What follows belongs to an exercise in optimizing a design on an open flow for small area, a short achievable clock period and few clock cycles; a production flow would make more cautious choices.
RTL that was checked went through simulation tests only; none was proved equivalent to the original.
The series may have gaps, and a smaller design here may also do less where the tests do not look.
The RTL of runs 2 to 8 was laid out without a check of its function.

===== flow/design.v =====
module dff
#(
	parameter DATA_WIDTH = 32
)
(
    input   						clock,
	input   	[DATA_WIDTH - 1:0] 	d	 ,
	output reg  [DATA_WIDTH - 1:0] 	q
);
always@(posedge clock) begin                      
	q <= d;
end
endmodule
module dff_ar
#(
	parameter DATA_WIDTH = 32, 
	parameter RESET_VALUE = 'b0
)
(
    input   						clock,
    input   						reset,
	input   	[DATA_WIDTH - 1:0] 	d	 ,
	output reg 	[DATA_WIDTH - 1:0] 	q
);
always@(posedge clock or posedge reset) begin
	if(reset) begin
		q <= RESET_VALUE;
	end
	else begin                                   
		q <= d;
	end
end
endmodule
module dff_en
#(
	parameter DATA_WIDTH = 32
)
(
    input   						clock,
    input   						en	 ,	
	input   	[DATA_WIDTH - 1:0] 	d	 ,
	output reg 	[DATA_WIDTH - 1:0] 	q
);
always@(posedge clock) begin
	if(en) begin
		q <= d;
	end
	else begin                                   
		q <= q;
	end
end
endmodule
module lzd_2bits(
    input	[1	:0]	src,
	output			p  ,
	output			v
);
assign	p = ~src[1:1];
assign	v = src[0:0] | src[1:1];
endmodule
module lzdu_2bits
#(
	parameter DATA_WIDTH = 2
)
(
    input	[DATA_WIDTH - 2:0]	p0,
	input   [DATA_WIDTH - 2:0]	p1,
	input 						v0,
	input 						v1,
	output  [DATA_WIDTH - 1:0]  p ,
	output						v
);
assign p[DATA_WIDTH - 1:DATA_WIDTH - 1] = ~v1;
assign p[DATA_WIDTH - 2:0] = v1 ? p1 : p0;
assign v = v0 | v1;
endmodule
module lzd_4bits(
    input	[3	:0]	src,
	output	[1	:0]	p  ,
	output			v
);
wire p0, p1;
wire v0, v1;
lzd_2bits u0_lzd_2bits(
    .src(src[1:0]	),
	.p  (p0			),
	.v  (v0			)
);
lzd_2bits u1_lzd_2bits(
    .src(src[3:2]	),
	.p  (p1			),
	.v  (v1			)
);
lzdu_2bits #(2) u_lzdu_2bits(
    .p0(p0	),
	.p1(p1	),
	.v0(v0	),
	.v1(v1	),
	.p (p	),
	.v (v	)
);
endmodule
module lzd_8bits(
    input   [7	:0]	src,
	output  [2	:0]	p  ,
	output			v
);
wire	[1	:0]	p0, p1;
wire			v0, v1;
lzd_4bits u0_lzd_4bits(
    .src(src[3:0]	),
	.p  (p0			),
	.v  (v0			)
);
lzd_4bits u1_lzd_4bits(
    .src(src[7:4]	),
	.p  (p1			),
	.v  (v1			)
);
lzdu_2bits #(3) u_lzdu_2bits(
    .p0(p0	),
	.p1(p1	),
	.v0(v0	),
	.v1(v1	),
	.p (p	),
	.v (v	)
);
endmodule
module lzd_16bits(
    input   [15	:0]	src,
	output  [3 	:0]	p  ,
	output			v
);
wire	[2	:0]	p0, p1;
wire			v0, v1;
lzd_8bits u0_lzd_8bits(
    .src(src[7:0]	),
	.p  (p0			),
	.v  (v0			)
);
lzd_8bits u1_lzd_8bits(
    .src(src[15:8]	),
	.p  (p1			),
	.v  (v1			)
);
lzdu_2bits #(4) u_lzdu_2bits(
    .p0(p0	),
	.p1(p1	),
	.v0(v0	),
	.v1(v1	),
	.p (p	),
	.v (v	)
);
endmodule
module lzd_32bits(
    input	[31	:0]	src,
	output  [4	:0]	p  ,
	output  	    v
);
wire	[3	:0]	p0, p1;
wire			v0, v1;
lzd_16bits u0_lzd_16bits(
    .src(src[15:0]	),
	.p  (p0			),
	.v  (v0			)
);
lzd_16bits u1_lzd_16bits(
    .src(src[31:16]	),
	.p  (p1			),
	.v  (v1			)
);
lzdu_2bits #(5) u_lzdu_2bits(
    .p0(p0	),
	.p1(p1	),
	.v0(v0	),
	.v1(v1	),
	.p (p	),
	.v (v	)
);
endmodule
module lzd_64bits(
    input	[63	:0]	src,
	output  [5	:0]	p  ,
	output			v
);
wire	[4	:0] p0, p1;
wire			v0, v1;
lzd_32bits u0_lzd_32bits(
    .src(src[31:0]	),
	.p  (p0			),
	.v  (v0			)
);
lzd_32bits u1_lzd_32bits(
    .src(src[63:32]	),
	.p  (p1			),
	.v  (v1			)
);
lzdu_2bits #(6) u_lzdu_2bits(
    .p0(p0	),
	.p1(p1	),
	.v0(v0	),
	.v1(v1	),
	.p (p	),
	.v (v	)
);
endmodule
module div_int
#(
	parameter DATA_WIDTH = 32,
	localparam DATA_WIDTH_SUB = DATA_WIDTH - 1,
	localparam DATA_WIDTH_ADD = DATA_WIDTH + 1
)
(
    input						clock       ,
	input		    			reset       ,					 
    input		    			en    		,
    input    					opcode      ,
    input   [DATA_WIDTH_SUB:0]	dividend    ,
    input   [DATA_WIDTH_SUB:0]	divisor     ,		    
    output  					valid_out   ,
	output  					almost_valid,
    output  [DATA_WIDTH_SUB:0]  quotient	,
    output  [DATA_WIDTH_SUB:0]  remainder
);
localparam CYCLE_WIDTH = $clog2(DATA_WIDTH) + 1;
localparam CYCLE_WIDTH_SUB = CYCLE_WIDTH - 1;
localparam FINISH_CYCLE = DATA_WIDTH_ADD;
localparam IDEL = 1'b0;
localparam RUN = 1'b1;
wire						state;
reg							state_next;
wire	[CYCLE_WIDTH_SUB:0] cycle;
reg		[CYCLE_WIDTH_SUB:0] cycle_next;
always@(*) begin
	case(state)
		IDEL: begin
			state_next = en ? RUN : IDEL;
			cycle_next = en ? cycle + 'b1 : 'b0;
		end
		RUN: begin
			state_next = cycle == FINISH_CYCLE ? IDEL : RUN;
			cycle_next = cycle == FINISH_CYCLE ? 'b0 : cycle + 'b1;
		end
	endcase
end
dff_ar #(1			) state_dff(.clock(clock), .reset(reset), .d(state_next), .q(state));
dff_ar #(CYCLE_WIDTH) cycle_dff(.clock(clock), .reset(reset), .d(cycle_next), .q(cycle));
localparam REG_WIDTH = DATA_WIDTH * 2 + 1;
localparam REG_WIDTH_SUB = REG_WIDTH - 1;
wire	[REG_WIDTH_SUB	:0]	dividend_true;
wire	[DATA_WIDTH		:0]	divisor_true;
wire	[DATA_WIDTH		:0]	divisor_negative;
assign dividend_true = opcode ? {{DATA_WIDTH_ADD{dividend[31:31]}}, dividend} : {{DATA_WIDTH_ADD{1'b0}}, dividend};
assign divisor_true = opcode ? {divisor[DATA_WIDTH_SUB:DATA_WIDTH_SUB], divisor} : {1'b0, divisor};
assign divisor_negative = ~divisor_true + 'b1;
wire	[REG_WIDTH_SUB	:0]	result;
wire	[REG_WIDTH_SUB	:0]	result_shifted;
wire	[REG_WIDTH_SUB	:0]	result_next;
wire	[DATA_WIDTH		:0]	r_adder_src0;
wire	[DATA_WIDTH		:0]	r_adder_src1;
wire	[DATA_WIDTH		:0]	r_adder_result;
wire						q;
assign result_shifted = {result[REG_WIDTH_SUB - 1:0], 1'b0};
assign r_adder_src0 = result_shifted[REG_WIDTH_SUB:DATA_WIDTH];
assign r_adder_src1 = result[REG_WIDTH_SUB:REG_WIDTH_SUB] == divisor_true[DATA_WIDTH:DATA_WIDTH] ? divisor_negative : divisor_true;
assign r_adder_result = r_adder_src0 + r_adder_src1;
assign q = result[REG_WIDTH_SUB:REG_WIDTH_SUB] == divisor_true[DATA_WIDTH:DATA_WIDTH] ? 'b1 : 'b0;
assign result_next = state == IDEL ? dividend_true : {r_adder_result, result_shifted[DATA_WIDTH_SUB:1], q};
dff #(REG_WIDTH) result_dff(.clock(clock), .d(result_next), .q(result));
wire	almost_valid_next;
assign almost_valid_next = cycle == DATA_WIDTH;
dff_ar #(1) almost_valid_dff(.clock(clock), .reset(reset), .d(almost_valid_next), .q(almost_valid));
wire						correction_en;
wire	[DATA_WIDTH_SUB	:0]	quotient_correction;
wire	[DATA_WIDTH		:0]	remainder_correction;
assign correction_en = cycle == DATA_WIDTH;
dff_en #(DATA_WIDTH		) quotient_correction_dff_en(.clock(clock), .en(correction_en), .d(result_next[DATA_WIDTH_SUB:0]		), .q(quotient_correction	));
dff_en #(DATA_WIDTH_ADD) remainder_correction_dff_en(.clock(clock), .en(correction_en), .d(result_next[REG_WIDTH_SUB:DATA_WIDTH]), .q(remainder_correction	));
wire						valid_out_next;
wire						need_correct;
wire						add_correct;
wire	[DATA_WIDTH_SUB:0]	quotient_complement;
wire	[DATA_WIDTH_SUB:0]	quotient_addend;
wire	[DATA_WIDTH_SUB:0]	quotient_corrected;
wire	[DATA_WIDTH_SUB:0]	remainder_addend;
wire	[DATA_WIDTH_SUB:0]	remainder_corrected;
assign valid_out_next = cycle == FINISH_CYCLE;
assign need_correct = remainder_correction[DATA_WIDTH:DATA_WIDTH] != dividend_true[REG_WIDTH - 1:REG_WIDTH - 1];
assign add_correct = remainder_correction[DATA_WIDTH:DATA_WIDTH] != divisor_true[DATA_WIDTH:DATA_WIDTH];
assign quotient_addend = add_correct ? -'b1 : 'b1;
assign quotient_complement = {quotient_correction[DATA_WIDTH_SUB - 1:0], 1'b1};
assign quotient_corrected = need_correct ? quotient_complement + quotient_addend : quotient_complement;
assign remainder_addend = add_correct ? divisor_true[DATA_WIDTH_SUB:0] : divisor_negative[DATA_WIDTH_SUB:0];
assign remainder_corrected = need_correct ? remainder_correction[DATA_WIDTH_SUB:0] + remainder_addend : remainder_correction[DATA_WIDTH_SUB:0];
dff_ar #(1) valid_out_dff_ar(.clock(clock), .reset(reset), .d(valid_out_next), .q(valid_out));
dff #(DATA_WIDTH) quotient_dff	(.clock(clock), .d(quotient_corrected	), .q(quotient	));
dff #(DATA_WIDTH) remainder_dff	(.clock(clock), .d(remainder_corrected	), .q(remainder	));
endmodule
module div_fp64(
	input  		    clock    ,
	input  		    reset    ,
	input   	    valid_in ,
	input	[2 	:0]	rm       ,
	input   [63	:0]	dividend ,
	input   [63	:0]	divisor  ,
	output  		valid_out,
	output  [63	:0]	quotient ,
	output			nv	     ,
	output			dz	     ,
	output			of		 ,
	output			uf	     ,
	output			nx		 
);
wire			dividend_sign;
wire			divisor_sign;
wire	[10	:0]	dividend_exp;
wire	[10	:0] divisor_exp;
wire	[51	:0] dividend_man;
wire	[51	:0] divisor_man;
assign dividend_sign = dividend[63:63];
assign divisor_sign = divisor[63:63];
assign dividend_exp = dividend[62:52];
assign divisor_exp = divisor[62:52];
assign dividend_man = dividend[51:0];
assign divisor_man = divisor[51:0];
wire dividend_normal;
wire divisor_normal;
wire dividend_subnormal;
wire divisor_subnormal;
wire dividend_zero;	
wire divisor_zero;	
wire dividend_infinity;
wire divisor_infinity;
wire dividend_snan;
wire divisor_snan;
wire dividend_qnan;
wire divisor_qnan;	
assign dividend_normal = dividend_exp != 11'b0 && dividend_exp != 11'b111_1111_1111;
assign divisor_normal = divisor_exp != 11'b0 && divisor_exp != 11'b111_1111_1111;
assign dividend_subnormal = dividend_exp == 11'b0 && dividend_man != 52'b0;
assign divisor_subnormal = divisor_exp == 11'b0 && divisor_man != 52'b0;
assign dividend_zero = dividend_exp == 11'b0 && dividend_man == 52'b0;
assign divisor_zero = divisor_exp == 11'b0 && divisor_man == 52'b0;
assign dividend_infinity = dividend_exp == 11'b111_1111_1111 && dividend_man == 52'b0;
assign divisor_infinity = divisor_exp == 11'b111_1111_1111 && divisor_man == 52'b0;
assign dividend_snan = dividend_exp == 11'b111_1111_1111 && !dividend_man[51:51] && dividend_man[50:0] != 51'b0;
assign divisor_snan = divisor_exp == 11'b111_1111_1111 && !divisor_man[51:51] && divisor_man[50:0] != 51'b0;
assign dividend_qnan = dividend_exp == 11'b111_1111_1111 && dividend_man[51:51];
assign divisor_qnan = divisor_exp == 11'b111_1111_1111 && divisor_man[51:51];
wire 			zero;	
wire 			infinity;
wire 			snan;
wire 			qnan;
wire	[50	:0]	nan_load;
wire 			nv_d0;
wire 			dz_d0;
assign zero = dividend_zero && (divisor_normal || divisor_subnormal || divisor_infinity) || 
			  (dividend_normal || dividend_subnormal) && divisor_infinity;
assign infinity = dividend_infinity && (divisor_normal || divisor_subnormal || divisor_zero);
assign snan = dividend_snan || divisor_snan;
assign qnan = dividend_qnan || divisor_qnan || dividend_zero && divisor_zero || dividend_infinity && divisor_infinity;
assign nan_load = dividend_snan || dividend_qnan ? dividend_man[50:0] : 
				  divisor_snan || divisor_qnan ? divisor_man[50:0] : 51'b1;
assign nv_d0 = dividend_zero && divisor_zero || dividend_infinity && divisor_infinity || 
			   dividend_snan || divisor_snan || dividend_qnan || divisor_qnan;
assign dz_d0 = (dividend_normal || dividend_subnormal) && divisor_zero;
wire sign;
assign sign = dividend_sign ^ divisor_sign;
wire	[11	:0]	dividend_exp_true;
wire	[11	:0]	divisor_exp_true;
wire	[11	:0]	divisor_exp_negative;
wire	[11	:0]	exp_temp;
wire	[12	:0]	exp_temp_wide;
wire	[5	:0]	dividend_lz;
wire			dividend_lz_v;
wire	[5	:0]	divisor_lz;
wire			divisor_lz_v;
assign dividend_exp_true = dividend_normal ? {1'b0, dividend_exp} + 12'b1100_0000_0001 : 12'b1100_0000_0010;
assign divisor_exp_true = divisor_normal ? {1'b0, divisor_exp} + 12'b1100_0000_0001 : 12'b1100_0000_0010;
assign divisor_exp_negative = ~divisor_exp_true + 'b1;
assign exp_temp_wide = {dividend_exp_true[11:11], dividend_exp_true} - {7'b0, dividend_lz} + 
					   {divisor_exp_negative[11:11], divisor_exp_negative} + {7'b0, divisor_lz};
assign exp_temp = $signed(exp_temp_wide) < $signed(-13'sd2045) ? 12'h803 : 
				  $signed(exp_temp_wide) > $signed(13'sd2045) ? 12'h7fd : exp_temp_wide[11:0];
wire	[52	:0]	dividend_man_true;
wire	[52	:0]	divisor_man_true;
assign dividend_man_true = {dividend_normal, dividend_man} << dividend_lz;
assign divisor_man_true = {divisor_normal, divisor_man} << divisor_lz;
lzd_64bits u0_lzd_64bits(
    .src({dividend_normal, dividend_man, 11'b0}),
	.p  (dividend_lz							),
	.v  (dividend_lz_v							)
);
lzd_64bits u3_lzd_64bits(
    .src({divisor_normal, divisor_man, 11'b0}	),
	.p  (divisor_lz								),
	.v  (divisor_lz_v							)
);
wire 			man_div_finish;
wire 			almost_valid;
wire	[107:0]	man_temp_d1;
wire	[107:0]	man_rem_d1;
div_int #(108) u_div_int(
    .clock    	 (clock								),
	.reset    	 (reset								),					 
    .en       	 (valid_in							),
    .opcode   	 (1'b0								),
    .dividend 	 ({1'b0, dividend_man_true, 54'b0}	),
    .divisor  	 ({55'b0, divisor_man_true}			),		    
    .valid_out	 (man_div_finish					),
	.almost_valid(almost_valid						),
    .quotient 	 (man_temp_d1						),
    .remainder	 (man_rem_d1						)
);
wire			zero_d1;
wire			infinity_d1;
wire			snan_d1;
wire			qnan_d1;
wire	[50	:0] nan_load_d1;
wire			nv_d1;
wire			dz_d1;
wire			sign_d1;
wire	[11	:0] exp_temp_d1;
wire	[2	:0] rm_d1;
dff_en #(1	) zero_dff_en_d1	(.clock(clock), .en(almost_valid), .d(zero		), .q(zero_d1		));
dff_en #(1	) infinity_dff_en_d1(.clock(clock), .en(almost_valid), .d(infinity	), .q(infinity_d1	));
dff_en #(1	) snan_dff_en_d1	(.clock(clock), .en(almost_valid), .d(snan		), .q(snan_d1		));
dff_en #(1	) qnan_dff_en_d1	(.clock(clock), .en(almost_valid), .d(qnan		), .q(qnan_d1		));
dff_en #(1	) nv_dff_en_d1		(.clock(clock), .en(almost_valid), .d(nv_d0		), .q(nv_d1			));
dff_en #(1	) dz_dff_en_d1		(.clock(clock), .en(almost_valid), .d(dz_d0		), .q(dz_d1			));
dff_en #(1	) sign_dff_en_d1	(.clock(clock), .en(almost_valid), .d(sign		), .q(sign_d1		));
dff_en #(12	) exp_temp_dff_en_d1(.clock(clock), .en(almost_valid), .d(exp_temp	), .q(exp_temp_d1	));
dff_en #(3	) rm_dff_en_d1		(.clock(clock), .en(almost_valid), .d(rm		), .q(rm_d1			));
dff_en #(51	) nan_load_dff_en_d1(.clock(clock), .en(almost_valid), .d(nan_load	), .q(nan_load_d1	));
wire	[5	:0]	p1_d1;
wire			v1_d1;
lzd_64bits u1_lzd_64bits(
    .src({man_temp_d1[107:55], 11'b0}	),
	.p  (p1_d1							),
	.v  (v1_d1							)
);
wire	[5	:0]	p2_d1;
wire			v2_d1;
lzd_64bits u2_lzd_64bits(
    .src({man_temp_d1[54:0], 9'b0}	),
	.p  (p2_d1						),
	.v  (v2_d1						)
);
wire	[12	:0] lshift_max_d1;
wire	[12	:0] rshift_min_d1;
wire			shift_direction_d1;  
wire	[6	:0] lshift_bits_d1;
wire	[6	:0] lshift_true_d1;
wire	[9	:0] rshift_bits_d1;
wire	[9	:0] rshift_true_d1;
assign lshift_max_d1 = {exp_temp_d1[11:11], exp_temp_d1} + 'd1022;
assign rshift_min_d1 = $signed(-'d1021) + ~{exp_temp_d1[11:11], exp_temp_d1};	 
assign shift_direction_d1 = $signed(rshift_min_d1) > $signed('b0) || v1_d1;
assign lshift_bits_d1 = p2_d1;
assign rshift_bits_d1 = v1_d1 ? 'd53 - p1_d1 : 'b0;
assign lshift_true_d1 = $signed(lshift_bits_d1) < $signed(lshift_max_d1) ? lshift_bits_d1 : 
						lshift_max_d1[12:12] ? 'b0 : lshift_max_d1[6:0];
assign rshift_true_d1 = $signed(rshift_bits_d1) > $signed(rshift_min_d1) ? rshift_bits_d1 : 
						rshift_min_d1[12:12] ? 'b0 : rshift_min_d1[9:0];
wire	[107:0]	man_lshifted_d1;
wire	[107:0]	man_rshifted_d1;
wire	[54	:0]	man_normalized_d1;
wire	[107:0]	dis_bits_d1;
wire	[11	:0]	exp_lshifted_d1;
wire	[11	:0]	exp_rshifted_d1;
wire	[11	:0]	exp_normalized_d1;
assign man_lshifted_d1 = man_temp_d1 << lshift_true_d1;
assign {man_rshifted_d1, dis_bits_d1} = rshift_true_d1 < 'd108 ? {man_temp_d1, 108'b0} >> rshift_true_d1 : {108'b0, man_temp_d1};
assign man_normalized_d1[54:1] = shift_direction_d1 ? man_rshifted_d1[54:1] : man_lshifted_d1[54:1];
assign man_normalized_d1[0:0] = (shift_direction_d1 ? |{man_rshifted_d1[0:0], dis_bits_d1} : |man_lshifted_d1[0:0]) | (|man_rem_d1);
assign exp_lshifted_d1 = exp_temp_d1 + ~{5'b0, lshift_true_d1} + 'b1;
assign exp_rshifted_d1 = exp_temp_d1 + {2'b0, rshift_true_d1};
assign exp_normalized_d1 = shift_direction_d1 ? exp_rshifted_d1 : exp_lshifted_d1;
wire			zero_d2;
wire			infinity_d2;
wire			snan_d2;
wire			qnan_d2;
wire			nv_d2;
wire			dz_d2;
wire			sign_d2;
wire	[11	:0] exp_temp_d2;
wire	[54	:0] man_temp_d2;
wire	[2	:0] rm_d2;
wire	[50	:0] nan_load_d2;
wire			valid_out_d2;
dff #(1	) zero_dff_d2		(.clock(clock), .d(zero_d1			), .q(zero_d2		));
dff #(1	) infinity_dff_d2	(.clock(clock), .d(infinity_d1		), .q(infinity_d2	));
dff #(1	) snan_dff_d2		(.clock(clock), .d(snan_d1			), .q(snan_d2		));
dff #(1	) qnan_dff_d2		(.clock(clock), .d(qnan_d1			), .q(qnan_d2		));
dff #(1	) nv_dff_d2			(.clock(clock), .d(nv_d1			), .q(nv_d2			));
dff #(1	) dz_dff_d2			(.clock(clock), .d(dz_d1			), .q(dz_d2			));
dff #(1	) sign_dff_d2		(.clock(clock), .d(sign_d1			), .q(sign_d2		));
dff #(12) exp_temp_dff_d2	(.clock(clock), .d(exp_normalized_d1), .q(exp_temp_d2	));
dff #(55) man_temp_dff_d2	(.clock(clock), .d(man_normalized_d1), .q(man_temp_d2	));
dff #(3	) rm_dff_d2			(.clock(clock), .d(rm_d1			), .q(rm_d2			));
dff #(51) nan_load_dff_d2	(.clock(clock), .d(nan_load_d1		), .q(nan_load_d2	));
dff_ar #(1) valid_out_dff_ar_d2(.clock(clock), .reset(reset), .d(man_div_finish), .q(valid_out_d2));
wire	[52	:0] man_round1_d2;
wire	[52	:0]	man_round0_d2;
reg		[52	:0]	man_rounded_d2;
assign man_round1_d2 = man_temp_d2[54:2] + 'b1;
assign man_round0_d2 = man_temp_d2[54:2];
always@(*) begin
	case(rm_d2)
		3'b000: begin
			case(man_temp_d2[1:0])
				2'b00: begin
					man_rounded_d2 = man_round0_d2;
				end
				2'b01: begin
					man_rounded_d2 = man_round0_d2;
				end
				2'b10: begin
					man_rounded_d2 = man_temp_d2[2:2] ? man_round1_d2 : man_round0_d2;
				end
				2'b11: begin
					man_rounded_d2 = man_round1_d2;
				end
			endcase
		end
		3'b001: begin
			man_rounded_d2 = man_round0_d2;
		end
		3'b010: begin
			man_rounded_d2 = sign_d2 ? (|man_temp_d2[1:0] ? man_round1_d2 : man_round0_d2) : man_round0_d2;
		end
		3'b011: begin
			man_rounded_d2 = sign_d2 ? man_round0_d2 : (|man_temp_d2[1:0] ? man_round1_d2 : man_round0_d2);
		end
		3'b100: begin
			man_rounded_d2 = man_temp_d2[1:1] ? man_round1_d2 : man_round0_d2;
		end
		default: begin
			man_rounded_d2 = 'b0;
		end
	endcase
end
wire	[11	:0]	exp_bias_d2;
assign exp_bias_d2 = man_rounded_d2[52:52] ? exp_temp_d2 + 'd1023 : 'b0;
wire			special;
wire			of_d2;
wire			uf_d2;
wire			nx_d2;
wire	[10	:0]	exp_d2;
wire	[51	:0]	man_d2;
assign special = zero_d2 || infinity_d2 || snan_d2 || qnan_d2 || dz_d2;
assign of_d2 = ~special && $signed(exp_temp_d2) > $signed('d1023);
assign uf_d2 = ~special && exp_bias_d2 == 'b0 && |man_temp_d2[1:0];
assign nx_d2 = of_d2 || ~special && |man_temp_d2[1:0];
assign exp_d2 = zero_d2 ? 'b0 : 
				infinity_d2 || snan_d2 || qnan_d2 || of_d2 || dz_d2 ? 'b111_1111_1111 : exp_bias_d2[10:0];
assign man_d2 = zero_d2 ? 'b0 :  
				infinity_d2 ? 'b0 :
				snan_d2 ? {1'b0, nan_load_d2} :
				qnan_d2 ? {1'b1, nan_load_d2} :
				of_d2 || dz_d2 ? 'b0 : man_rounded_d2[51:0];
dff_ar #(1) valid_out_dff_ar_d3(.clock(clock), .reset(reset), .d(valid_out_d2), .q(valid_out));
dff #(64) result_dff_d3	(.clock(clock), .d({sign_d2, exp_d2, man_d2}), .q(quotient	));
dff #(1	) nv_dff_d3		(.clock(clock), .d(nv_d2					), .q(nv		));
dff #(1	) dz_dff_d3		(.clock(clock), .d(dz_d2					), .q(dz		));
dff #(1	) of_dff_d3		(.clock(clock), .d(of_d2					), .q(of		));
dff #(1	) uf_dff_d3		(.clock(clock), .d(uf_d2					), .q(uf		));
dff #(1	) nx_dff_d3		(.clock(clock), .d(nx_d2					), .q(nx		));
endmodule

===== flow/run.sh =====
#!/bin/bash
# synth_recipe.tcl (not shown) runs the flow's synth.tcl, then flattens the netlist and writes it again
# the make line also repeats each setting of config.mk as NAME=value (left out here)
make -C /OpenROAD-flow-scripts/flow DESIGN_CONFIG=/design/flow/config.mk WORK_HOME=/design/flow/orfs CLKGATE_MAP_FILE= SYNTH_SCRIPT=/design/flow/synth_recipe.tcl finish

===== flow/config.mk =====
export PLATFORM = sky130hd
export DESIGN_NAME = div_fp64
export DESIGN_NICKNAME = div_fp64
export VERILOG_FILES = /design/flow/design.v
export SDC_FILE = /design/flow/constraint.sdc
export NUM_CORES = 8
export LEC_CHECK = 0
export CAP_MARGIN = 20
export CORE_MARGIN = 2
export CORE_UTILIZATION = 40
export SETUP_SLACK_MARGIN = 0.2
export SLEW_MARGIN = 20

===== flow/constraint.sdc =====
create_clock -name core_clock -period 11.0 [get_ports {clock}]
set_input_delay 2.2000 -clock core_clock [delete_from_list [all_inputs] [get_ports {clock}]]
set_output_delay 2.2000 -clock core_clock [all_outputs]
set_load 0.01 [all_outputs]

==> reports/metrics.csv, run 1 <==
metric;value;unit
path_common_cell;buf_4;
synth_cell_types;114;
synth_edf_count;289;
top_register;u_div_int.result_dff.q;
cts_resized;33;
reg2reg_to;man_temp_dff_d2.q[0]$_DFF_P_;
syn_area_per_cell;8.15;um^2
grt_use_total;0.327;
syn2layout_area_growth;22.0;%
max_cap_viol_count;0;
htreeDepth;3;
grtUsageMet1;0.437;
gp_congestion;1.06;
dp_cells;12755;
use_met3;0.0423;
die_w;442;um
grt_pass1_vias;75144;
highest_layer;met5;
largest_register_ffs;217;
slew_viol_final;0;
die_h;442;um
first_pass_iters;6;
rsz0062_at_grt;yes;
fin_area;0.0937;mm^2
crit_type;in2reg;
ys.flop_type;dfxtp_1;
hold_end;nv_dff_d3.q$_DFF_P_;
die_area;0.196;mm^2
cp_slowest_stage_delay;0.53;ns
utilization;0.492;
wl_met2;150000;um
overflow;0;
path_buf_inv;10;
synth-simple-area-share;0.178;
grt_antenna_before_repair;25;
r2r_cells;32;
layoutNonFillerInstCount;12993;
finalCriticalPeriod;10.50;ns
largestRegisters;u_div_int.result_dff.q: 217 flops, u_div_int.remainder_correction_dff_en.q: 109 flops;
placed_area;0.0892;mm^2
routedWlPerCell;25.9;um
synthCells;9428;
crit_fanout;7;
yosys.area_share.xor_xnor;0.0546;
initial_utilization;0.403;
hold_viol;0;
hpwl;267000;um
drive_gt1_frac;0.190;
met1_length;145000;um
synthArstFlopShare;0.0139;
wl_met3;22600;um
cts_hold_buf;0;
setup_viol;0;
timing.final.ws_setup;0.501;ns
cts_root_buf;clkbuf_16;
worstSetupEndpointType;flop;
worst_pin_slew;1.18;ns
grt_max_degree;197;
cp.arrival;10.97;ns
post-place-ws;-1.16;ns
clockBufferDepth;3;
ys_ff_latch;932;
hold_depth;0;
min_from;nv_dff_d2.q$_DFF_P_;
use_met2;0.516;
grt_busiest_layer;met2;
reg2reg_slack;1.23;ns
numCtsBuffers;104;
timing.fmax;95.3;MHz
drt_wl_total;336000;um
synthAdderAreaFrac;0.0706;
r2r-start;u_div_int.quotient_dff.q[80]$_DFF_P_;
cts_setup_buffers;3;
path_clk_slew;0.06;ns
hp-class;reg2reg;
routed_via_density;6.07;
synth_top_family_by_area;compound AO/OA/AOI/OAI gates;
io_pins;204;
relSlewSlack;0.205;
yosysSeqAreaShare;0.281;
outcome;finished clean;
finalCritPeriodShare;0.954;
num_vias;78920;
syn_area;0.0768;mm^2
drt_iter0_drc;8026;
grt_pass1_wl;489000;um
start_kind;primary input;
setup_tns;0;ns
crit_required;11.47;ns
antenna_left;0;
yosys_warnings;18;
nets;10924;
holdWs;0.329;ns
io_buffer_count;203;
cts_tree;done;
synthMuxAreaShare;0.115;
slowest_stage;or4_1;
std_cell_rows;160;
path_delay_family;compound AO/OA/AOI/OAI gates;
coreArea;0.191;mm^2
remaining_drc_errors;0;
clock_skew;0.0549;ns
synth-compound-area-share;0.252;
Testbench counts for the RTL of run 1, summed over its fixed seeds: cycles 1,344,008.
==> run 1: cell type report <==
type / instances / area [um^2]
fillers: 18516 / 96900
clock inverters: 58 / 593
clock buffers: 138 / 2960
flip-flops and latches: 932 / 21600
diodes: 23 / 57.6
multi-input cells: 7617 / 52500
well taps: 2511 / 3140
inverters: 236 / 892
repair buffers: 1478 / 11900
==> run 1: how the worst max path moves through the flow <==
stage                     cells after the start  slack [ns]        start                                                      to
final                                        43        0.50  divisor[27]  u_div_int.remainder_correction_dff_en.q[108]$_DFFE_PP_
after global routing                         45        0.09  divisor[48]  u_div_int.remainder_correction_dff_en.q[106]$_DFFE_PP_
after CTS                                    45        0.16  divisor[53]  u_div_int.remainder_correction_dff_en.q[106]$_DFFE_PP_
after detailed placement                     43       -1.16  divisor[14]                  u_div_int.remainder_dff.q[103]$_DFF_P_
after global placement                       43       -1.13  divisor[14]                  u_div_int.remainder_dff.q[103]$_DFF_P_
after floorplan                              41        0.20  divisor[52]  u_div_int.remainder_correction_dff_en.q[104]$_DFFE_PP_
==> run 1: synthesized netlist by cell type, types with 239 or more instances <==
cell	count	area, um^2
a21oi_1	849	4250
nor2_1	823	3090
nand2_1	806	3030
dfxtp_1	630	12600
mux2i_1	571	5720
o21ai_0	534	2670
clkbuf_1	478	1790
ha_1	404	5050
a21o_1	323	2420
xnor2_1	313	2740
edfxtp_1	289	8680
mux2_2	266	3000
nand3_1	239	1200
==> run 1: placed cells by master, fill, tap and decap left out, types with 68 or more instances in the layout <==
cell             count
a211oi_1           152
a22o_1              79
nor4_1              95
nand3_1            235
buf_4             1243
clkbuf_16          113
a21oi_1            829
o21ai_0            515
nand2_1            802
ha_1               404
xnor2_1            313
and2_1             188
a21o_1             323
mux2i_1            552
xor2_1             165
o22ai_1            155
clkdlybuf4s50_1    200
nand4_1            122
a31oi_1            117
dfxtp_1            629
o21bai_1            95
nor2b_1             81
mux2_2             266
edfxtp_1           289
and3_1              93
inv_1              220
nor3_1             167
nor2_1             815
nand2b_1            68
==> run_1/layer_met3.png <==
The bar under the picture is 100 um long.
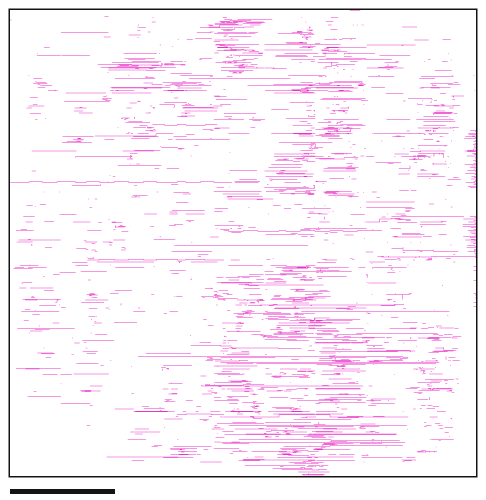
wire length on this layer: 22.6 mm
longest straight run: 251 um
share of all routed wire: 6.7%

==> run_1/layer_met4.png <==
Supply wires on this layer in gray.
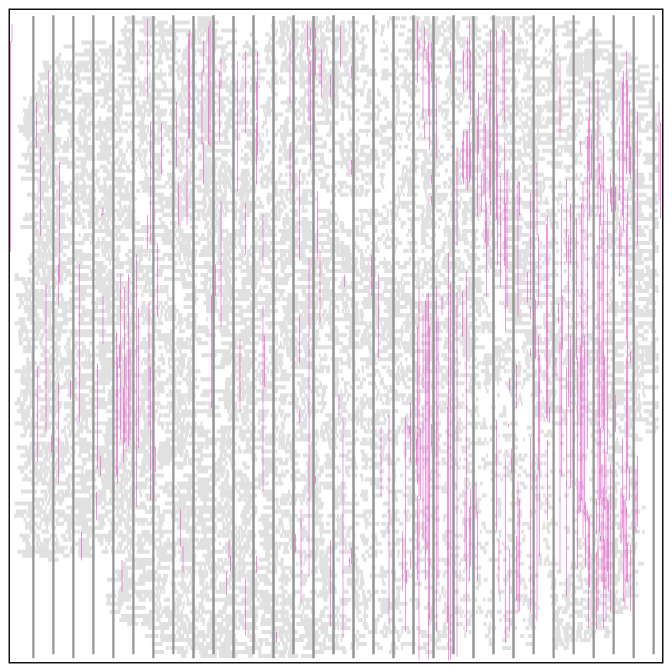
main direction: vertical
wire length on this layer: 18400 um
nets with wire on the layer: 236
share of all routed wire: 5.5%
longest straight run: 277 um

==> run_1/clocks.png <==
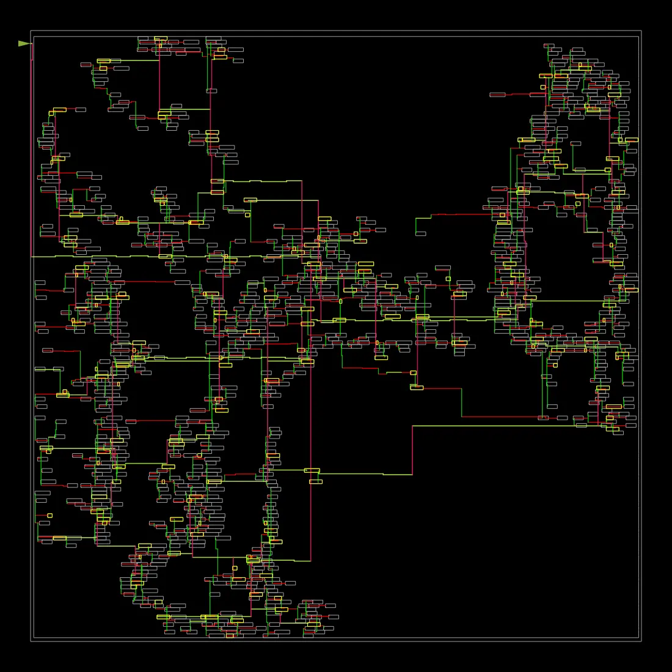
clock sink count: 932
worst skew pair latency: 0.77 ns

==> run_1/placement_by_type.png <==
Fill, decap, tap and diode cells in gray.
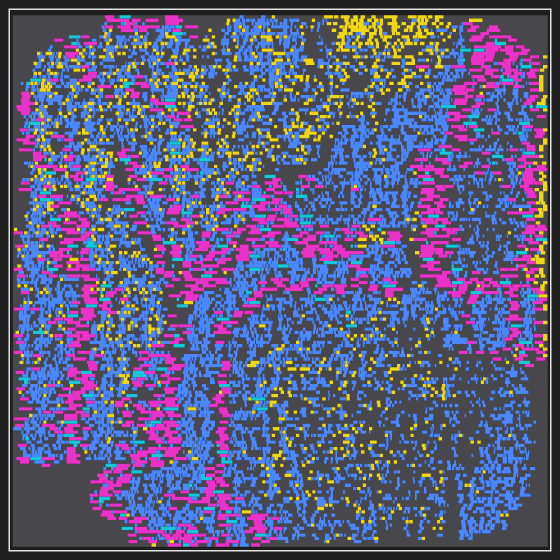
legend:
  clock drivers and dummy loads:
    color: cyan
    cells: 196
    share_of_their_area: 3.9%
  sequential cells:
    color: magenta
    cells: 932
    share_of_their_area: 24%
  remaining buffers and delay cells:
    color: yellow
    cells: 1478
    share_of_their_area: 13%
  combinational and other logic:
    color: blue
    cells: 7853
    share_of_their_area: 59%

## Run 2: files that changed since run 1, shown whole
==> flow/design.v <==
module div_fp64(
	input         clock,
	input         reset,
	input         valid_in,
	input  [2:0]  rm,
	input  [63:0] dividend,
	input  [63:0] divisor,
	output        valid_out,
	output [63:0] quotient,
	output        nv,
	output        dz,
	output        of,
	output        uf,
	output        nx
);
localparam S_IDLE  = 3'd0;
localparam S_NORM  = 3'd1;
localparam S_ITER  = 3'd2;
localparam S_SHIFT = 3'd3;
localparam S_FINAL = 3'd4;
wire [10:0] ea = dividend[62:52];
wire [10:0] eb = divisor[62:52];
wire [51:0] fa = dividend[51:0];
wire [51:0] fb = divisor[51:0];
wire a_ez = ~|ea;
wire b_ez = ~|eb;
wire a_eo = &ea;
wire b_eo = &eb;
wire a_fz = ~|fa;
wire b_fz = ~|fb;
wire a_zero = a_ez & a_fz;
wire b_zero = b_ez & b_fz;
wire a_inf  = a_eo & a_fz;
wire b_inf  = b_eo & b_fz;
wire a_nan  = a_eo & ~a_fz;
wire b_nan  = b_eo & ~b_fz;
wire a_snan = a_nan & ~fa[51];
wire b_snan = b_nan & ~fb[51];
wire zero_res = (a_zero & ~b_zero & ~b_nan) | (~a_eo & b_inf);
wire inf_res  = (a_inf & ~b_eo) | (~a_eo & ~a_zero & b_zero);
wire nan_res  = a_nan | b_nan | (a_zero & b_zero) | (a_inf & b_inf);
wire special  = zero_res | inf_res | nan_res;
wire sign     = dividend[63] ^ divisor[63];
wire [52:0] xa = {~a_ez, fa};
wire [52:0] xb = {~b_ez, fb};
wire [12:0] e0 = {2'b0, ea[10:1], ea[0] | a_ez} - {2'b0, eb[10:1], eb[0] | b_ez} + 13'd1077;
reg  [2:0]  state;
reg         vout;
reg  [54:0] R;       
reg  [52:0] D;       
reg  [63:0] Q;       
reg  [12:0] E;       
reg         zf;      
reg         st;      
reg         after_iter;
reg         nv_r, dz_r, of_r, uf_r, nx_r;
wire        c1 = R[54];                          
wire [53:0] s1 = R[53:0] + (c1 ? {1'b0, D} : ~{1'b0, D}) + {53'b0, ~c1};
wire        c2 = s1[53];
wire [53:0] a2 = {s1[52:0], 1'b0};
wire [53:0] s2 = a2 + (c2 ? {1'b0, D} : ~{1'b0, D}) + {53'b0, ~c2};
wire        b1 = ~s1[53];
wire        b2 = ~s2[53];
wire [55:0] q_it  = {Q[53:0], b1, b2};
wire        stop  = Q[52] | Q[51];
wire [12:0] e_m2  = E - 13'd2;
wire [12:0] e_p1  = E + 13'd1;
wire        r_zero = ~|R;
wire        s1_zero = ~|s1;
wire        rb   = Q[0];
wire        lsb  = Q[1];
wire        exact = zf | (after_iter & r_zero);
wire        stk  = st | ~exact;
wire        inx  = rb | stk;
reg         up;
always @(*) begin
	case (rm)
		3'd0: up = rb & (stk | lsb);
		3'd1: up = 1'b0;
		3'd2: up = sign & inx;
		3'd3: up = ~sign & inx;
		3'd4: up = rb;
		default: up = 1'b0;
	endcase
end
wire [10:0] ef   = Q[53] ? E[10:0] : 11'd0;
wire [62:0] sum  = {ef, Q[52:1]} + {62'b0, up};
wire        ovf  = (~E[12] & (E[11] | (&E[10:0]))) | (&sum[62:52]);
wire        unf  = ~|sum[62:52];
wire [50:0] payload = a_nan ? fa[50:0] : (b_nan ? fb[50:0] : 51'd1);
wire [63:0] res_special = {sign, (zero_res ? 11'd0 : 11'h7ff),
                           (nan_res ? {~(a_snan | b_snan), payload} : 52'd0)};
wire [63:0] res_normal  = ovf ? {sign, 11'h7ff, 52'd0} : {sign, sum};
wire        spec_now = zero_res | inf_res | nan_res;
always @(posedge clock or posedge reset) begin
	if (reset) begin
		state <= S_IDLE;
		vout  <= 1'b0;
	end else begin
		vout <= (state == S_FINAL);
		case (state)
			S_IDLE:  if (valid_in) state <= special ? S_FINAL : (xb[52] ? S_ITER : S_NORM);
			S_NORM:  if (D[51]) state <= S_ITER;
			S_ITER:  if (stop) state <= (Q[52] | $signed(e_m2) < 1) ? S_SHIFT : S_FINAL;
			S_SHIFT: if (!($signed(e_p1) < 1) || $signed(E) < -64) state <= S_FINAL;
			default: state <= S_IDLE;
		endcase
	end
end
always @(posedge clock) begin
	after_iter <= (state == S_ITER);
	R <= (state == S_ITER) ? {s2, 1'b0} : {2'b0, xa};
	case (state)
		S_IDLE: begin
			D  <= xb;
			Q  <= 64'd0;
			E  <= e0;
			zf <= 1'b0;
			st <= 1'b0;
		end
		S_NORM: begin
			D <= {D[51:0], 1'b0};
			E <= e_p1;
		end
		S_ITER: begin
			Q[55:0] <= q_it;
			E  <= e_m2;
			zf <= zf | s1_zero | r_zero;
		end
		S_SHIFT: begin
			zf <= exact;
			if ($signed(E) < -64) begin
				Q  <= 64'd0;
				E  <= 13'd1;
				st <= 1'b1;
			end else begin
				Q[55:0] <= {1'b0, Q[55:1]};
				E  <= e_p1;
				st <= st | Q[0];
			end
		end
		S_FINAL: begin
			Q    <= spec_now ? res_special : res_normal;
			nv_r <= nan_res;
			dz_r <= ~a_eo & ~a_zero & b_zero;
			of_r <= ~spec_now & ovf;
			uf_r <= ~spec_now & ~ovf & unf & inx;
			nx_r <= ~spec_now & (ovf | inx);
		end
		default: ;
	endcase
end
assign valid_out = vout;
assign quotient  = Q;
assign nv = nv_r;
assign dz = dz_r;
assign of = of_r;
assign uf = uf_r;
assign nx = nx_r;
endmodule
==> run_2/layer_met4.png <==
Supply wires on this layer in gray.
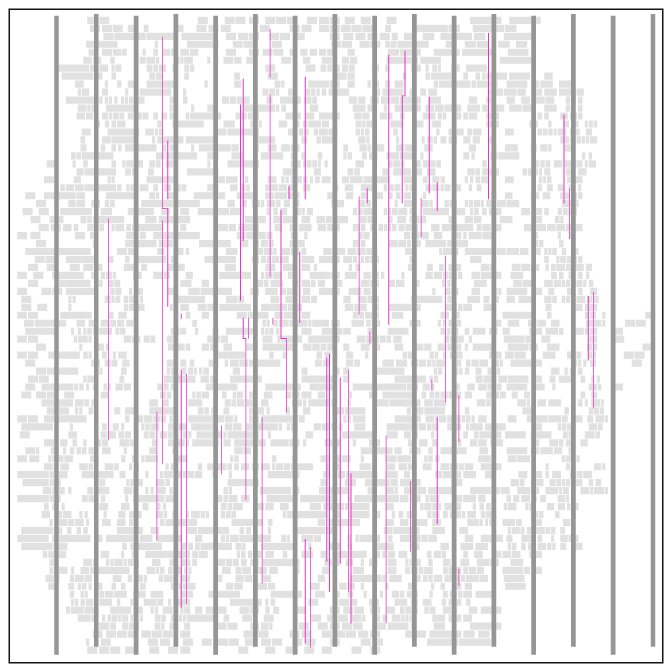
share of all routed wire: 2.7%
longest straight run: 91.8 um
wire length on this layer: 1980 um
nets with wire on the layer: 42

==> run_2/placement_by_type.png <==
Fill, decap, tap and diode cells in gray.
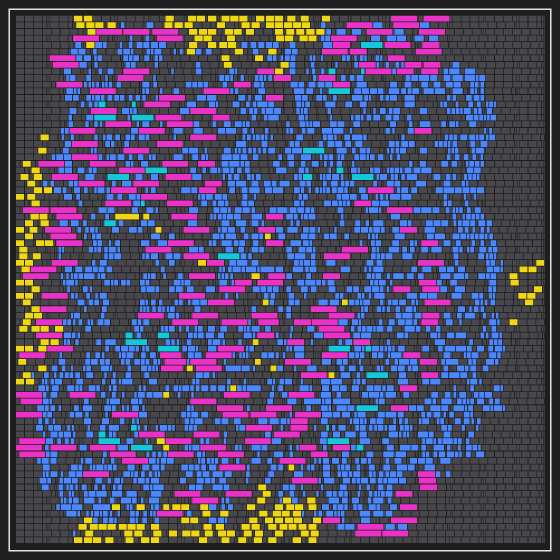
legend:
  combinational and other logic:
    color: blue
    cells: 2002
    share_of_their_area: 62%
  sequential cells:
    color: magenta
    cells: 197
    share_of_their_area: 25%
  remaining buffers and delay cells:
    color: yellow
    cells: 219
    share_of_their_area: 10%
  clock drivers and dummy loads:
    color: cyan
    cells: 32
    share_of_their_area: 2.6%

==> reports/metrics.csv, run 2 <==
metric;value;unit
netlist_top_cells_area;edfxtp_1, xnor2_1, ha_1;
synth-simple-area-share;0.204;
nets;2697;
top_register;Q;
r2r-start;R[54]$_SDFF_PN0_;
relSlewSlack;0.293;
syn2layout_area_growth;16.1;%
rsz0062_at_grt;no;
synth-compound-area-share;0.239;
cts_hold_buf;0;
fillers;4679;
grt_max_degree;84;
yosysSeqAreaShare;0.279;
grt_pass1_vias;18368;
routed_via_density;6.30;
timing.fmax;127;MHz
grt_busiest_layer;met2;
hold_end;Q[54]$_DFFE_PP_;
slew_viol_final;0;
synth.most_common_cell;nand2_1;
multi_input_area;0.0131;mm^2
grt_pass1_wl;112000;um
finalCriticalPeriod;7.84;ns
overflow;0;
reg2reg_to;zf$_DFFE_PP_;
max_cap_viol_count;0;
worst_pin_slew;1.04;ns
hold_viol;0;
syn_area_per_cell;8.21;um^2
path_clk_slew;0.08;ns
highest_layer;met5;
syn_area;0.0191;mm^2
met1_length;33000;um
yosys_warnings;1;
synth_cell_types;85;
std_cell_rows;80;
synthMuxAreaShare;0.0333;
cp.arrival;8.14;ns
n_antenna_cell;0;
drive_gt1_frac;0.0543;
hold_depth;1;
use_met3;0.0319;
crit_fanout;55;
synthArstFlopShare;0.0203;
io_buffer_count;203;
hp-class;reg2reg;
final_cell_mix;nand2_1, clkdlybuf4s50_1, xnor2_1, a21oi_1, nor2_1;
layout_commonest_cell;nand2_1;
coreArea;0.0474;mm^2
cts_tree;done;
outcome;finished clean;
largestRegisters;Q: 64 flops, R: 55 flops, D: 53 flops;
yosys.area_share.xor_xnor;0.122;
grt_antenna_before_repair;2;
min_from;Q[55]$_DFFE_PP_;
finalCritPeriodShare;0.713;
die_h;223;um
synth_edf_count;137;
==> run_2/sizes.png <==
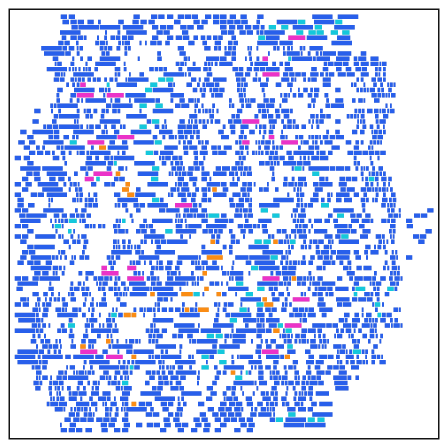
legend:
  _6 and larger:
    color: magenta
    cells: 25
    share: 1.0%
  _0 and _1 cells:
    color: blue
    cells: 2317
    share: 95%
  _2 cells:
    color: cyan
    cells: 80
    share: 3.3%
  _3 and _4 cells:
    color: orange
    cells: 28
    share: 1.1%

## run 2: cell types whose count changed after synthesis, moves of 281 or more
| cell | delta |
|---|---|
| a21oi_1 | -660 |
| nor2_1 | -641 |
| nand2_1 | -598 |
| dfxtp_1 | -574 |
| mux2i_1 | -566 |
| o21ai_0 | -376 |
| clkbuf_1 | -368 |
| ha_1 | -281 |
## run 2: area by class of cell
cell class,count,area share
Clock buffer,20,0.0206
Clock inverter,12,0.00423
Inverter,65,0.0110
Multi-Input combinational cell,1937,0.591
Sequential cell,197,0.241
Tap cell,615,0.0347
Timing Repair Buffer,219,0.0980
## run 2: cells by family (layout without fill, tap and decap cells)
group	Yosys count	after routing
and+or+nand+nor	784	784
AOI/OAI and AO/OA	703	703
xor gates and xnor gates	267	267
DFF	197	197
buffers and inverters	192	316
adders and majority gates	126	126
muxes	57	57
## run 2: how the worst max path moves through the flow
stage / slack (ns) / end / start
after floorplan: 4.49 / zf$_DFFE_PP_ / R[54]$_SDFF_PN0_
after global placement: 2.97 / Q[29]$_DFFE_PP_ / dividend[63]
after detailed placement: 2.94 / Q[29]$_DFFE_PP_ / dividend[63]
after CTS: 3.26 / zf$_DFFE_PP_ / R[54]$_SDFF_PN0_
after global routing: 2.81 / Q[0]$_DFFE_PP_ / R[54]$_SDFF_PN0_
final: 3.16 / zf$_DFFE_PP_ / R[54]$_SDFF_PN0_
## run 2: per-stage QoR
stage / utilization / cells / hold WS (ns) / worst slack (ns)
after floorplan: - / 2326 / 0.534 / 4.49
after global placement: 0.455 / 3032 / 0.586 / 2.97
after detailed placement: 0.456 / 3033 / 0.587 / 2.94
after CTS: 0.467 / 3065 / 0.617 / 3.26
after global routing: 0.467 / 3065 / 0.652 / 2.81
final: 0.467 / 3065 / 0.617 / 3.16
## run 2: critical path, cell delays in order, from the launching register on
cell and delay [ns]:
dfxtp_4 0.99, and2b_4 0.30, nor2_1 0.05, fa_1 0.43, a21oi_2 0.18, o22ai_1 0.17
o211ai_1 0.39, a311oi_1 0.25, a21oi_1 0.36, o31a_1 0.25, o21ai_0 0.17, a21o_1 0.21
a21o_1 0.20, a21o_1 0.17, a21oi_1 0.18, xor2_1 0.21, ha_1 0.21, nand4b_1 0.13
or4_1 0.42, or4_1 0.40, or4_1 0.42, or4_1 0.50, nor4_2 0.16, nand4_1 0.20
or4_1 0.48, o41ai_2 0.21
==> run 3, diff against run 2 <==
--- a/flow/config.mk
+++ b/flow/config.mk
@@ -8,5 +8,5 @@
 export CAP_MARGIN = 20
 export CORE_MARGIN = 2
 export CORE_UTILIZATION = 40
-export SETUP_SLACK_MARGIN = 0.2
+export SETUP_SLACK_MARGIN = 5
 export SLEW_MARGIN = 20
==> run_3/clocks.png <==
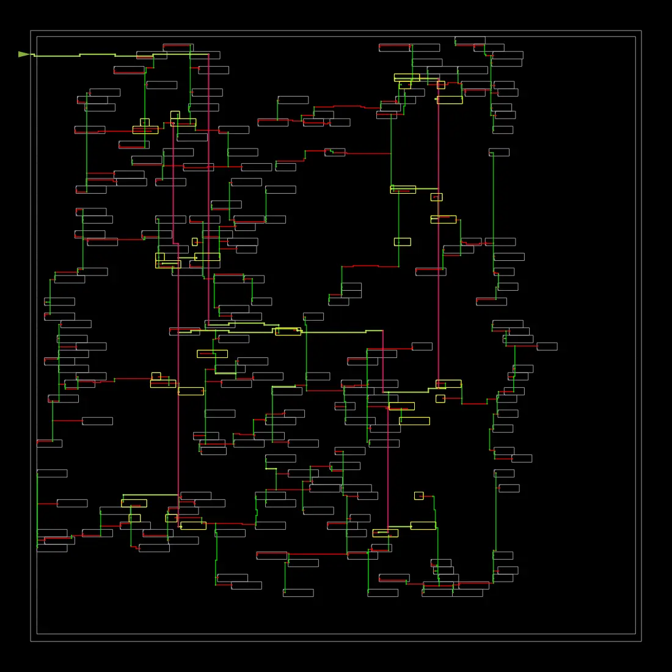
number of CTS-inserted buffers: 17
clk_skew: 0.0218 ns
worst skew pair latency: 0.49 ns
clock sink count: 197

==> run_3/placement_by_type.png <==
Fill, decap, tap and diode cells in gray.
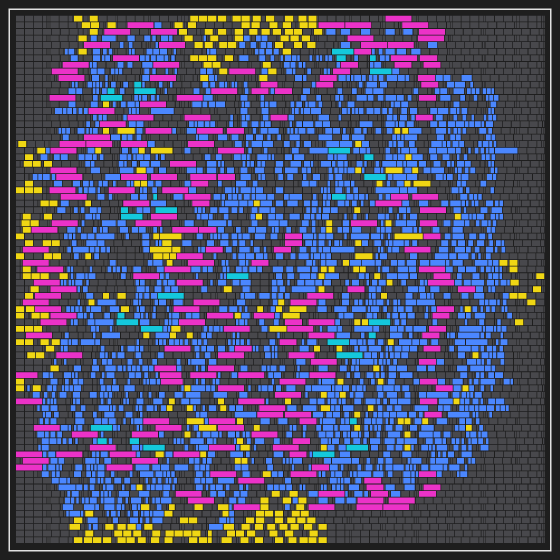
legend:
  sequential cells:
    color: magenta
    cells: 197
    share_of_their_area: 23%
  remaining buffers and delay cells:
    color: yellow
    cells: 310
    share_of_their_area: 13%
  clock drivers and dummy loads:
    color: cyan
    cells: 32
    share_of_their_area: 2.6%
  combinational and other logic:
    color: blue
    cells: 2005
    share_of_their_area: 61%

==> reports/metrics.csv, run 3 <==
metric;value;unit
initial_utilization;0.403;
path_clk_slew;0.09;ns
largestRegisters;Q: 64 flops, R: 55 flops, D: 53 flops;
overflow;0;
drt_iter0_drc;2390;
htreeDepth;4;
outcome;finished clean;
synthCells;2326;
grt_use_total;0.302;
nets;2791;
synthArstFlopShare;0.0203;
regArea;0.00534;mm^2
crit_fanout;13;
worst_pin_slew;1.06;ns
io_buffer_count;203;
yosys_warnings;1;
syn_area_per_cell;8.21;um^2
die_w;223;um
finalCriticalPeriod;6.64;ns
finalCritPeriodShare;0.603;
antenna_left;0;
relSlewSlack;0.295;
grtUsageMet1;0.405;
std_cell_rows;80;
max_cap_viol_count;0;
rsz0062_at_grt;yes;
setup_viol;0;
min_from;Q[54]$_DFFE_PP_;
yosysSeqAreaShare;0.279;
netlist_top_cells_area;edfxtp_1, xnor2_1, ha_1;
multi_input_area;0.0141;mm^2
routed_via_density;6.34;
grt_antenna_before_repair;3;
grt_max_degree;105;
slowest_stage;or4_4;
drt_wl_total;78600;um
die_area;0.0495;mm^2
yosysTopAreaCellShare;0.215;
setup_tns;0;ns
worstSetupEndpointType;flop;
coreArea;0.0474;mm^2
synth.most_common_cell;nand2_1;
first_pass_iters;6;
synth_top_cells_by_count;nand2_1, xnor2_1, a21oi_1;
fillers;4493;
die_h;223;um
gp_congestion;0.973;
start_kind;flop;
timing.fmax;151;MHz
synth_edf_count;137;
critPathLaunch;R[54]$_SDFF_PN0_;
crit_type;reg2reg;
utilization;0.508;
hp-class;reg2reg;
ys.flop_type;edfxtp_1;
clockBufferDepth;2;
grt_pass1_wl;115000;um
r2r-start;R[54]$_SDFF_PN0_;
use_met2;0.485;
synth_cell_types;85;
slew_viol_final;0;
grt_busiest_layer;met2;
routedWlPerCell;24.9;um
cp.arrival;6.94;ns
top_register;Q;
drive_gt1_frac;0.147;
cts_root_buf;clkbuf_16;
syn_area;0.0191;mm^2
cp_slowest_stage_delay;0.54;ns
io_pins;204;
num_vias;20036;
remaining_drc_errors;0;
final_cell_mix;nand2_1, clkdlybuf4s50_1, xnor2_1, nor2_1, a21oi_1;
hold_viol;0;
crit_required;11.31;ns
ys_ff_latch;197;
yosysTopAreaCell;edfxtp_1;
layout_commonest_cell;nand2_1;
syn2layout_area_growth;26.2;%
use_met3;0.0451;
grt_pass1_vias;19020;
largest_register_ffs;64;
cts_tree;done;
hpwl;58600;um
==> run_3/layer_met3.png <==
The bar under the picture is 50 um long.
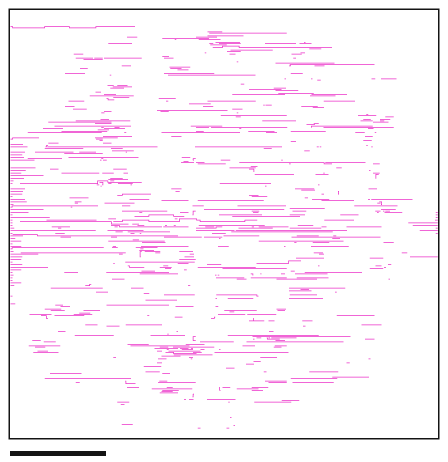
share of all routed wire: 7.5%
wire length on this layer: 5860 um

[run 3: cell families (layout without fill, tap and decap cells)]
family | count (synthesis) | after routing | share of synthesized area
AO/OA/AOI/OAI | 703 | 703 | 0.239
XOR/XNOR | 267 | 267 | 0.122
adder cells (fa/ha/maj) | 126 | 126 | 0.0837
buffers and inverters | 192 | 407 | 0.0384
flip-flops | 197 | 197 | 0.279
multiplexers | 57 | 57 | 0.0333
other | 0 | 2 | 0
AND/OR/NAND/NOR | 784 | 787 | 0.204
[run 3: timing repair]
item	in CTS	in global routing
buffers inserted	54	33
gates resized for setup	123	131
endpoints found under the setup margin	114	93
hold buffers	0	0
gates cloned	3	5
pin swaps	41	46
hold endpoints to repair	0	0
[run 3: routing by layer]
| metal | vias up | share of wire | wire (um) |
|---|---|---|---|
| met2 | 974 | 0.46 | 36300 |
| li1 | 9146 | - | - |
| met3 | 178 | 0.075 | 5860 |
| met4 | 2 | 0.043 | 3350 |
| met1 | 9736 | 0.42 | 33100 |
| met5 | - | 0.00015 | 12 |
[run 3: area by class of cell]
cell class	instances	area share
antenna	2	0.000208
clock buffer	17	0.0177
clock inverter	15	0.00774
inverter	65	0.0101
multi-input combinational	1940	0.584
sequential	197	0.222
tap	615	0.0319
timing repair buffer	310	0.127
[run 3: path summary, 6_finish.rpt]
kind,cells after the start,slack (ns),to
max,26,4.36,zf$_DFFE_PP_
min,1,0.62,Q[53]$_DFFE_PP_
max reg2reg,26,4.36,zf$_DFFE_PP_
min reg2reg,1,0.62,Q[53]$_DFFE_PP_
max in group asynchronous,2,8.88,vout$_DFF_PP0_
min in group asynchronous,2,1.92,state[0]$_DFFE_PP0P_
[run 3: worst max-delay path: cells and delay by family (launching register included)]
family | cells | cell delay [ns]
DFF | 1 | 0.36
AOI/OAI and AO/OA | 10 | 1.71
buffers and inverters | 2 | 0.33
adders and majority gates | 2 | 0.61
xor gates and xnor gates | 2 | 0.31
and+or+nand+nor | 10 | 3.11
[run 3: stage by stage]
step           area (um^2)  setup WS, ns  instances  hold slack [ns]
6_report             24100          4.36       3161            0.623
5_1_grt              24100          4.15       3159            0.659
2_1_floorplan        19100          4.97       2326            0.534
3_3_place_gp         21600          2.81       3032            0.583
3_5_place_dp         21600          2.80       3032            0.601
4_1_cts              23300          4.49       3121            0.616
--- run 4 (changed files replaced; the others as in run 3) ---
==> flow/design.v <==
module div_fp64(
	input         clock,
	input         reset,
	input         valid_in,
	input  [2:0]  rm,
	input  [63:0] dividend,
	input  [63:0] divisor,
	output        valid_out,
	output [63:0] quotient,
	output        nv,
	output        dz,
	output        of,
	output        uf,
	output        nx
);
localparam S_IDLE  = 3'd0;
localparam S_NORM  = 3'd1;
localparam S_ITER  = 3'd2;
localparam S_POST  = 3'd3;
localparam S_SHIFT = 3'd4;
localparam S_FINAL = 3'd5;
wire [10:0] ea = dividend[62:52];
wire [10:0] eb = divisor[62:52];
wire [51:0] fa = dividend[51:0];
wire [51:0] fb = divisor[51:0];
wire a_ez = ~|ea;
wire b_ez = ~|eb;
wire a_eo = &ea;
wire b_eo = &eb;
wire a_fz = ~|fa;
wire b_fz = ~|fb;
wire a_zero = a_ez & a_fz;
wire b_zero = b_ez & b_fz;
wire a_inf  = a_eo & a_fz;
wire b_inf  = b_eo & b_fz;
wire a_nan  = a_eo & ~a_fz;
wire b_nan  = b_eo & ~b_fz;
wire a_snan = a_nan & ~fa[51];
wire b_snan = b_nan & ~fb[51];
wire zero_res = (a_zero & ~b_zero & ~b_nan) | (~a_eo & b_inf);
wire inf_res  = (a_inf & ~b_eo) | (~a_eo & ~a_zero & b_zero);
wire nan_res  = a_nan | b_nan | (a_zero & b_zero) | (a_inf & b_inf);
wire special  = zero_res | inf_res | nan_res;
wire sign     = dividend[63] ^ divisor[63];
wire [52:0] xa = {~a_ez, fa};
wire [52:0] xb = {~b_ez, fb};
wire [10:0] ea1 = {ea[10:1], ea[0] | a_ez};
wire [10:0] eb1 = {eb[10:1], eb[0] | b_ez};
reg  [2:0]  state;
reg         vout;
reg  [56:0] WS, WC;   
reg  [52:0] D;        
reg  [63:0] Q;        
reg  [12:0] E;
reg  [10:0] EB;
reg  [5:0]  cnt;
reg         st;       
reg         ng;       
reg         spec;
reg         r_near, r_away, r_up;
reg         nv_r, dz_r, of_r, uf_r, nx_r;
wire [6:0] y = WS[55:49] + WC[55:49];
reg  [2:0] qs;    
always @(*) begin : qsel
	reg signed [7:0] m2, m1, m0, mm1;
	reg signed [7:0] yy;
	yy = {y[6], y};
	case (D[51:49])
		3'd0: begin m2 = 12; m1 = 4; m0 = -4; mm1 = -13; end
		3'd1: begin m2 = 14; m1 = 4; m0 = -5; mm1 = -15; end
		3'd2: begin m2 = 15; m1 = 4; m0 = -5; mm1 = -16; end
		3'd3: begin m2 = 16; m1 = 4; m0 = -6; mm1 = -18; end
		3'd4: begin m2 = 18; m1 = 6; m0 = -6; mm1 = -20; end
		3'd5: begin m2 = 20; m1 = 6; m0 = -6; mm1 = -20; end
		3'd6: begin m2 = 20; m1 = 6; m0 = -6; mm1 = -22; end
		default: begin m2 = 24; m1 = 8; m0 = -8; mm1 = -24; end
	endcase
	if (yy >= m2)       qs = 3'b010;
	else if (yy >= m1)  qs = 3'b001;
	else if (yy >= m0)  qs = 3'b000;
	else if (yy >= mm1) qs = 3'b101;
	else                qs = 3'b110;
end
wire qneg = qs[2];
wire q2   = qs[1];
wire q1   = qs[0];
wire qpos = ~qneg & (q1 | q2);
wire [57:0] d4 = {3'b0, D, 2'b0};
wire [57:0] d8 = {2'b0, D, 3'b0};
wire [57:0] mop = (({58{q1}} & d4) | ({58{q2}} & d8)) ^ {58{qpos}};
wire [57:0] wa = {WS[55:0], 2'b0};
wire [57:0] wb = {WC[55:0], 2'b0};
wire [57:0] ws_n = wa ^ wb ^ mop;
wire [57:0] wc_n = {((wa & wb) | (wa & mop) | (wb & mop)), qpos};
wire [53:0] qdec = Q[53:0] - 54'd1;
wire [1:0]  qd   = {q2 | (q1 & qneg), q1};
wire [55:0] q_it = {(qneg ? qdec : Q[53:0]), qd};
wire        stop = ((cnt == 6'd27) & ~a_ez) | q_it[55] | q_it[54];
wire [56:0] wsum  = WS + WC;
wire        wneg  = wsum[56];
wire        wzero = ~|wsum;
wire        first = (cnt == 6'd0);
wire [12:0] e_b   = (state == S_ITER) ? (first ? {2'b11, ~EB} : 13'h1ffe) : 13'd0;
wire [12:0] e_n   = E + e_b + {12'd0, (state != S_ITER) | first};
wire        e_lo  = $signed(E) < -13'sd1075;      
wire        e_lo1 = $signed(E) < -13'sd1076;      
wire        deep  = $signed(E) < -13'sd1140;      
wire        shift_post = Q[55] | Q[54] | e_lo;
wire        borrow = ng & ~Q[0];
wire        rb   = Q[0] ^ ng;
wire        lsb  = Q[1] ^ borrow;
wire        stk  = st | ng;
wire        inx  = rb | stk;
wire        up   = r_near ? (rb & (stk | lsb | r_away)) : (r_up & inx);
wire        inc  = up & ~borrow;
wire        dec  = ~up & borrow;
wire [10:0] ebias = E[10:0] + 11'd1076;
wire [10:0] ef   = Q[53] ? ebias : 11'd0;
wire [62:0] pk   = {ef, Q[52:1]};
reg  [62:0] ones, zeros;    
integer k;
always @(*) begin
	ones[0] = 1'b1;
	zeros[0] = 1'b1;
	for (k = 1; k < 63; k = k + 1) begin
		ones[k]  = ones[k-1] & pk[k-1];
		zeros[k] = zeros[k-1] & ~pk[k-1];
	end
end
wire [62:0] sum  = pk ^ ({63{inc}} & ones) ^ ({63{dec}} & zeros);
wire        e_ovf = $signed(E) > 13'sd970;
wire        ovf  = e_ovf | (inc & ones[52] & (ef == 11'h7fe));
wire        unf  = ((ef == 11'd0) & ~(inc & ones[52])) | ((ef == 11'd1) & dec & zeros[52]);
wire [50:0] payload = a_nan ? fa[50:0] : (b_nan ? fb[50:0] : 51'd1);
wire [63:0] res_special = {sign, (zero_res ? 11'd0 : 11'h7ff),
                           (nan_res ? {~(a_snan | b_snan), payload} : 52'd0)};
wire [63:0] res_normal  = ovf ? {sign, 11'h7ff, 52'd0} : {sign, sum};
always @(posedge clock or posedge reset) begin
	if (reset) begin
		state <= S_IDLE;
		vout  <= 1'b0;
	end else begin
		vout <= (state == S_FINAL);
		case (state)
			S_IDLE:  if (valid_in) state <= special ? S_FINAL : (xb[52] ? S_ITER : S_NORM);
			S_NORM:  if (D[51]) state <= S_ITER;
			S_ITER:  if (stop) state <= S_POST;
			S_POST:  state <= ((shift_post & (Q[55] | e_lo1)) | (~shift_post & e_lo)) ? S_SHIFT : S_FINAL;
			S_SHIFT: if (deep || !e_lo1 && !Q[55]) state <= S_FINAL;
			default: state <= S_IDLE;
		endcase
	end
end
always @(posedge clock) begin
	if (state == S_ITER) begin
		WS <= ws_n[56:0];
		WC <= wc_n[56:0];
	end else begin
		WS <= {4'b0, xa};
		WC <= 57'd0;
	end
	EB <= eb1;
	if (state == S_IDLE || state == S_NORM)
		D <= (state == S_IDLE) ? xb : {D[51:0], 1'b0};
	case (state)
		S_IDLE: begin
			Q      <= 64'd0;
			E      <= {2'b0, ea1};
			cnt    <= 6'd0;
			spec   <= special;
			r_near <= (rm == 3'd0) | (rm == 3'd4);
			r_away <= rm[2];
			r_up   <= ((rm == 3'd3) & ~sign) | ((rm == 3'd2) & sign);
		end
		S_NORM: begin
			E <= e_n;
		end
		S_ITER: begin
			Q[55:0] <= q_it;
			E   <= e_n;
			cnt <= cnt + 6'd1;
		end
		S_POST: begin
			if (shift_post) begin
				Q[55:0] <= {1'b0, Q[55:1]};
				E  <= e_n;
				st <= ~wzero | Q[0];
				ng <= wneg & ~Q[0];
			end else begin
				st <= ~wzero;
				ng <= wneg;
			end
		end
		S_SHIFT: begin
			if (deep) begin
				Q  <= 64'd0;
				E  <= -13'sd1075;
				st <= 1'b1;
				ng <= 1'b0;
			end else begin
				Q[55:0] <= {1'b0, Q[55:1]};
				E  <= e_n;
				st <= st | Q[0];
				ng <= ng & ~Q[0];
			end
		end
		S_FINAL: begin
			Q    <= spec ? res_special : res_normal;
			nv_r <= nan_res;
			dz_r <= ~a_eo & ~a_zero & b_zero;
			of_r <= ~spec & ovf;
			uf_r <= ~spec & ~ovf & unf & inx;
			nx_r <= ~spec & (ovf | inx);
		end
		default: ;
	endcase
end
assign valid_out = vout;
assign quotient  = Q;
assign nv = nv_r;
assign dz = dz_r;
assign of = of_r;
assign uf = uf_r;
assign nx = nx_r;
endmodule
==> flow/config.mk <==
export PLATFORM = sky130hd
export DESIGN_NAME = div_fp64
export DESIGN_NICKNAME = div_fp64
export VERILOG_FILES = /design/flow/design.v
export SDC_FILE = /design/flow/constraint.sdc
export NUM_CORES = 8
export LEC_CHECK = 0
export CAP_MARGIN = 20
export CORE_MARGIN = 2
export CORE_UTILIZATION = 40
export SETUP_SLACK_MARGIN = 0.2
export SLEW_MARGIN = 20
==> run_4/sizes.png <==
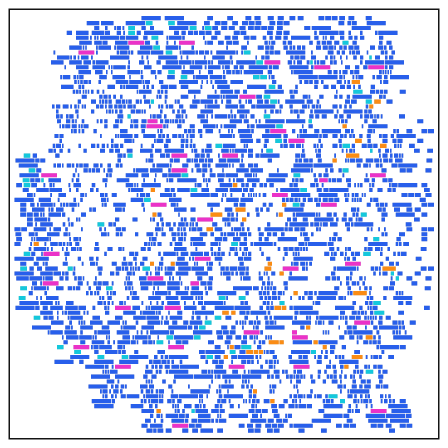
legend:
  _6 and larger:
    color: magenta
    cells: 41
    share: 1.5%
  _3 and _4 cells:
    color: orange
    cells: 46
    share: 1.7%
  _0 and _1 cells:
    color: blue
    cells: 2511
    share: 94%
  _2 cells:
    color: cyan
    cells: 84
    share: 3.1%

==> run_4/clocks.png <==
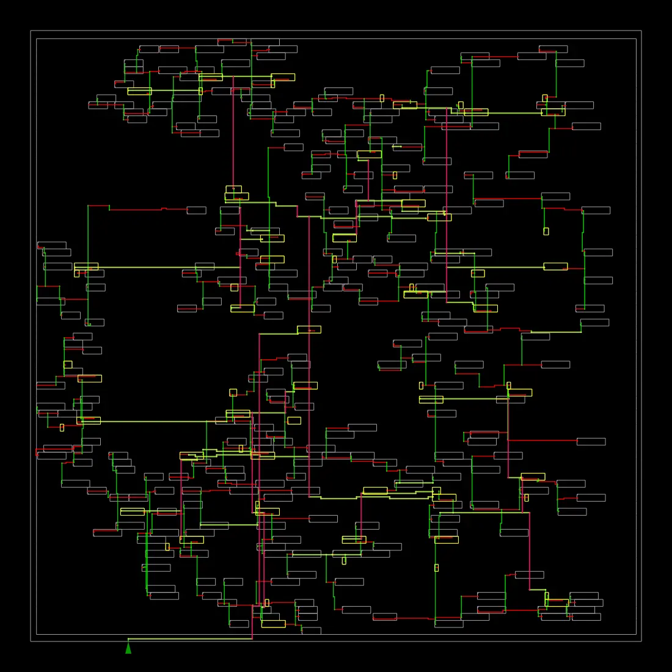
clk_skew: 0.0254 ns
clock sink count: 274
number of CTS-inserted buffers: 36
worst skew pair latency: 0.57 ns

==> reports/metrics.csv, run 4 <==
metric;value;unit
r2r-start;WS[49]$_DFF_P_;
reg2reg_to;WS[19]$_DFF_P_;
outcome;finished clean;
remaining_drc_errors;0;
slew_viol_final;0;
cp_slowest_stage_delay;0.81;ns
synthCells;2552;
std_cell_rows;85;
hold_depth;1;
coreArea;0.0538;mm^2
synthArstFlopShare;0.0146;
hp-class;reg2reg;
grt_antenna_before_repair;10;
fin_area;0.0254;mm^2
setup_tns;0;ns
relSlewSlack;0.245;
htreeDepth;2;
routedWlPerCell;25.1;um
worst_pin_slew;1.10;ns
layoutNonFillerInstCount;3388;
clockBufferDepth;3;
crit_required;11.32;ns
min_from;D[34]$_DFFE_PP_;
synth.most_common_cell;nand2_1;
initial_utilization;0.404;
syn2layout_area_growth;16.7;%
worstSetupEndpointType;flop;
hold_end;D[35]$_DFFE_PP_;
fillers;5249;
num_vias;20921;
crit_fanout;52;
die_w;237;um
routed_via_density;6.18;
grt_pass1_wl;127000;um
netlist_top_cells_area;edfxtp_1, dfxtp_1, ha_1;
timing.fmax;168;MHz
top_register;Q;
finalCritPeriodShare;0.542;
io_buffer_count;203;
hpwl;65000;um
yosys_warnings;1;
rsz0062_at_grt;no;
dp_cells;3313;
cts_root_buf;clkbuf_16;
start_kind;primary input;
finalCriticalPeriod;5.96;ns
antenna_left;0;
largestRegisters;Q: 64 flops, WS: 57 flops, WC: 55 flops;
yosysTopAreaCellShare;0.203;
reg2reg_slack;5.42;ns
drt_wl_total;85000;um
r2r_cells;14;
slowest_stage;nor4_1;
gp_congestion;1.01;
synth_top_cells_by_count;nand2_1, nor2_1, o21ai_0;
cts_setup_buffers;0;
final_cell_mix;nand2_1, nor2_1, clkdlybuf4s50_1, o21ai_0, inv_1;
hold_viol;0;
grt_max_degree;100;
io_pins;204;
path_buf_inv;4;
path_clk_slew;0.06;ns
cp.arrival;6.28;ns
first_pass_iters;8;
placed_area;0.0242;mm^2
largest_register_ffs;64;
layout_commonest_cell;nand2_1;
synth_edf_count;147;
utilization;0.471;
yosysSeqAreaShare;0.321;
cts_resized;0;
overflow;0;
crit_chain;clkdlybuf4s50_1 > nor4_1 > nand4_1 > nor4_1 > nor2_4 > buf_4 > nor2_4 > buf_4 > inv_1 > o22ai_1 > o22ai_1 > a22oi_1 > nand2_1;
grt_pass1_vias;19794;
synth_cell_types;98;
yosysTopAreaCell;edfxtp_1;
crit_type;in2reg;
die_h;237;um
setup_viol;0;
critPathLaunch;dividend[1];
cts_tree;done;
ys_ff_latch;274;
nets;2934;
drive_gt1_frac;0.0638;
die_area;0.0562;mm^2
path_delay_family;simple AND/OR/NAND/NOR gates;
ys.flop_type;edfxtp_1;
cts_hold_buf;0;
max_cap_viol_count;0;
drt_iter0_drc;2439;
==> run_4/layer_met3.png <==
The bar under the picture is 50 um long.
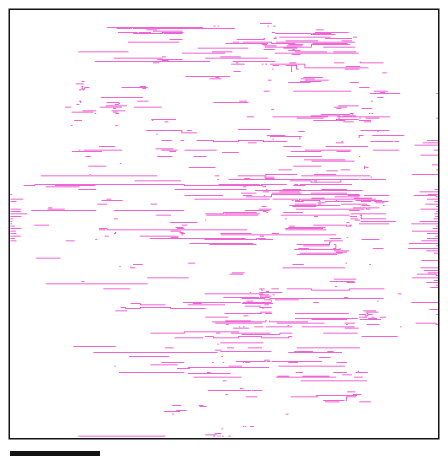
longest straight run: 82.8 um
share of all routed wire: 8.1%
nets with wire on the layer: 390
main direction: horizontal
wire length on this layer: 6860 um

==> run 4: worst register-to-register path: cells and delay by family (launching register included) <==
family                   cells  cell delay (ns)
XOR/XNOR                     2             0.52
buffers and inverters        1             0.52
AO/OA/AOI/OAI                6             2.44
AND/OR/NAND/NOR              1             0.13
flip-flops                   1             0.32
adder cells (fa/ha/maj)      4             1.54
==> run 4: kinds of logic (layout without fill, tap and decap cells) <==
group,count (synthesis),in the layout,synth area share
XOR/XNOR,215,215,0.0867
AND/OR/NAND/NOR,813,813,0.188
other,0,10,0
AO/OA/AOI/OAI,712,712,0.211
multiplexers,61,61,0.0311
adder cells (fa/ha/maj),145,145,0.102
buffers and inverters,332,462,0.0597
flip-flops,274,274,0.321
==> run 4: how the worst max path moves through the flow <==
stage | endpoint | slack [ns] | cells after the start
after floorplan | Q[0]$_DFFE_PP_ | 5.66 | 3
after global placement | Q[0]$_DFFE_PP_ | 4.49 | 13
after detailed placement | Q[0]$_DFFE_PP_ | 4.49 | 13
after CTS | Q[0]$_DFFE_PP_ | 5.07 | 13
after global routing | Q[0]$_DFFE_PP_ | 4.80 | 13
final | Q[0]$_DFFE_PP_ | 5.04 | 13
==> run 4: through the flow <==
step	hold slack [ns]	setup WS, ns
floorplan	0.577	5.66
global placement	0.595	4.49
detailed placement	0.603	4.49
CTS	0.611	5.07
global route	0.621	4.80
finish	0.608	5.04
==> run 4: metal layers <==
layer / share of wire / GRT usage / vias up
li1: - / - / 9562
met1: 0.45 / 0.423 / 10151
met2: 0.43 / 0.449 / 1043
met3: 0.081 / 0.0435 / 165
met4: 0.038 / 0.109 / 0
met5: 0 / 0 / -
==> run 4: final cells by class <==
class                      instances  area (um^2)  share of cell area
sequential                       274         6980               0.275
timing repair buffer             229         2230              0.0878
antenna                           10         25.0            0.000986
inverter                         168          631              0.0249
multi-input combinational       1946        13600               0.534
tap                              696          871              0.0343
clock buffer                      56         1020              0.0401
clock inverter                     9         68.8             0.00271
==> run 5, diff against run 4 <==
--- a/flow/config.mk
+++ b/flow/config.mk
@@ -8,5 +8,5 @@
 export CAP_MARGIN = 20
 export CORE_MARGIN = 2
 export CORE_UTILIZATION = 40
-export SETUP_SLACK_MARGIN = 0.2
+export SETUP_SLACK_MARGIN = 5
 export SLEW_MARGIN = 20
==> run_5/clocks.png <==
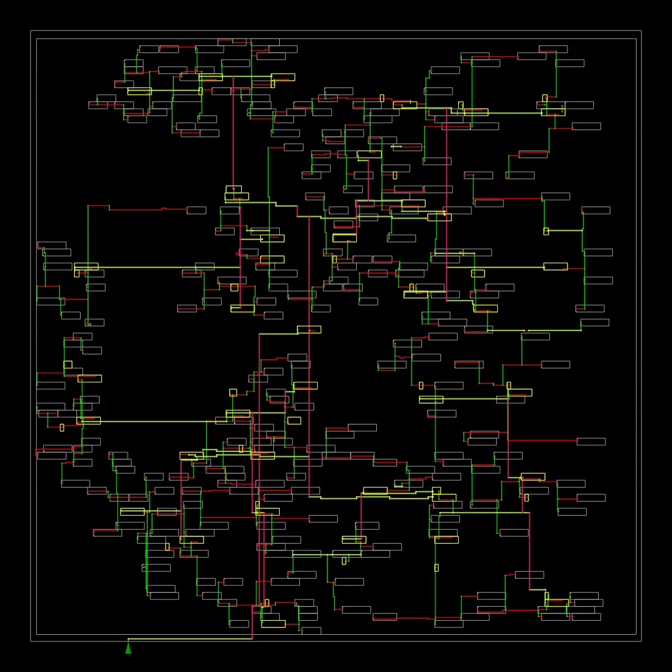
clock buffer count: 56
seq_cells: 274
clk_skew: 0.0258 ns

==> run_5/sizes.png <==
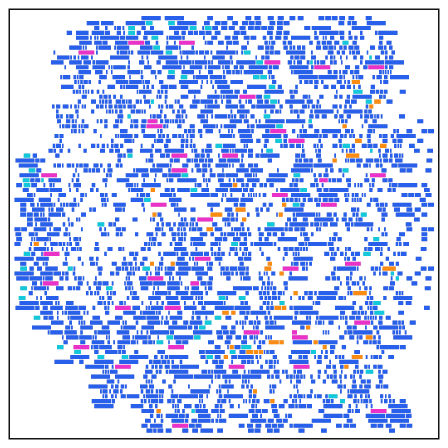
legend:
  _0 and _1 cells:
    color: blue
    cells: 2510
    share: 94%
  _6 and larger:
    color: magenta
    cells: 41
    share: 1.5%
  _3 and _4 cells:
    color: orange
    cells: 46
    share: 1.7%
  _2 cells:
    color: cyan
    cells: 85
    share: 3.2%

==> reports/metrics.csv, run 5 <==
metric;value;unit
syn2layout_area_growth;16.8;%
dp_cells;3313;
die_w;237;um
synth_top_family_by_area;compound AO/OA/AOI/OAI gates;
yosys.area_share.xor_xnor;0.0867;
slew_viol_final;0;
overflow;0;
grt_pass1_wl;127000;um
worstSetupEndpointType;flop;
num_vias;20959;
timing.fmax;172;MHz
outcome;finished clean;
layout_commonest_cell;nand2_1;
antenna_left;0;
std_cell_rows;85;
r2r_cells;14;
ys.flop_type;edfxtp_1;
setup_tns;0;ns
start_kind;primary input;
clockBufferDepth;3;
worst_pin_slew;1.10;ns
numCtsBuffers;36;
cts.sinks;274;
drt_wl_total;85100;um
gp_congestion;1.01;
hold_viol;0;
synth_edf_count;147;
routedWlPerCell;25.1;um
grt_max_degree;100;
reg2reg_to;WS[19]$_DFF_P_;
grt_use_total;0.295;
hpwl;65000;um
relSlewSlack;0.245;
max_cap_viol_count;0;
cts_setup_buffers;0;
die_area;0.0562;mm^2
min_from;D[34]$_DFFE_PP_;
die_h;237;um
largestRegisters;Q: 64 flops, WS: 57 flops, WC: 55 flops;
syn_area_per_cell;8.52;um^2
routed_via_density;6.19;
yosys_warnings;1;
cts_tree;done;
slowest_stage;nor4_1;
htreeDepth;2;
largest_register_ffs;64;
clk-insertion-delay-late;0.57;ns
setup_viol;0;
yosysSeqAreaShare;0.321;
synthMuxAreaShare;0.0311;
crit_type;in2reg;
ys_ff_latch;274;
syn_area;0.0217;mm^2
io_buffer_count;203;
cts_root_buf;clkbuf_16;
first_pass_iters;6;
synth-simple-area-share;0.188;
path_clk_slew;0.06;ns
crit_chain;clkdlybuf4s50_1 > nor4_1 > nand4_1 > nor4_1 > nor2_1 > or3_1 > nand2_1 > buf_4 > o22ai_1 > a22oi_1 > o21ai_0;
yosysTopAreaCellShare;0.203;
top_register;Q;
synth_top_cells_by_count;nand2_1, nor2_1, o21ai_0;
cts_hold_buf;0;
crit_fanout;39;
final_cell_mix;nand2_1, nor2_1, clkdlybuf4s50_1, o21ai_0, inv_1;
path_delay_family;simple AND/OR/NAND/NOR gates;
drive_gt1_frac;0.0641;
hold_end;D[35]$_DFFE_PP_;
rsz0062_at_grt;no;
nets;2934;
netlist_top_cells_area;edfxtp_1, dfxtp_1, ha_1;
layoutNonFillerInstCount;3388;
cts_resized;0;
finalCriticalPeriod;5.81;ns
grt_antenna_before_repair;10;
hold_depth;1;
path_buf_inv;2;
synthCells;2552;
hp-class;reg2reg;
io_pins;204;
cp_slowest_stage_delay;0.79;ns
reg2reg_slack;5.44;ns
synth-compound-area-share;0.211;
crit_required;11.28;ns
grt_pass1_vias;19794;
synth.most_common_cell;nand2_1;
drt_iter0_drc;2388;
cp.arrival;6.09;ns
synthAdderAreaFrac;0.102;
synth_cell_types;98;
coreArea;0.0538;mm^2
path_common_cell;nor4_1;
finalCritPeriodShare;0.528;
remaining_drc_errors;0;
initial_utilization;0.404;
r2r-start;WS[49]$_DFF_P_;
yosysTopAreaCell;edfxtp_1;
synthArstFlopShare;0.0146;
==> run_5/layer_met4.png <==
Supply wires on this layer in gray.
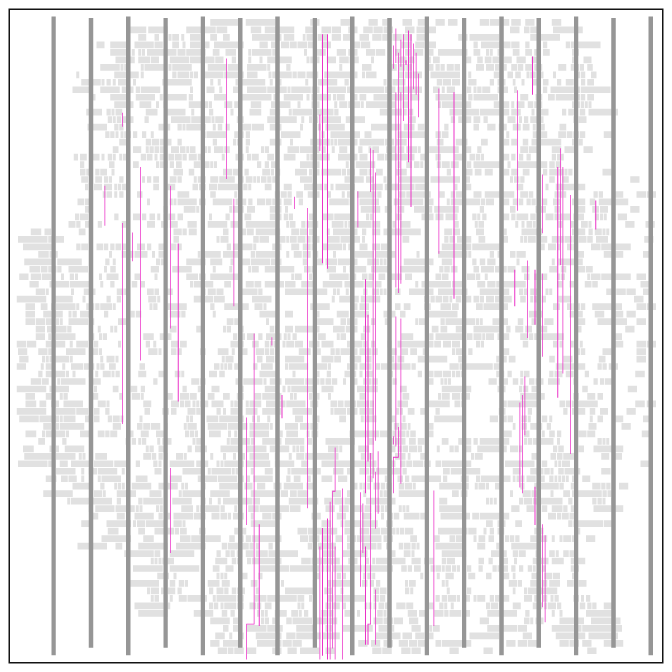
longest straight run: 119 um
share of all routed wire: 3.8%

## run 5: cell counts after synthesis
No cell type changed its count.
## run 5: per-stage QoR
step	hold slack [ns]	worst slack (ns)	utilization	instance area [um^2]
after global placement	0.595	4.49	0.450	24200
after floorplan	0.577	5.66	-	21700
after global routing	0.621	5.00	0.471	25400
after detailed placement	0.603	4.49	0.450	24200
final	0.607	5.19	0.471	25400
after CTS	0.611	5.07	0.471	25300
## run 5: cell type report
class	count	area, um^2
multi-input cells	1946	13600
well taps	696	871
flip-flops and latches	274	6980
clock buffers	56	1020
diodes	10	25.0
repair buffers	229	2230
clock inverters	9	68.8
fillers	5248	28400
inverters	168	631
## run 5: cell families (layout without fill, tap and decap cells)
family,count (synthesis),in the layout
simple gates,813,813
buf+inv,332,462
other cells,0,10
compound gates,712,712
mux,61,61
fa+ha+maj,145,145
flops,274,274
xor+xnor,215,215
## run 5: worst max-delay path by stage
stage	startpoint	to	depth (start not counted)	slack, ns
floorplan	state[2]$_DFFE_PP0P_	Q[0]$_DFFE_PP_	3	5.66
global placement	dividend[1]	Q[0]$_DFFE_PP_	13	4.49
detailed placement	dividend[1]	Q[0]$_DFFE_PP_	13	4.49
CTS	dividend[1]	Q[0]$_DFFE_PP_	13	5.07
global route	dividend[1]	Q[0]$_DFFE_PP_	13	5.00
finish	divisor[17]	Q[7]$_DFFE_PP_	11	5.19
## run 5: per-layer routing
metal | track usage | share of wire
met5 | 0 | 0
met4 | 0.109 | 0.038
met3 | 0.0435 | 0.081
met2 | 0.449 | 0.43
met1 | 0.423 | 0.45
==> run 6, diff against run 5 <==
==> flow/config.mk (replaced) <==
export PLATFORM = sky130hd
export DESIGN_NAME = div_fp64
export DESIGN_NICKNAME = div_fp64
export VERILOG_FILES = /design/flow/design.v
export SDC_FILE = /design/flow/constraint.sdc
export NUM_CORES = 8
export LEC_CHECK = 0
export CAP_MARGIN = 60
export CORE_MARGIN = 2
export CORE_UTILIZATION = 40
export SETUP_SLACK_MARGIN = 0.2
export SLEW_MARGIN = 60
==> run_6/clocks.png <==
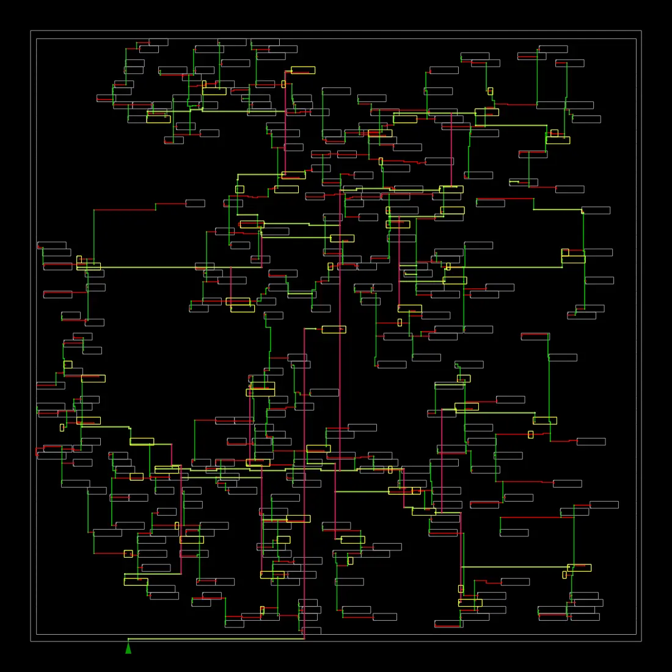
clk_skew: 0.0184 ns
clock buffer count: 50

==> run_6/sizes.png <==
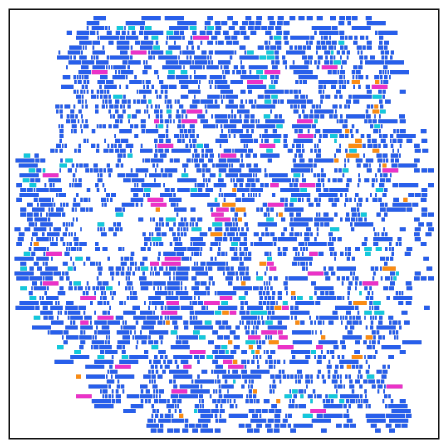
legend:
  _6 and larger:
    color: magenta
    cells: 59
    share: 2.2%
  _0 and _1 cells:
    color: blue
    cells: 2470
    share: 92%
  _2 cells:
    color: cyan
    cells: 123
    share: 4.6%
  _3 and _4 cells:
    color: orange
    cells: 42
    share: 1.6%

==> reports/metrics.csv, run 6 <==
metric;value;unit
grt_pass1_wl;127000;um
use_met2;0.449;
die_h;237;um
timing.fmax;178;MHz
cts_root_buf;clkbuf_16;
cts_tree;done;
setup_viol;0;
r2r_cells;18;
hold_depth;1;
cp.arrival;5.90;ns
finalCriticalPeriod;5.62;ns
synth_cell_types;98;
drt_wl_total;85300;um
outcome;finished clean;
crit_fanout;39;
top_register;Q;
overflow;0;
htreeDepth;2;
antenna_left;0;
synthCells;2552;
routed_via_density;6.17;
max_cap_viol_count;0;
yosysSeqAreaShare;0.321;
nets;2945;
netlist_top_cells_area;edfxtp_1, dfxtp_1, ha_1;
numCtsBuffers;36;
crit_type;in2reg;
post-place-ws;4.98;ns
hpwl;65100;um
crit_required;11.28;ns
grt_max_degree;100;
final_cell_mix;nand2_1, nor2_1, clkdlybuf4s50_1, o21ai_0, inv_1;
grtUsageMet1;0.423;
worst_pin_slew;0.628;ns
clockBufferDepth;3;
cts_resized;0;
syn_area_per_cell;8.52;um^2
slew_viol_final;0;
setup_tns;0;ns
regArea;0.00698;mm^2
remaining_drc_errors;0;
clk-insertion-delay-late;0.56;ns
std_cell_rows;85;
coreArea;0.0538;mm^2
largestRegisters;Q: 64 flops, WS: 57 flops, WC: 55 flops;
rsz0062_at_grt;no;
layout_commonest_cell;nand2_1;
routedWlPerCell;25.1;um
synth.most_common_cell;nand2_1;
path_clk_slew;0.06;ns
drt_iter0_drc;2739;
synth_edf_count;147;
relSlewSlack;0.577;
synthArstFlopShare;0.0146;
grt_antenna_before_repair;9;
min_from;D[34]$_DFFE_PP_;
ys_ff_latch;274;
grt_busiest_layer;met2;
timing.final.ws_setup;5.38;ns
syn2layout_area_growth;18.9;%
gp_congestion;1.01;
worstSetupEndpointType;flop;
grt_use_total;0.297;
reg2reg_slack;6.08;ns
use_met3;0.0476;
multi_input_area;0.0138;mm^2
hp-class;reg2reg;
yosys_warnings;1;
largest_register_ffs;64;
synth_top_cells_by_count;nand2_1, nor2_1, o21ai_0;
cts_hold_buf;0;
syn_area;0.0217;mm^2
die_w;237;um
fin_area;0.0258;mm^2
first_pass_iters;6;
fillers;5185;
placed_area;0.0245;mm^2
grt_pass1_vias;20061;
hold_end;D[35]$_DFFE_PP_;
drive_gt1_frac;0.0831;
die_area;0.0562;mm^2
yosysTopAreaCell;edfxtp_1;
io_pins;204;
initial_utilization;0.404;
start_kind;primary input;
io_buffer_count;203;
yosysTopAreaCellShare;0.203;
cts.sinks;274;
finalCritPeriodShare;0.511;
cts_setup_buffers;0;
ys.flop_type;edfxtp_1;
num_vias;20971;
r2r-start;state[0]$_DFFE_PP0P_;
holdWs;0.610;ns
hold_viol;0;
reg2reg_to;E[12]$_DFFE_PP_;
==> run_6/layer_met4.png <==
Supply wires on this layer in gray.
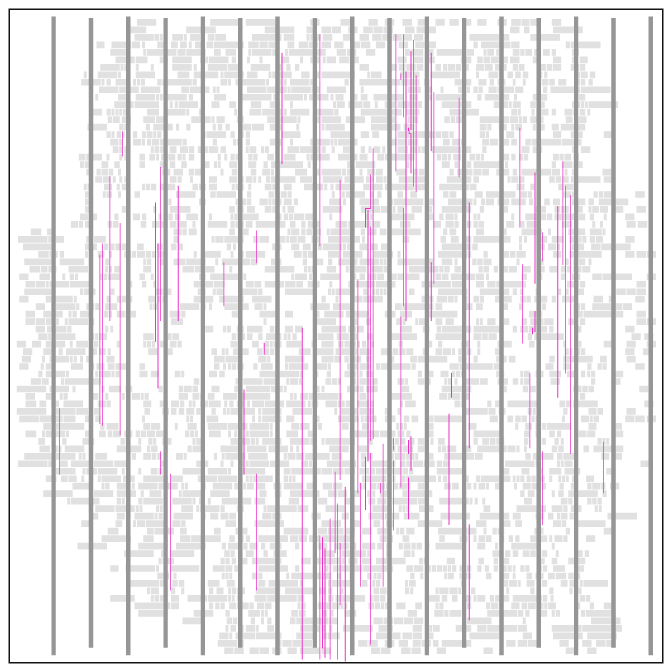
wire length on this layer: 3160 um
main direction: vertical
nets with wire on the layer: 62
longest straight run: 120 um
share of all routed wire: 3.7%

## run 6: cell counts after synthesis
Identical to the previous run, type by type.
## run 6: worst max path at each step
stage | start | end | slack, ns | cells past startpoint
finish | dividend[1] | Q[19]$_DFFE_PP_ | 5.38 | 11
global route | dividend[1] | Q[7]$_DFFE_PP_ | 5.35 | 11
CTS | divisor[39] | Q[19]$_DFFE_PP_ | 5.56 | 11
detailed placement | divisor[39] | Q[19]$_DFFE_PP_ | 4.98 | 11
global placement | dividend[1] | Q[0]$_DFFE_PP_ | 4.49 | 13
floorplan | state[2]$_DFFE_PP0P_ | Q[0]$_DFFE_PP_ | 5.66 | 3
## run 6: layout make-up
type / count / share of cell area
Tap cell: 696 / 0.0337
Clock buffer: 50 / 0.0405
Inverter: 168 / 0.0244
Clock inverter: 16 / 0.00470
Timing Repair Buffer: 240 / 0.0926
Antenna cell: 7 / 0.000678
Sequential cell: 274 / 0.270
Multi-Input combinational cell: 1946 / 0.533
## run 6: kinds of logic after synthesis
| logic type | synth area share |
|---|---|
| buffers and inverters | 0.0597 |
| AND/OR/NAND/NOR | 0.188 |
| multiplexers | 0.0311 |
| AO/OA/AOI/OAI | 0.211 |
| XOR/XNOR | 0.0867 |
| flip-flops | 0.321 |
| adder cells (fa/ha/maj) | 0.102 |
## run 6: worst max-delay path, stage by stage
cell             delay (ns)
clkdlybuf4s50_1        0.50
nor4_2                 0.60
nand4_1                0.31
nor4_2                 0.62
a21oi_1                0.14
or3_1                  0.45
nand2_1                0.12
buf_4                  0.46
o22ai_1                0.18
a22oi_1                0.15
o21ai_0                0.12
## run 6: layer usage
metal | wire length (um) | vias up | share of wire
met5 | 0 | - | 0
met2 | 37200 | 1047 | 0.44
met3 | 7440 | 161 | 0.087
li1 | - | 9586 | -
met4 | 3160 | 0 | 0.037
met1 | 37500 | 10177 | 0.44
## run 6: stage by stage
stage | util | instances
after floorplan | - | 2552
after global placement | 0.450 | 3313
after detailed placement | 0.456 | 3319
after CTS | 0.477 | 3385
after global routing | 0.480 | 3397
final | 0.480 | 3397
==> run 7: too many edits to list; what changed since run 6 <==
flow/design.v: 225 -> 1342 lines; modules unchanged: 0
  div_fp64: edited, 225 -> 1342 lines
--- a/flow/config.mk
+++ b/flow/config.mk
@@ -6,7 +6,7 @@
 export NUM_CORES = 8
 export LEC_CHECK = 0
-export CAP_MARGIN = 60
+export CAP_MARGIN = 20
 export CORE_MARGIN = 2
 export CORE_UTILIZATION = 40
 export SETUP_SLACK_MARGIN = 0.2
-export SLEW_MARGIN = 60
+export SLEW_MARGIN = 20
==> run_7/layer_met3.png <==
The bar under the picture is 100 um long.
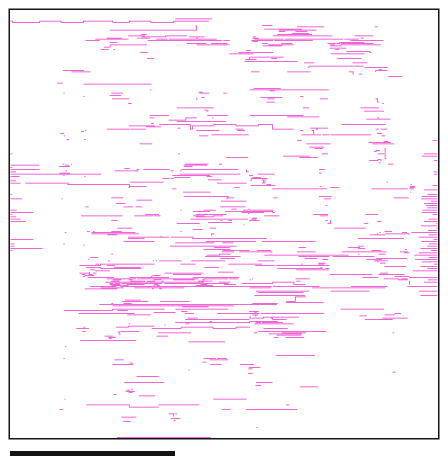
longest straight run: 107 um
nets with wire on the layer: 396

==> run_7/layer_met4.png <==
Supply wires on this layer in gray.
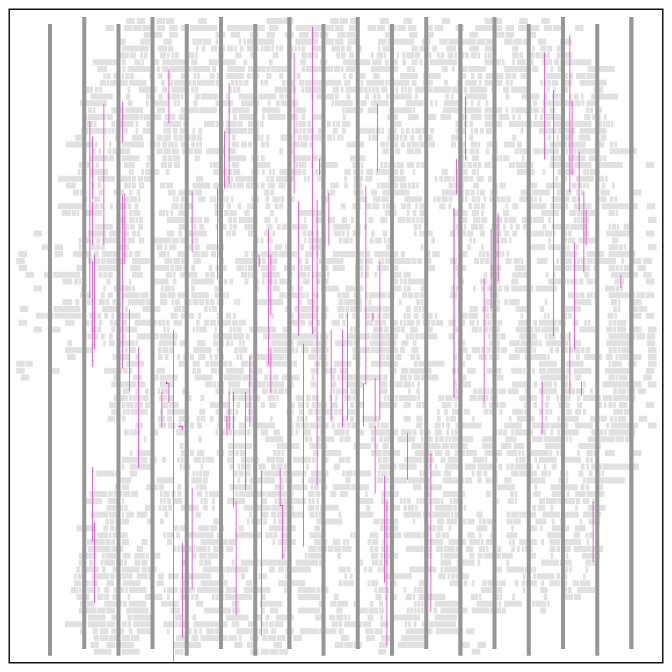
longest straight run: 131 um
wire length on this layer: 2870 um
share of all routed wire: 3.0%

==> reports/metrics.csv, run 7 <==
metric;value;unit
outcome;finished clean;
hpwl;70800;um
synth_cell_types;93;
relSlewSlack;0.182;
largestRegisters;WC: 57 flops, WS: 57 flops, Q: 56 flops;
drt_wl_total;95100;um
finalCritPeriodShare;0.416;
yosysSeqAreaShare;0.290;
netlist_top_cells_area;dfxtp_1, edfxtp_1, fa_1;
htreeDepth;2;
grt_antenna_before_repair;2;
cp.arrival;5.04;ns
setup_tns;0;ns
numCtsBuffers;41;
cts_resized;0;
syn2layout_area_growth;15.0;%
synthArstFlopShare;0.0212;
initial_utilization;0.403;
yosysTopAreaCellShare;0.181;
crit_required;11.46;ns
grt_pass1_vias;23790;
drive_gt1_frac;0.0641;
n_antenna_cell;0;
worst_pin_slew;1.22;ns
use_met2;0.438;
clock_skew;0.0216;ns
syn_area_per_cell;8.09;um^2
coreArea;0.0643;mm^2
timing.final.ws_setup;6.42;ns
cts_tree;done;
grt_pass1_wl;144000;um
routed_via_density;6.02;
synth_edf_count;88;
gp_congestion;0.979;
use_met3;0.0419;
yosysTopAreaCell;dfxtp_1;
cts_hold_buf;0;
setup_viol;0;
path_delay_family;simple AND/OR/NAND/NOR gates;
fin_area;0.0298;mm^2
timing.fmax;219;MHz
layout_commonest_cell;nor2_1;
yosys_warnings;1;
highest_layer;met5;
die_w;259;um
slew_viol_final;0;
met1_length;42500;um
synth.most_common_cell;nor2_1;
crit_fanout;7;
drt_iter0_drc;2901;
overflow;0;
cp_slowest_stage_delay;0.60;ns
worstSetupEndpointType;flop;
die_h;259;um
num_vias;24985;
cts_root_buf;clkbuf_16;
placed_area;0.0285;mm^2
post-place-ws;6.52;ns
path_clk_slew;0.06;ns
hp-class;reg2reg;
crit_chain;or4_1 > nor4_1 > nand4b_1 > o211a_1 > inv_1 > ha_1 > nor3b_1 > nand4_1 > nor4_4 > nand4b_1 > nand2_1 > mux2i_1 > a221oi_1 > o21ai_0;
ys.flop_type;dfxtp_1;
remaining_drc_errors;0;
grt_use_total;0.276;
clockBufferDepth;3;
path_buf_inv;1;
==> run_7/clocks.png <==
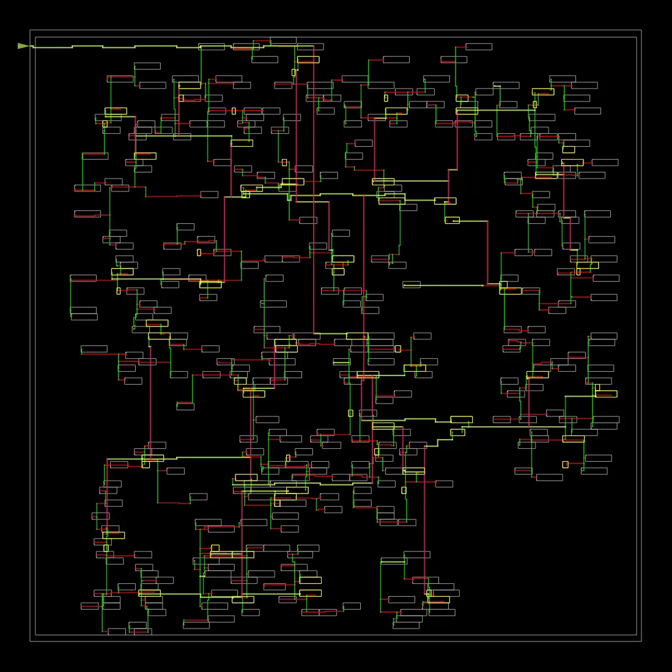
clock sink count: 330
seq_cells: 330

run 7: cell types whose count changed after synthesis, sizes merged, moves of 55 or more:
cell and change:
inv +74, nor2 +113, clkbuf +55, edfxtp -59
a211oi +71, a21oi +65, dfxtp +112, o21ai +62
a22oi -73
run 7: final cells by class:
type / count / area (um^2) / area share
clock buffers: 58 / 1220 / 0.0408
clock inverters: 18 / 156 / 0.00524
inverters: 240 / 903 / 0.0303
multi-input cells: 2410 / 16700 / 0.559
flip-flops and latches: 330 / 7540 / 0.253
well taps: 855 / 1070 / 0.0358
repair buffers: 236 / 2280 / 0.0764
run 7: metrics by stage:
stage / hold WS (ns) / utilization / std cells
2_1_floorplan: 0.310 / - / 3206
3_3_place_gp: 0.310 / 0.442 / 4071
3_5_place_dp: 0.312 / 0.442 / 4071
4_1_cts: 0.326 / 0.464 / 4147
5_1_grt: 0.336 / 0.464 / 4147
6_report: 0.327 / 0.464 / 4147
run 7: kinds of logic (layout without fill, tap and decap cells):
logic type | after synthesis | after routing | synth area share
and+or+nand+nor | 1004 | 1004 | 0.186
AOI/OAI and AO/OA | 935 | 935 | 0.234
buffers and inverters | 466 | 552 | 0.0696
DFF | 330 | 330 | 0.290
adders and majority gates | 210 | 210 | 0.128
xor gates and xnor gates | 201 | 201 | 0.0678
muxes | 60 | 60 | 0.0255
run 7: final timing paths:
| kind | end | slack, ns | startpoint | depth (start not counted) |
|---|---|---|---|---|
| worst max-delay path | WC[0]$_DFF_P_ | 6.42 | rz[5]$_DFFE_PP_ | 14 |
| worst min-delay path | dz_r$_DFF_P_ | 0.33 | c_dz$_DFF_P_ | 0 |
| worst max register to register | WC[0]$_DFF_P_ | 6.42 | rz[5]$_DFFE_PP_ | 14 |
| worst min register to register | dz_r$_DFF_P_ | 0.33 | c_dz$_DFF_P_ | 0 |
| max in group asynchronous | s_idle$_DFF_PP1_ | 8.82 | reset | 2 |
| min in group asynchronous | s_post$_DFF_PP0_ | 1.89 | reset | 2 |
## Run 8: large edit since run 7, in outline
flow/design.v: 1342 -> 1287 lines; modules unchanged: 0
  div_fp64: edited, 1342 -> 1287 lines
==> run_8/layer_met3.png <==
The bar under the picture is 100 um long.
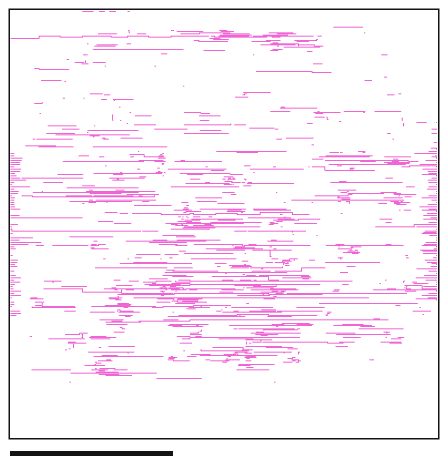
nets with wire on the layer: 506
wire length on this layer: 9440 um
share of all routed wire: 9.2%
main direction: horizontal

==> run_8/clocks.png <==
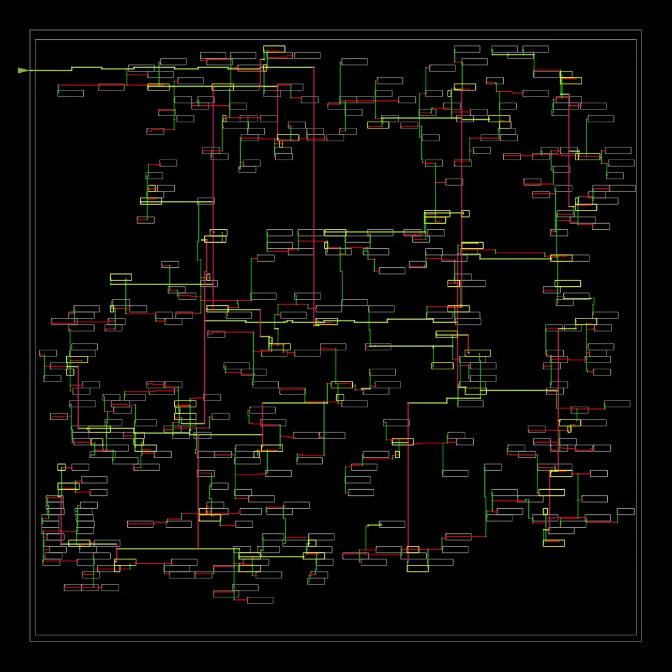
clock sink count: 325
worst skew pair latency: 0.61 ns
clk_skew: 0.0348 ns

==> reports/metrics.csv, run 8 <==
metric;value;unit
outcome;finished clean;
drt_iter0_drc;3171;
cts_hold_buf;0;
io_pins;204;
finalCritPeriodShare;0.480;
htreeDepth;2;
largestRegisters;Q: 57 flops, WC: 57 flops, WS: 57 flops;
remaining_drc_errors;0;
grt_pass1_vias;24875;
hpwl;76100;um
hp-class;reg2reg;
synth.most_common_cell;nor2_1;
relSlewSlack;0.237;
ys.flop_type;dfxtp_1;
regArea;0.00794;mm^2
cts_root_buf;clkbuf_16;
hold_depth;0;
die_area;0.0689;mm^2
cp.arrival;5.59;ns
max_cap_viol_count;0;
synth_edf_count;139;
std_cell_rows;94;
yosysTopAreaCell;edfxtp_1;
num_vias;25630;
setup_tns;0;ns
synth_cell_types;82;
die_h;263;um
cts_tree;done;
worst_pin_slew;1.14;ns
crit_path_end;Q[13]$_DFFE_PP_;
synthArstFlopShare;0.0215;
layout_commonest_cell;nor2_1;
hold_end;dz_r$_DFF_P_;
worstSetupEndpointType;flop;
r2r-start;WS[46]$_DFF_P_;
reg2reg_slack;5.72;ns
cts_setup_buffers;0;
rsz0062_at_grt;no;
grt_antenna_before_repair;2;
syn_area_per_cell;8.44;um^2
multi_input_area;0.0171;mm^2
drive_gt1_frac;0.0601;
hold_viol;0;
gp_congestion;0.956;
drt_wl_total;103000;um
coreArea;0.0660;mm^2
yosys_warnings;1;
grt_use_total;0.288;
nets;3558;
fillers;6462;
finalCriticalPeriod;5.28;ns
synthCells;3166;
final_cell_mix;nor2_1, nand2_1, inv_1, a21oi_1, clkdlybuf4s50_1;
slew_viol_final;0;
start_kind;flop;
ys_ff_latch;325;
crit_type;reg2reg;
routed_via_density;6.24;
holdWs;0.334;ns
grt_max_degree;65;
critPathLaunch;WS[46]$_DFF_P_;
min_from;c_dz$_DFF_P_;
first_pass_iters;8;
reg2reg_to;Q[13]$_DFFE_PP_;
cts_resized;0;
io_buffer_count;203;
initial_utilization;0.405;
antenna_left;0;
crit_required;11.31;ns
r2r_cells;12;
timing.fmax;189;MHz
crit_fanout;61;
die_w;263;um
clockBufferDepth;3;
routedWlPerCell;25.0;um
setup_viol;0;
overflow;0;
synth_top_cells_by_count;nor2_1, nand2_1, inv_1;
netlist_top_cells_area;edfxtp_1, dfxtp_1, fa_1;
syn2layout_area_growth;14.9;%
numCtsBuffers;42;
syn_area;0.0267;mm^2
yosysSeqAreaShare;0.297;
yosysTopAreaCellShare;0.156;
grt_pass1_wl;155000;um
path_clk_slew;0.06;ns
==> run_8/placement_by_type.png <==
Fill, decap, tap and diode cells in gray.
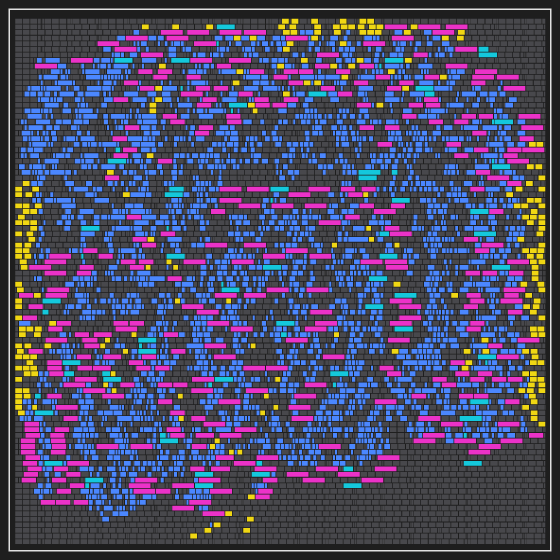
legend:
  combinational and other logic:
    color: blue
    cells: 2606
    share_of_their_area: 61%
  remaining buffers and delay cells:
    color: yellow
    cells: 234
    share_of_their_area: 7.6%
  clock drivers and dummy loads:
    color: cyan
    cells: 78
    share_of_their_area: 4.9%
  sequential cells:
    color: magenta
    cells: 325
    share_of_their_area: 27%

[run 8: cell count changes in the layout (fill, tap and decap cells not counted), moves of 35 or more]
cell / change
a221oi_1: -35
nor2_1: -60
dfxtp_1: -56
edfxtp_1: +51
a211oi_1: -69
o221ai_1: +79
o21ai_0: -67
[run 8: cell type report]
class                           instances  area share
Timing Repair Buffer                  234      0.0737
Sequential cell                       325       0.258
Clock buffer                           60      0.0394
Tap cell                              864      0.0352
Clock inverter                         18     0.00778
Multi-Input combinational cell       2382       0.558
Inverter                              224      0.0274
Antenna cell                            2    0.000163
[run 8: routing by layer]
metal | global-route usage | vias up | part of all wire
met5 | 0 | - | 0
met4 | 0.102 | 0 | 0.038
met3 | 0.0488 | 237 | 0.092
met2 | 0.473 | 1438 | 0.46
met1 | 0.382 | 12370 | 0.41
li1 | - | 11585 | -
[run 8: logic make-up (layout without fill, tap and decap cells)]
group	after synthesis	count (layout)	synth area share
and+or+nand+nor	927	927	0.167
AOI/OAI and AO/OA	884	884	0.220
buffers and inverters	459	536	0.0664
DFF	325	325	0.297
xor gates and xnor gates	265	265	0.0868
adders and majority gates	215	215	0.126
muxes	91	91	0.0363
other	0	2	0
[run 8: critical path: stages, from the launching register on]
cell	delay, ns
dfxtp_1	0.35
ha_1	0.23
inv_1	0.17
fa_1	0.37
o21ai_0	0.26
a221oi_1	0.38
o21ai_0	0.39
nor3_1	0.96
xor2_4	0.16
buf_4	0.62
or3_1	0.65
o221ai_1	0.22
o21bai_1	0.21
[run 8: through the flow]
stage	setup WS, ns	cells	util	instance area (um^2)
after floorplan	7.32	3166	-	26700
after global placement	5.91	4029	0.443	29300
after detailed placement	5.83	4029	0.444	29300
after CTS	5.80	4107	0.466	30700
after global routing	5.44	4108	0.466	30700
final	5.72	4109	0.466	30700
--- run 9: outline of the changes from run 8 ---
flow/design.v: 1287 -> 1301 lines; modules unchanged: 0
  div_fp64: edited, 1287 -> 1301 lines
==> flow/flow/run.sh (new file) <==
#!/bin/bash
set -euo pipefail
cd "$(dirname "$0")/.."
bash standard.sh synth > flow_synth.log 2>&1
bash standard.sh finish 'BUFFER_PORTS_ARGS=-buffer_cell sky130_fd_sc_hd__buf_1' SETUP_SLACK_MARGIN=7 > flow_layout.log 2>&1
==> flow/standard.sh (new file) <==
#!/bin/bash
# synth_recipe.tcl (not shown) runs the flow's synth.tcl, then flattens the netlist and writes it again
# the make line also repeats each setting of config.mk as NAME=value (left out here)
make -C /OpenROAD-flow-scripts/flow DESIGN_CONFIG=/design/flow/config.mk WORK_HOME=/design/flow/orfs CLKGATE_MAP_FILE= SYNTH_SCRIPT=/design/flow/synth_recipe.tcl "${@:-finish}"
removed: flow/run.sh
==> run_9/sizes.png <==
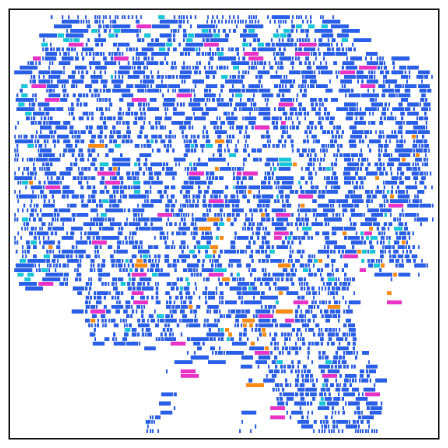
legend:
  _3 and _4 cells:
    color: orange
    cells: 48
    share: 1.5%
  _2 cells:
    color: cyan
    cells: 109
    share: 3.4%
  _0 and _1 cells:
    color: blue
    cells: 3029
    share: 93%
  _6 and larger:
    color: magenta
    cells: 54
    share: 1.7%

==> run_9/layer_met4.png <==
Supply wires on this layer in gray.
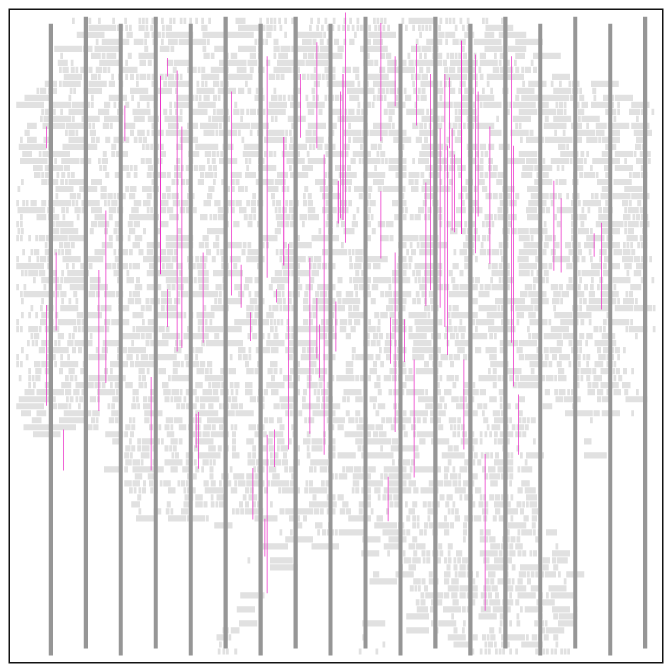
longest straight run: 116 um
main direction: vertical

==> reports/metrics.csv, run 9 <==
metric;value;unit
finalCritPeriodShare;0.353;
max_cap_viol_count;0;
cts_tree;done;
synth_edf_count;65;
crit_type;reg2reg;
grt_pass1_vias;22617;
io_buffer_count;203;
setup_tns;0;ns
yosys_warnings;1;
numCtsBuffers;40;
cts_root_buf;clkbuf_16;
dp_cells;3949;
syn_area;0.0248;mm^2
rsz0062_at_grt;yes;
hpwl;66200;um
path_clk_slew;0.06;ns
clockBufferDepth;3;
post-place-ws;6.32;ns
yosysTopAreaCell;dfxtp_1;
worst_pin_slew;1.09;ns
largestRegisters;WC: 57 flops, WS: 57 flops, Q: 56 flops;
worstSetupEndpointType;flop;
num_vias;24059;
timing.final.ws_setup;7.11;ns
synth_cell_types;89;
yosysSeqAreaShare;0.266;
antenna_left;0;
outcome;finished clean;
final_cell_mix;nor2_1, a21oi_1, inv_1, dfxtp_1;
die_w;253;um
cts_hold_buf;0;
nets;3548;
utilization;0.447;
ys.flop_type;dfxtp_1;
fillers;6254;
grt_antenna_before_repair;2;
fin_area;0.0275;mm^2
syn_area_per_cell;7.90;um^2
netlist_top_cells_area;dfxtp_1, edfxtp_1, fa_1;
synthArstFlopShare;0.0237;
n_antenna_cell;0;
synth_top_cells_by_count;nor2_1, a21oi_1, inv_1;
start_kind;flop;
die_area;0.0641;mm^2
syn2layout_area_growth;10.7;%
std_cell_rows;91;
crit_fanout;8;
grt_pass1_wl;138000;um
cp.arrival;4.33;ns
hold_viol;0;
synth.most_common_cell;nor2_1;
timing.fmax;257;MHz
drt_iter0_drc;2315;
io_pins;204;
cts.sinks;295;
Testbench counts for the RTL of run 9, summed over its fixed seeds: cycles 379,545.
==> run_9/layer_met3.png <==
The bar under the picture is 100 um long.
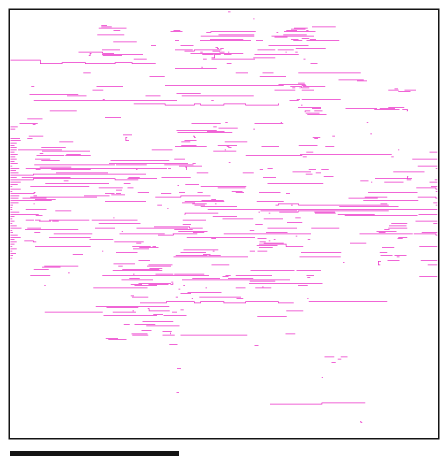
wire length on this layer: 6390 um
longest straight run: 136 um
main direction: horizontal
share of all routed wire: 7.1%

==> run 9: cell count changes in the layout (fill, tap and decap cells not counted), moves of 23 or more <==
cell / change
a211oi_1: +98
a21oi_1: +45
buf_1: +203
clkdlybuf4s50_1: -203
dfxtp_1: +42
edfxtp_1: -74
mux2i_1: -28
nand2_1: -80
nand3_1: +24
nand4_1: -23
nor2_1: +133
o221ai_1: -97
xor2_1: -55
==> run 9: what timing repair did <==
action                                  CTS  global route
hold endpoints to repair                  0             0
buffers inserted                          0             7
resized for setup                         8            21
endpoints found under the setup margin   19            72
pin swaps                                 1             1
==> run 9: worst paths after layout <==
check,start,endpoint,slack [ns],cells after the start
min in group asynchronous,reset,vout$_DFF_PP0_,1.54,2
max reg2reg,rz[3]$_DFFE_PP_,WC[0]$_DFF_P_,7.11,10
min,c_dz$_DFF_P_,dz_r$_DFF_P_,0.42,0
max,rz[3]$_DFFE_PP_,WC[0]$_DFF_P_,7.11,10
min reg2reg,c_dz$_DFF_P_,dz_r$_DFF_P_,0.42,0
max in group asynchronous,reset,s_idle$_DFF_PP1_,9.18,2
==> run 9: final cells by class <==
| type | count | area, um^2 | area share |
|---|---|---|---|
| Timing Repair Buffer | 237 | 1030 | 0.0374 |
| Sequential cell | 295 | 6610 | 0.240 |
| Clock buffer | 49 | 1100 | 0.0399 |
| Tap cell | 790 | 988 | 0.0360 |
| Clock inverter | 25 | 263 | 0.00957 |
| Multi-Input combinational cell | 2397 | 16600 | 0.604 |
| Inverter | 237 | 891 | 0.0324 |
==> run 9: cell families after synthesis <==
logic type	share of synthesized area
multiplexers	0.0283
AND/OR/NAND/NOR	0.190
flip-flops	0.266
XOR/XNOR	0.0702
buffers and inverters	0.0721
adder cells (fa/ha/maj)	0.132
AO/OA/AOI/OAI	0.242
==> run 9: worst max-delay path, stage by stage (launching register included) <==
cell      delay [ns]
edfxtp_1        0.46
or4_1           0.64
o32a_1          0.35
nor2_1          0.31
or4b_4          0.58
or2_1           0.40
o31ai_4         0.21
a22oi_1         0.12
xor2_1          0.21
o21ai_1         0.37
nand2_1         0.10
==> run 9: per-layer routing <==
layer  GRT usage  part of all wire  wire, um
met5           0           0.00023        21
met4      0.0935             0.034      3030
met3      0.0403             0.071      6390
met2       0.449              0.46     41700
met1       0.378              0.43     38900

==> screenshots <==
Cell sizes after repair.
picture 1
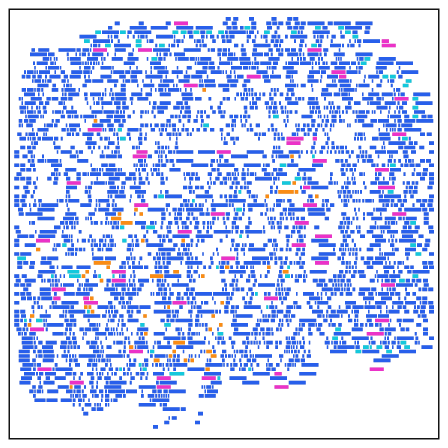
picture 2
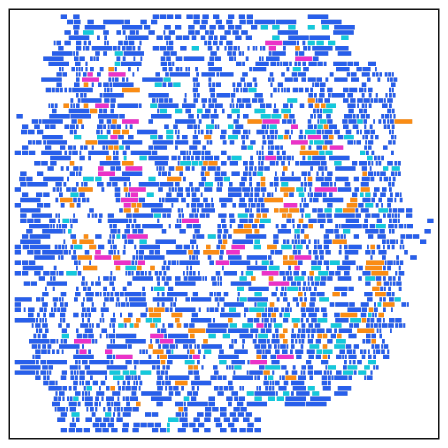
picture 2 -> run 3
picture 1 -> run 8
- most cells: picture 1

Key to picture 2:
legend:
  _2 cells:
    color: cyan
    cells: 177
    share: 7.0%
  _6 and larger:
    color: magenta
    cells: 47
    share: 1.8%
  _3 and _4 cells:
    color: orange
    cells: 149
    share: 5.9%
  _0 and _1 cells:
    color: blue
    cells: 2171
    share: 85%

[port drivers added, routing unchanged]
The results above use ideal ports. As a check the final layouts listed here were re-extracted and re-timed, cells and wires unchanged.
Step 1 sets driving cells, clkbuf_16 on the clock port and buf_2 on the other inputs (assumed; they add their load-dependent delay and slew).
Step 2 times the ports against the registers' clock, not the clock port: input delays grow and output delays shrink by t, the midpoint of the rising clock arrivals with the driver on.
Slacks: ideal ports / drivers / drivers and shift; pairs: ideal ports / drivers.
| run | shift t [ns] | setup WS [ns] | hold WS [ns] | latest minus earliest clock arrival (ns) | worst register clock-pin slew, ns |
|---|---|---|---|---|---|
| run 1 | 0.829 | 0.501 / 0.553 / -0.276 | 0.329 / 0.329 / 0.329 | 0.057 / 0.057 | 0.08 / 0.08 |
| run 2 | 0.524 | 3.156 / 3.156 / 2.826 | 0.617 / 0.617 / 0.617 | 0.016 / 0.016 | 0.09 / 0.09 |
| run 3 | 0.534 | 4.363 / 4.363 / 4.363 | 0.623 / 0.623 / 0.623 | 0.022 / 0.022 | 0.09 / 0.09 |
| run 4 | 0.603 | 5.038 / 5.064 / 4.461 | 0.608 / 0.608 / 0.608 | 0.030 / 0.030 | 0.07 / 0.07 |
| run 5 | 0.603 | 5.188 / 5.217 / 4.614 | 0.607 / 0.607 / 0.607 | 0.029 / 0.029 | 0.07 / 0.07 |
| run 6 | 0.606 | 5.384 / 5.411 / 4.805 | 0.610 / 0.610 / 0.610 | 0.024 / 0.024 | 0.07 / 0.07 |
| run 7 | 0.649 | 6.425 / 6.425 / 6.425 | 0.327 / 0.327 / 0.327 | 0.022 / 0.022 | 0.07 / 0.07 |
| run 8 | 0.655 | 5.720 / 5.720 / 5.720 | 0.334 / 0.334 / 0.334 | 0.035 / 0.035 | 0.07 / 0.07 |
| run 9 | 0.637 | 7.113 / 7.113 / 6.542 | 0.425 / 0.425 / 0.425 | 0.033 / 0.033 | 0.06 / 0.06 |
Met with ideal ports but missed after step 2: setup timing in run 1. For run 1, which loses most, drivers alone change the setup slack by +0.052 ns; drivers and shift together by -0.777 ns.
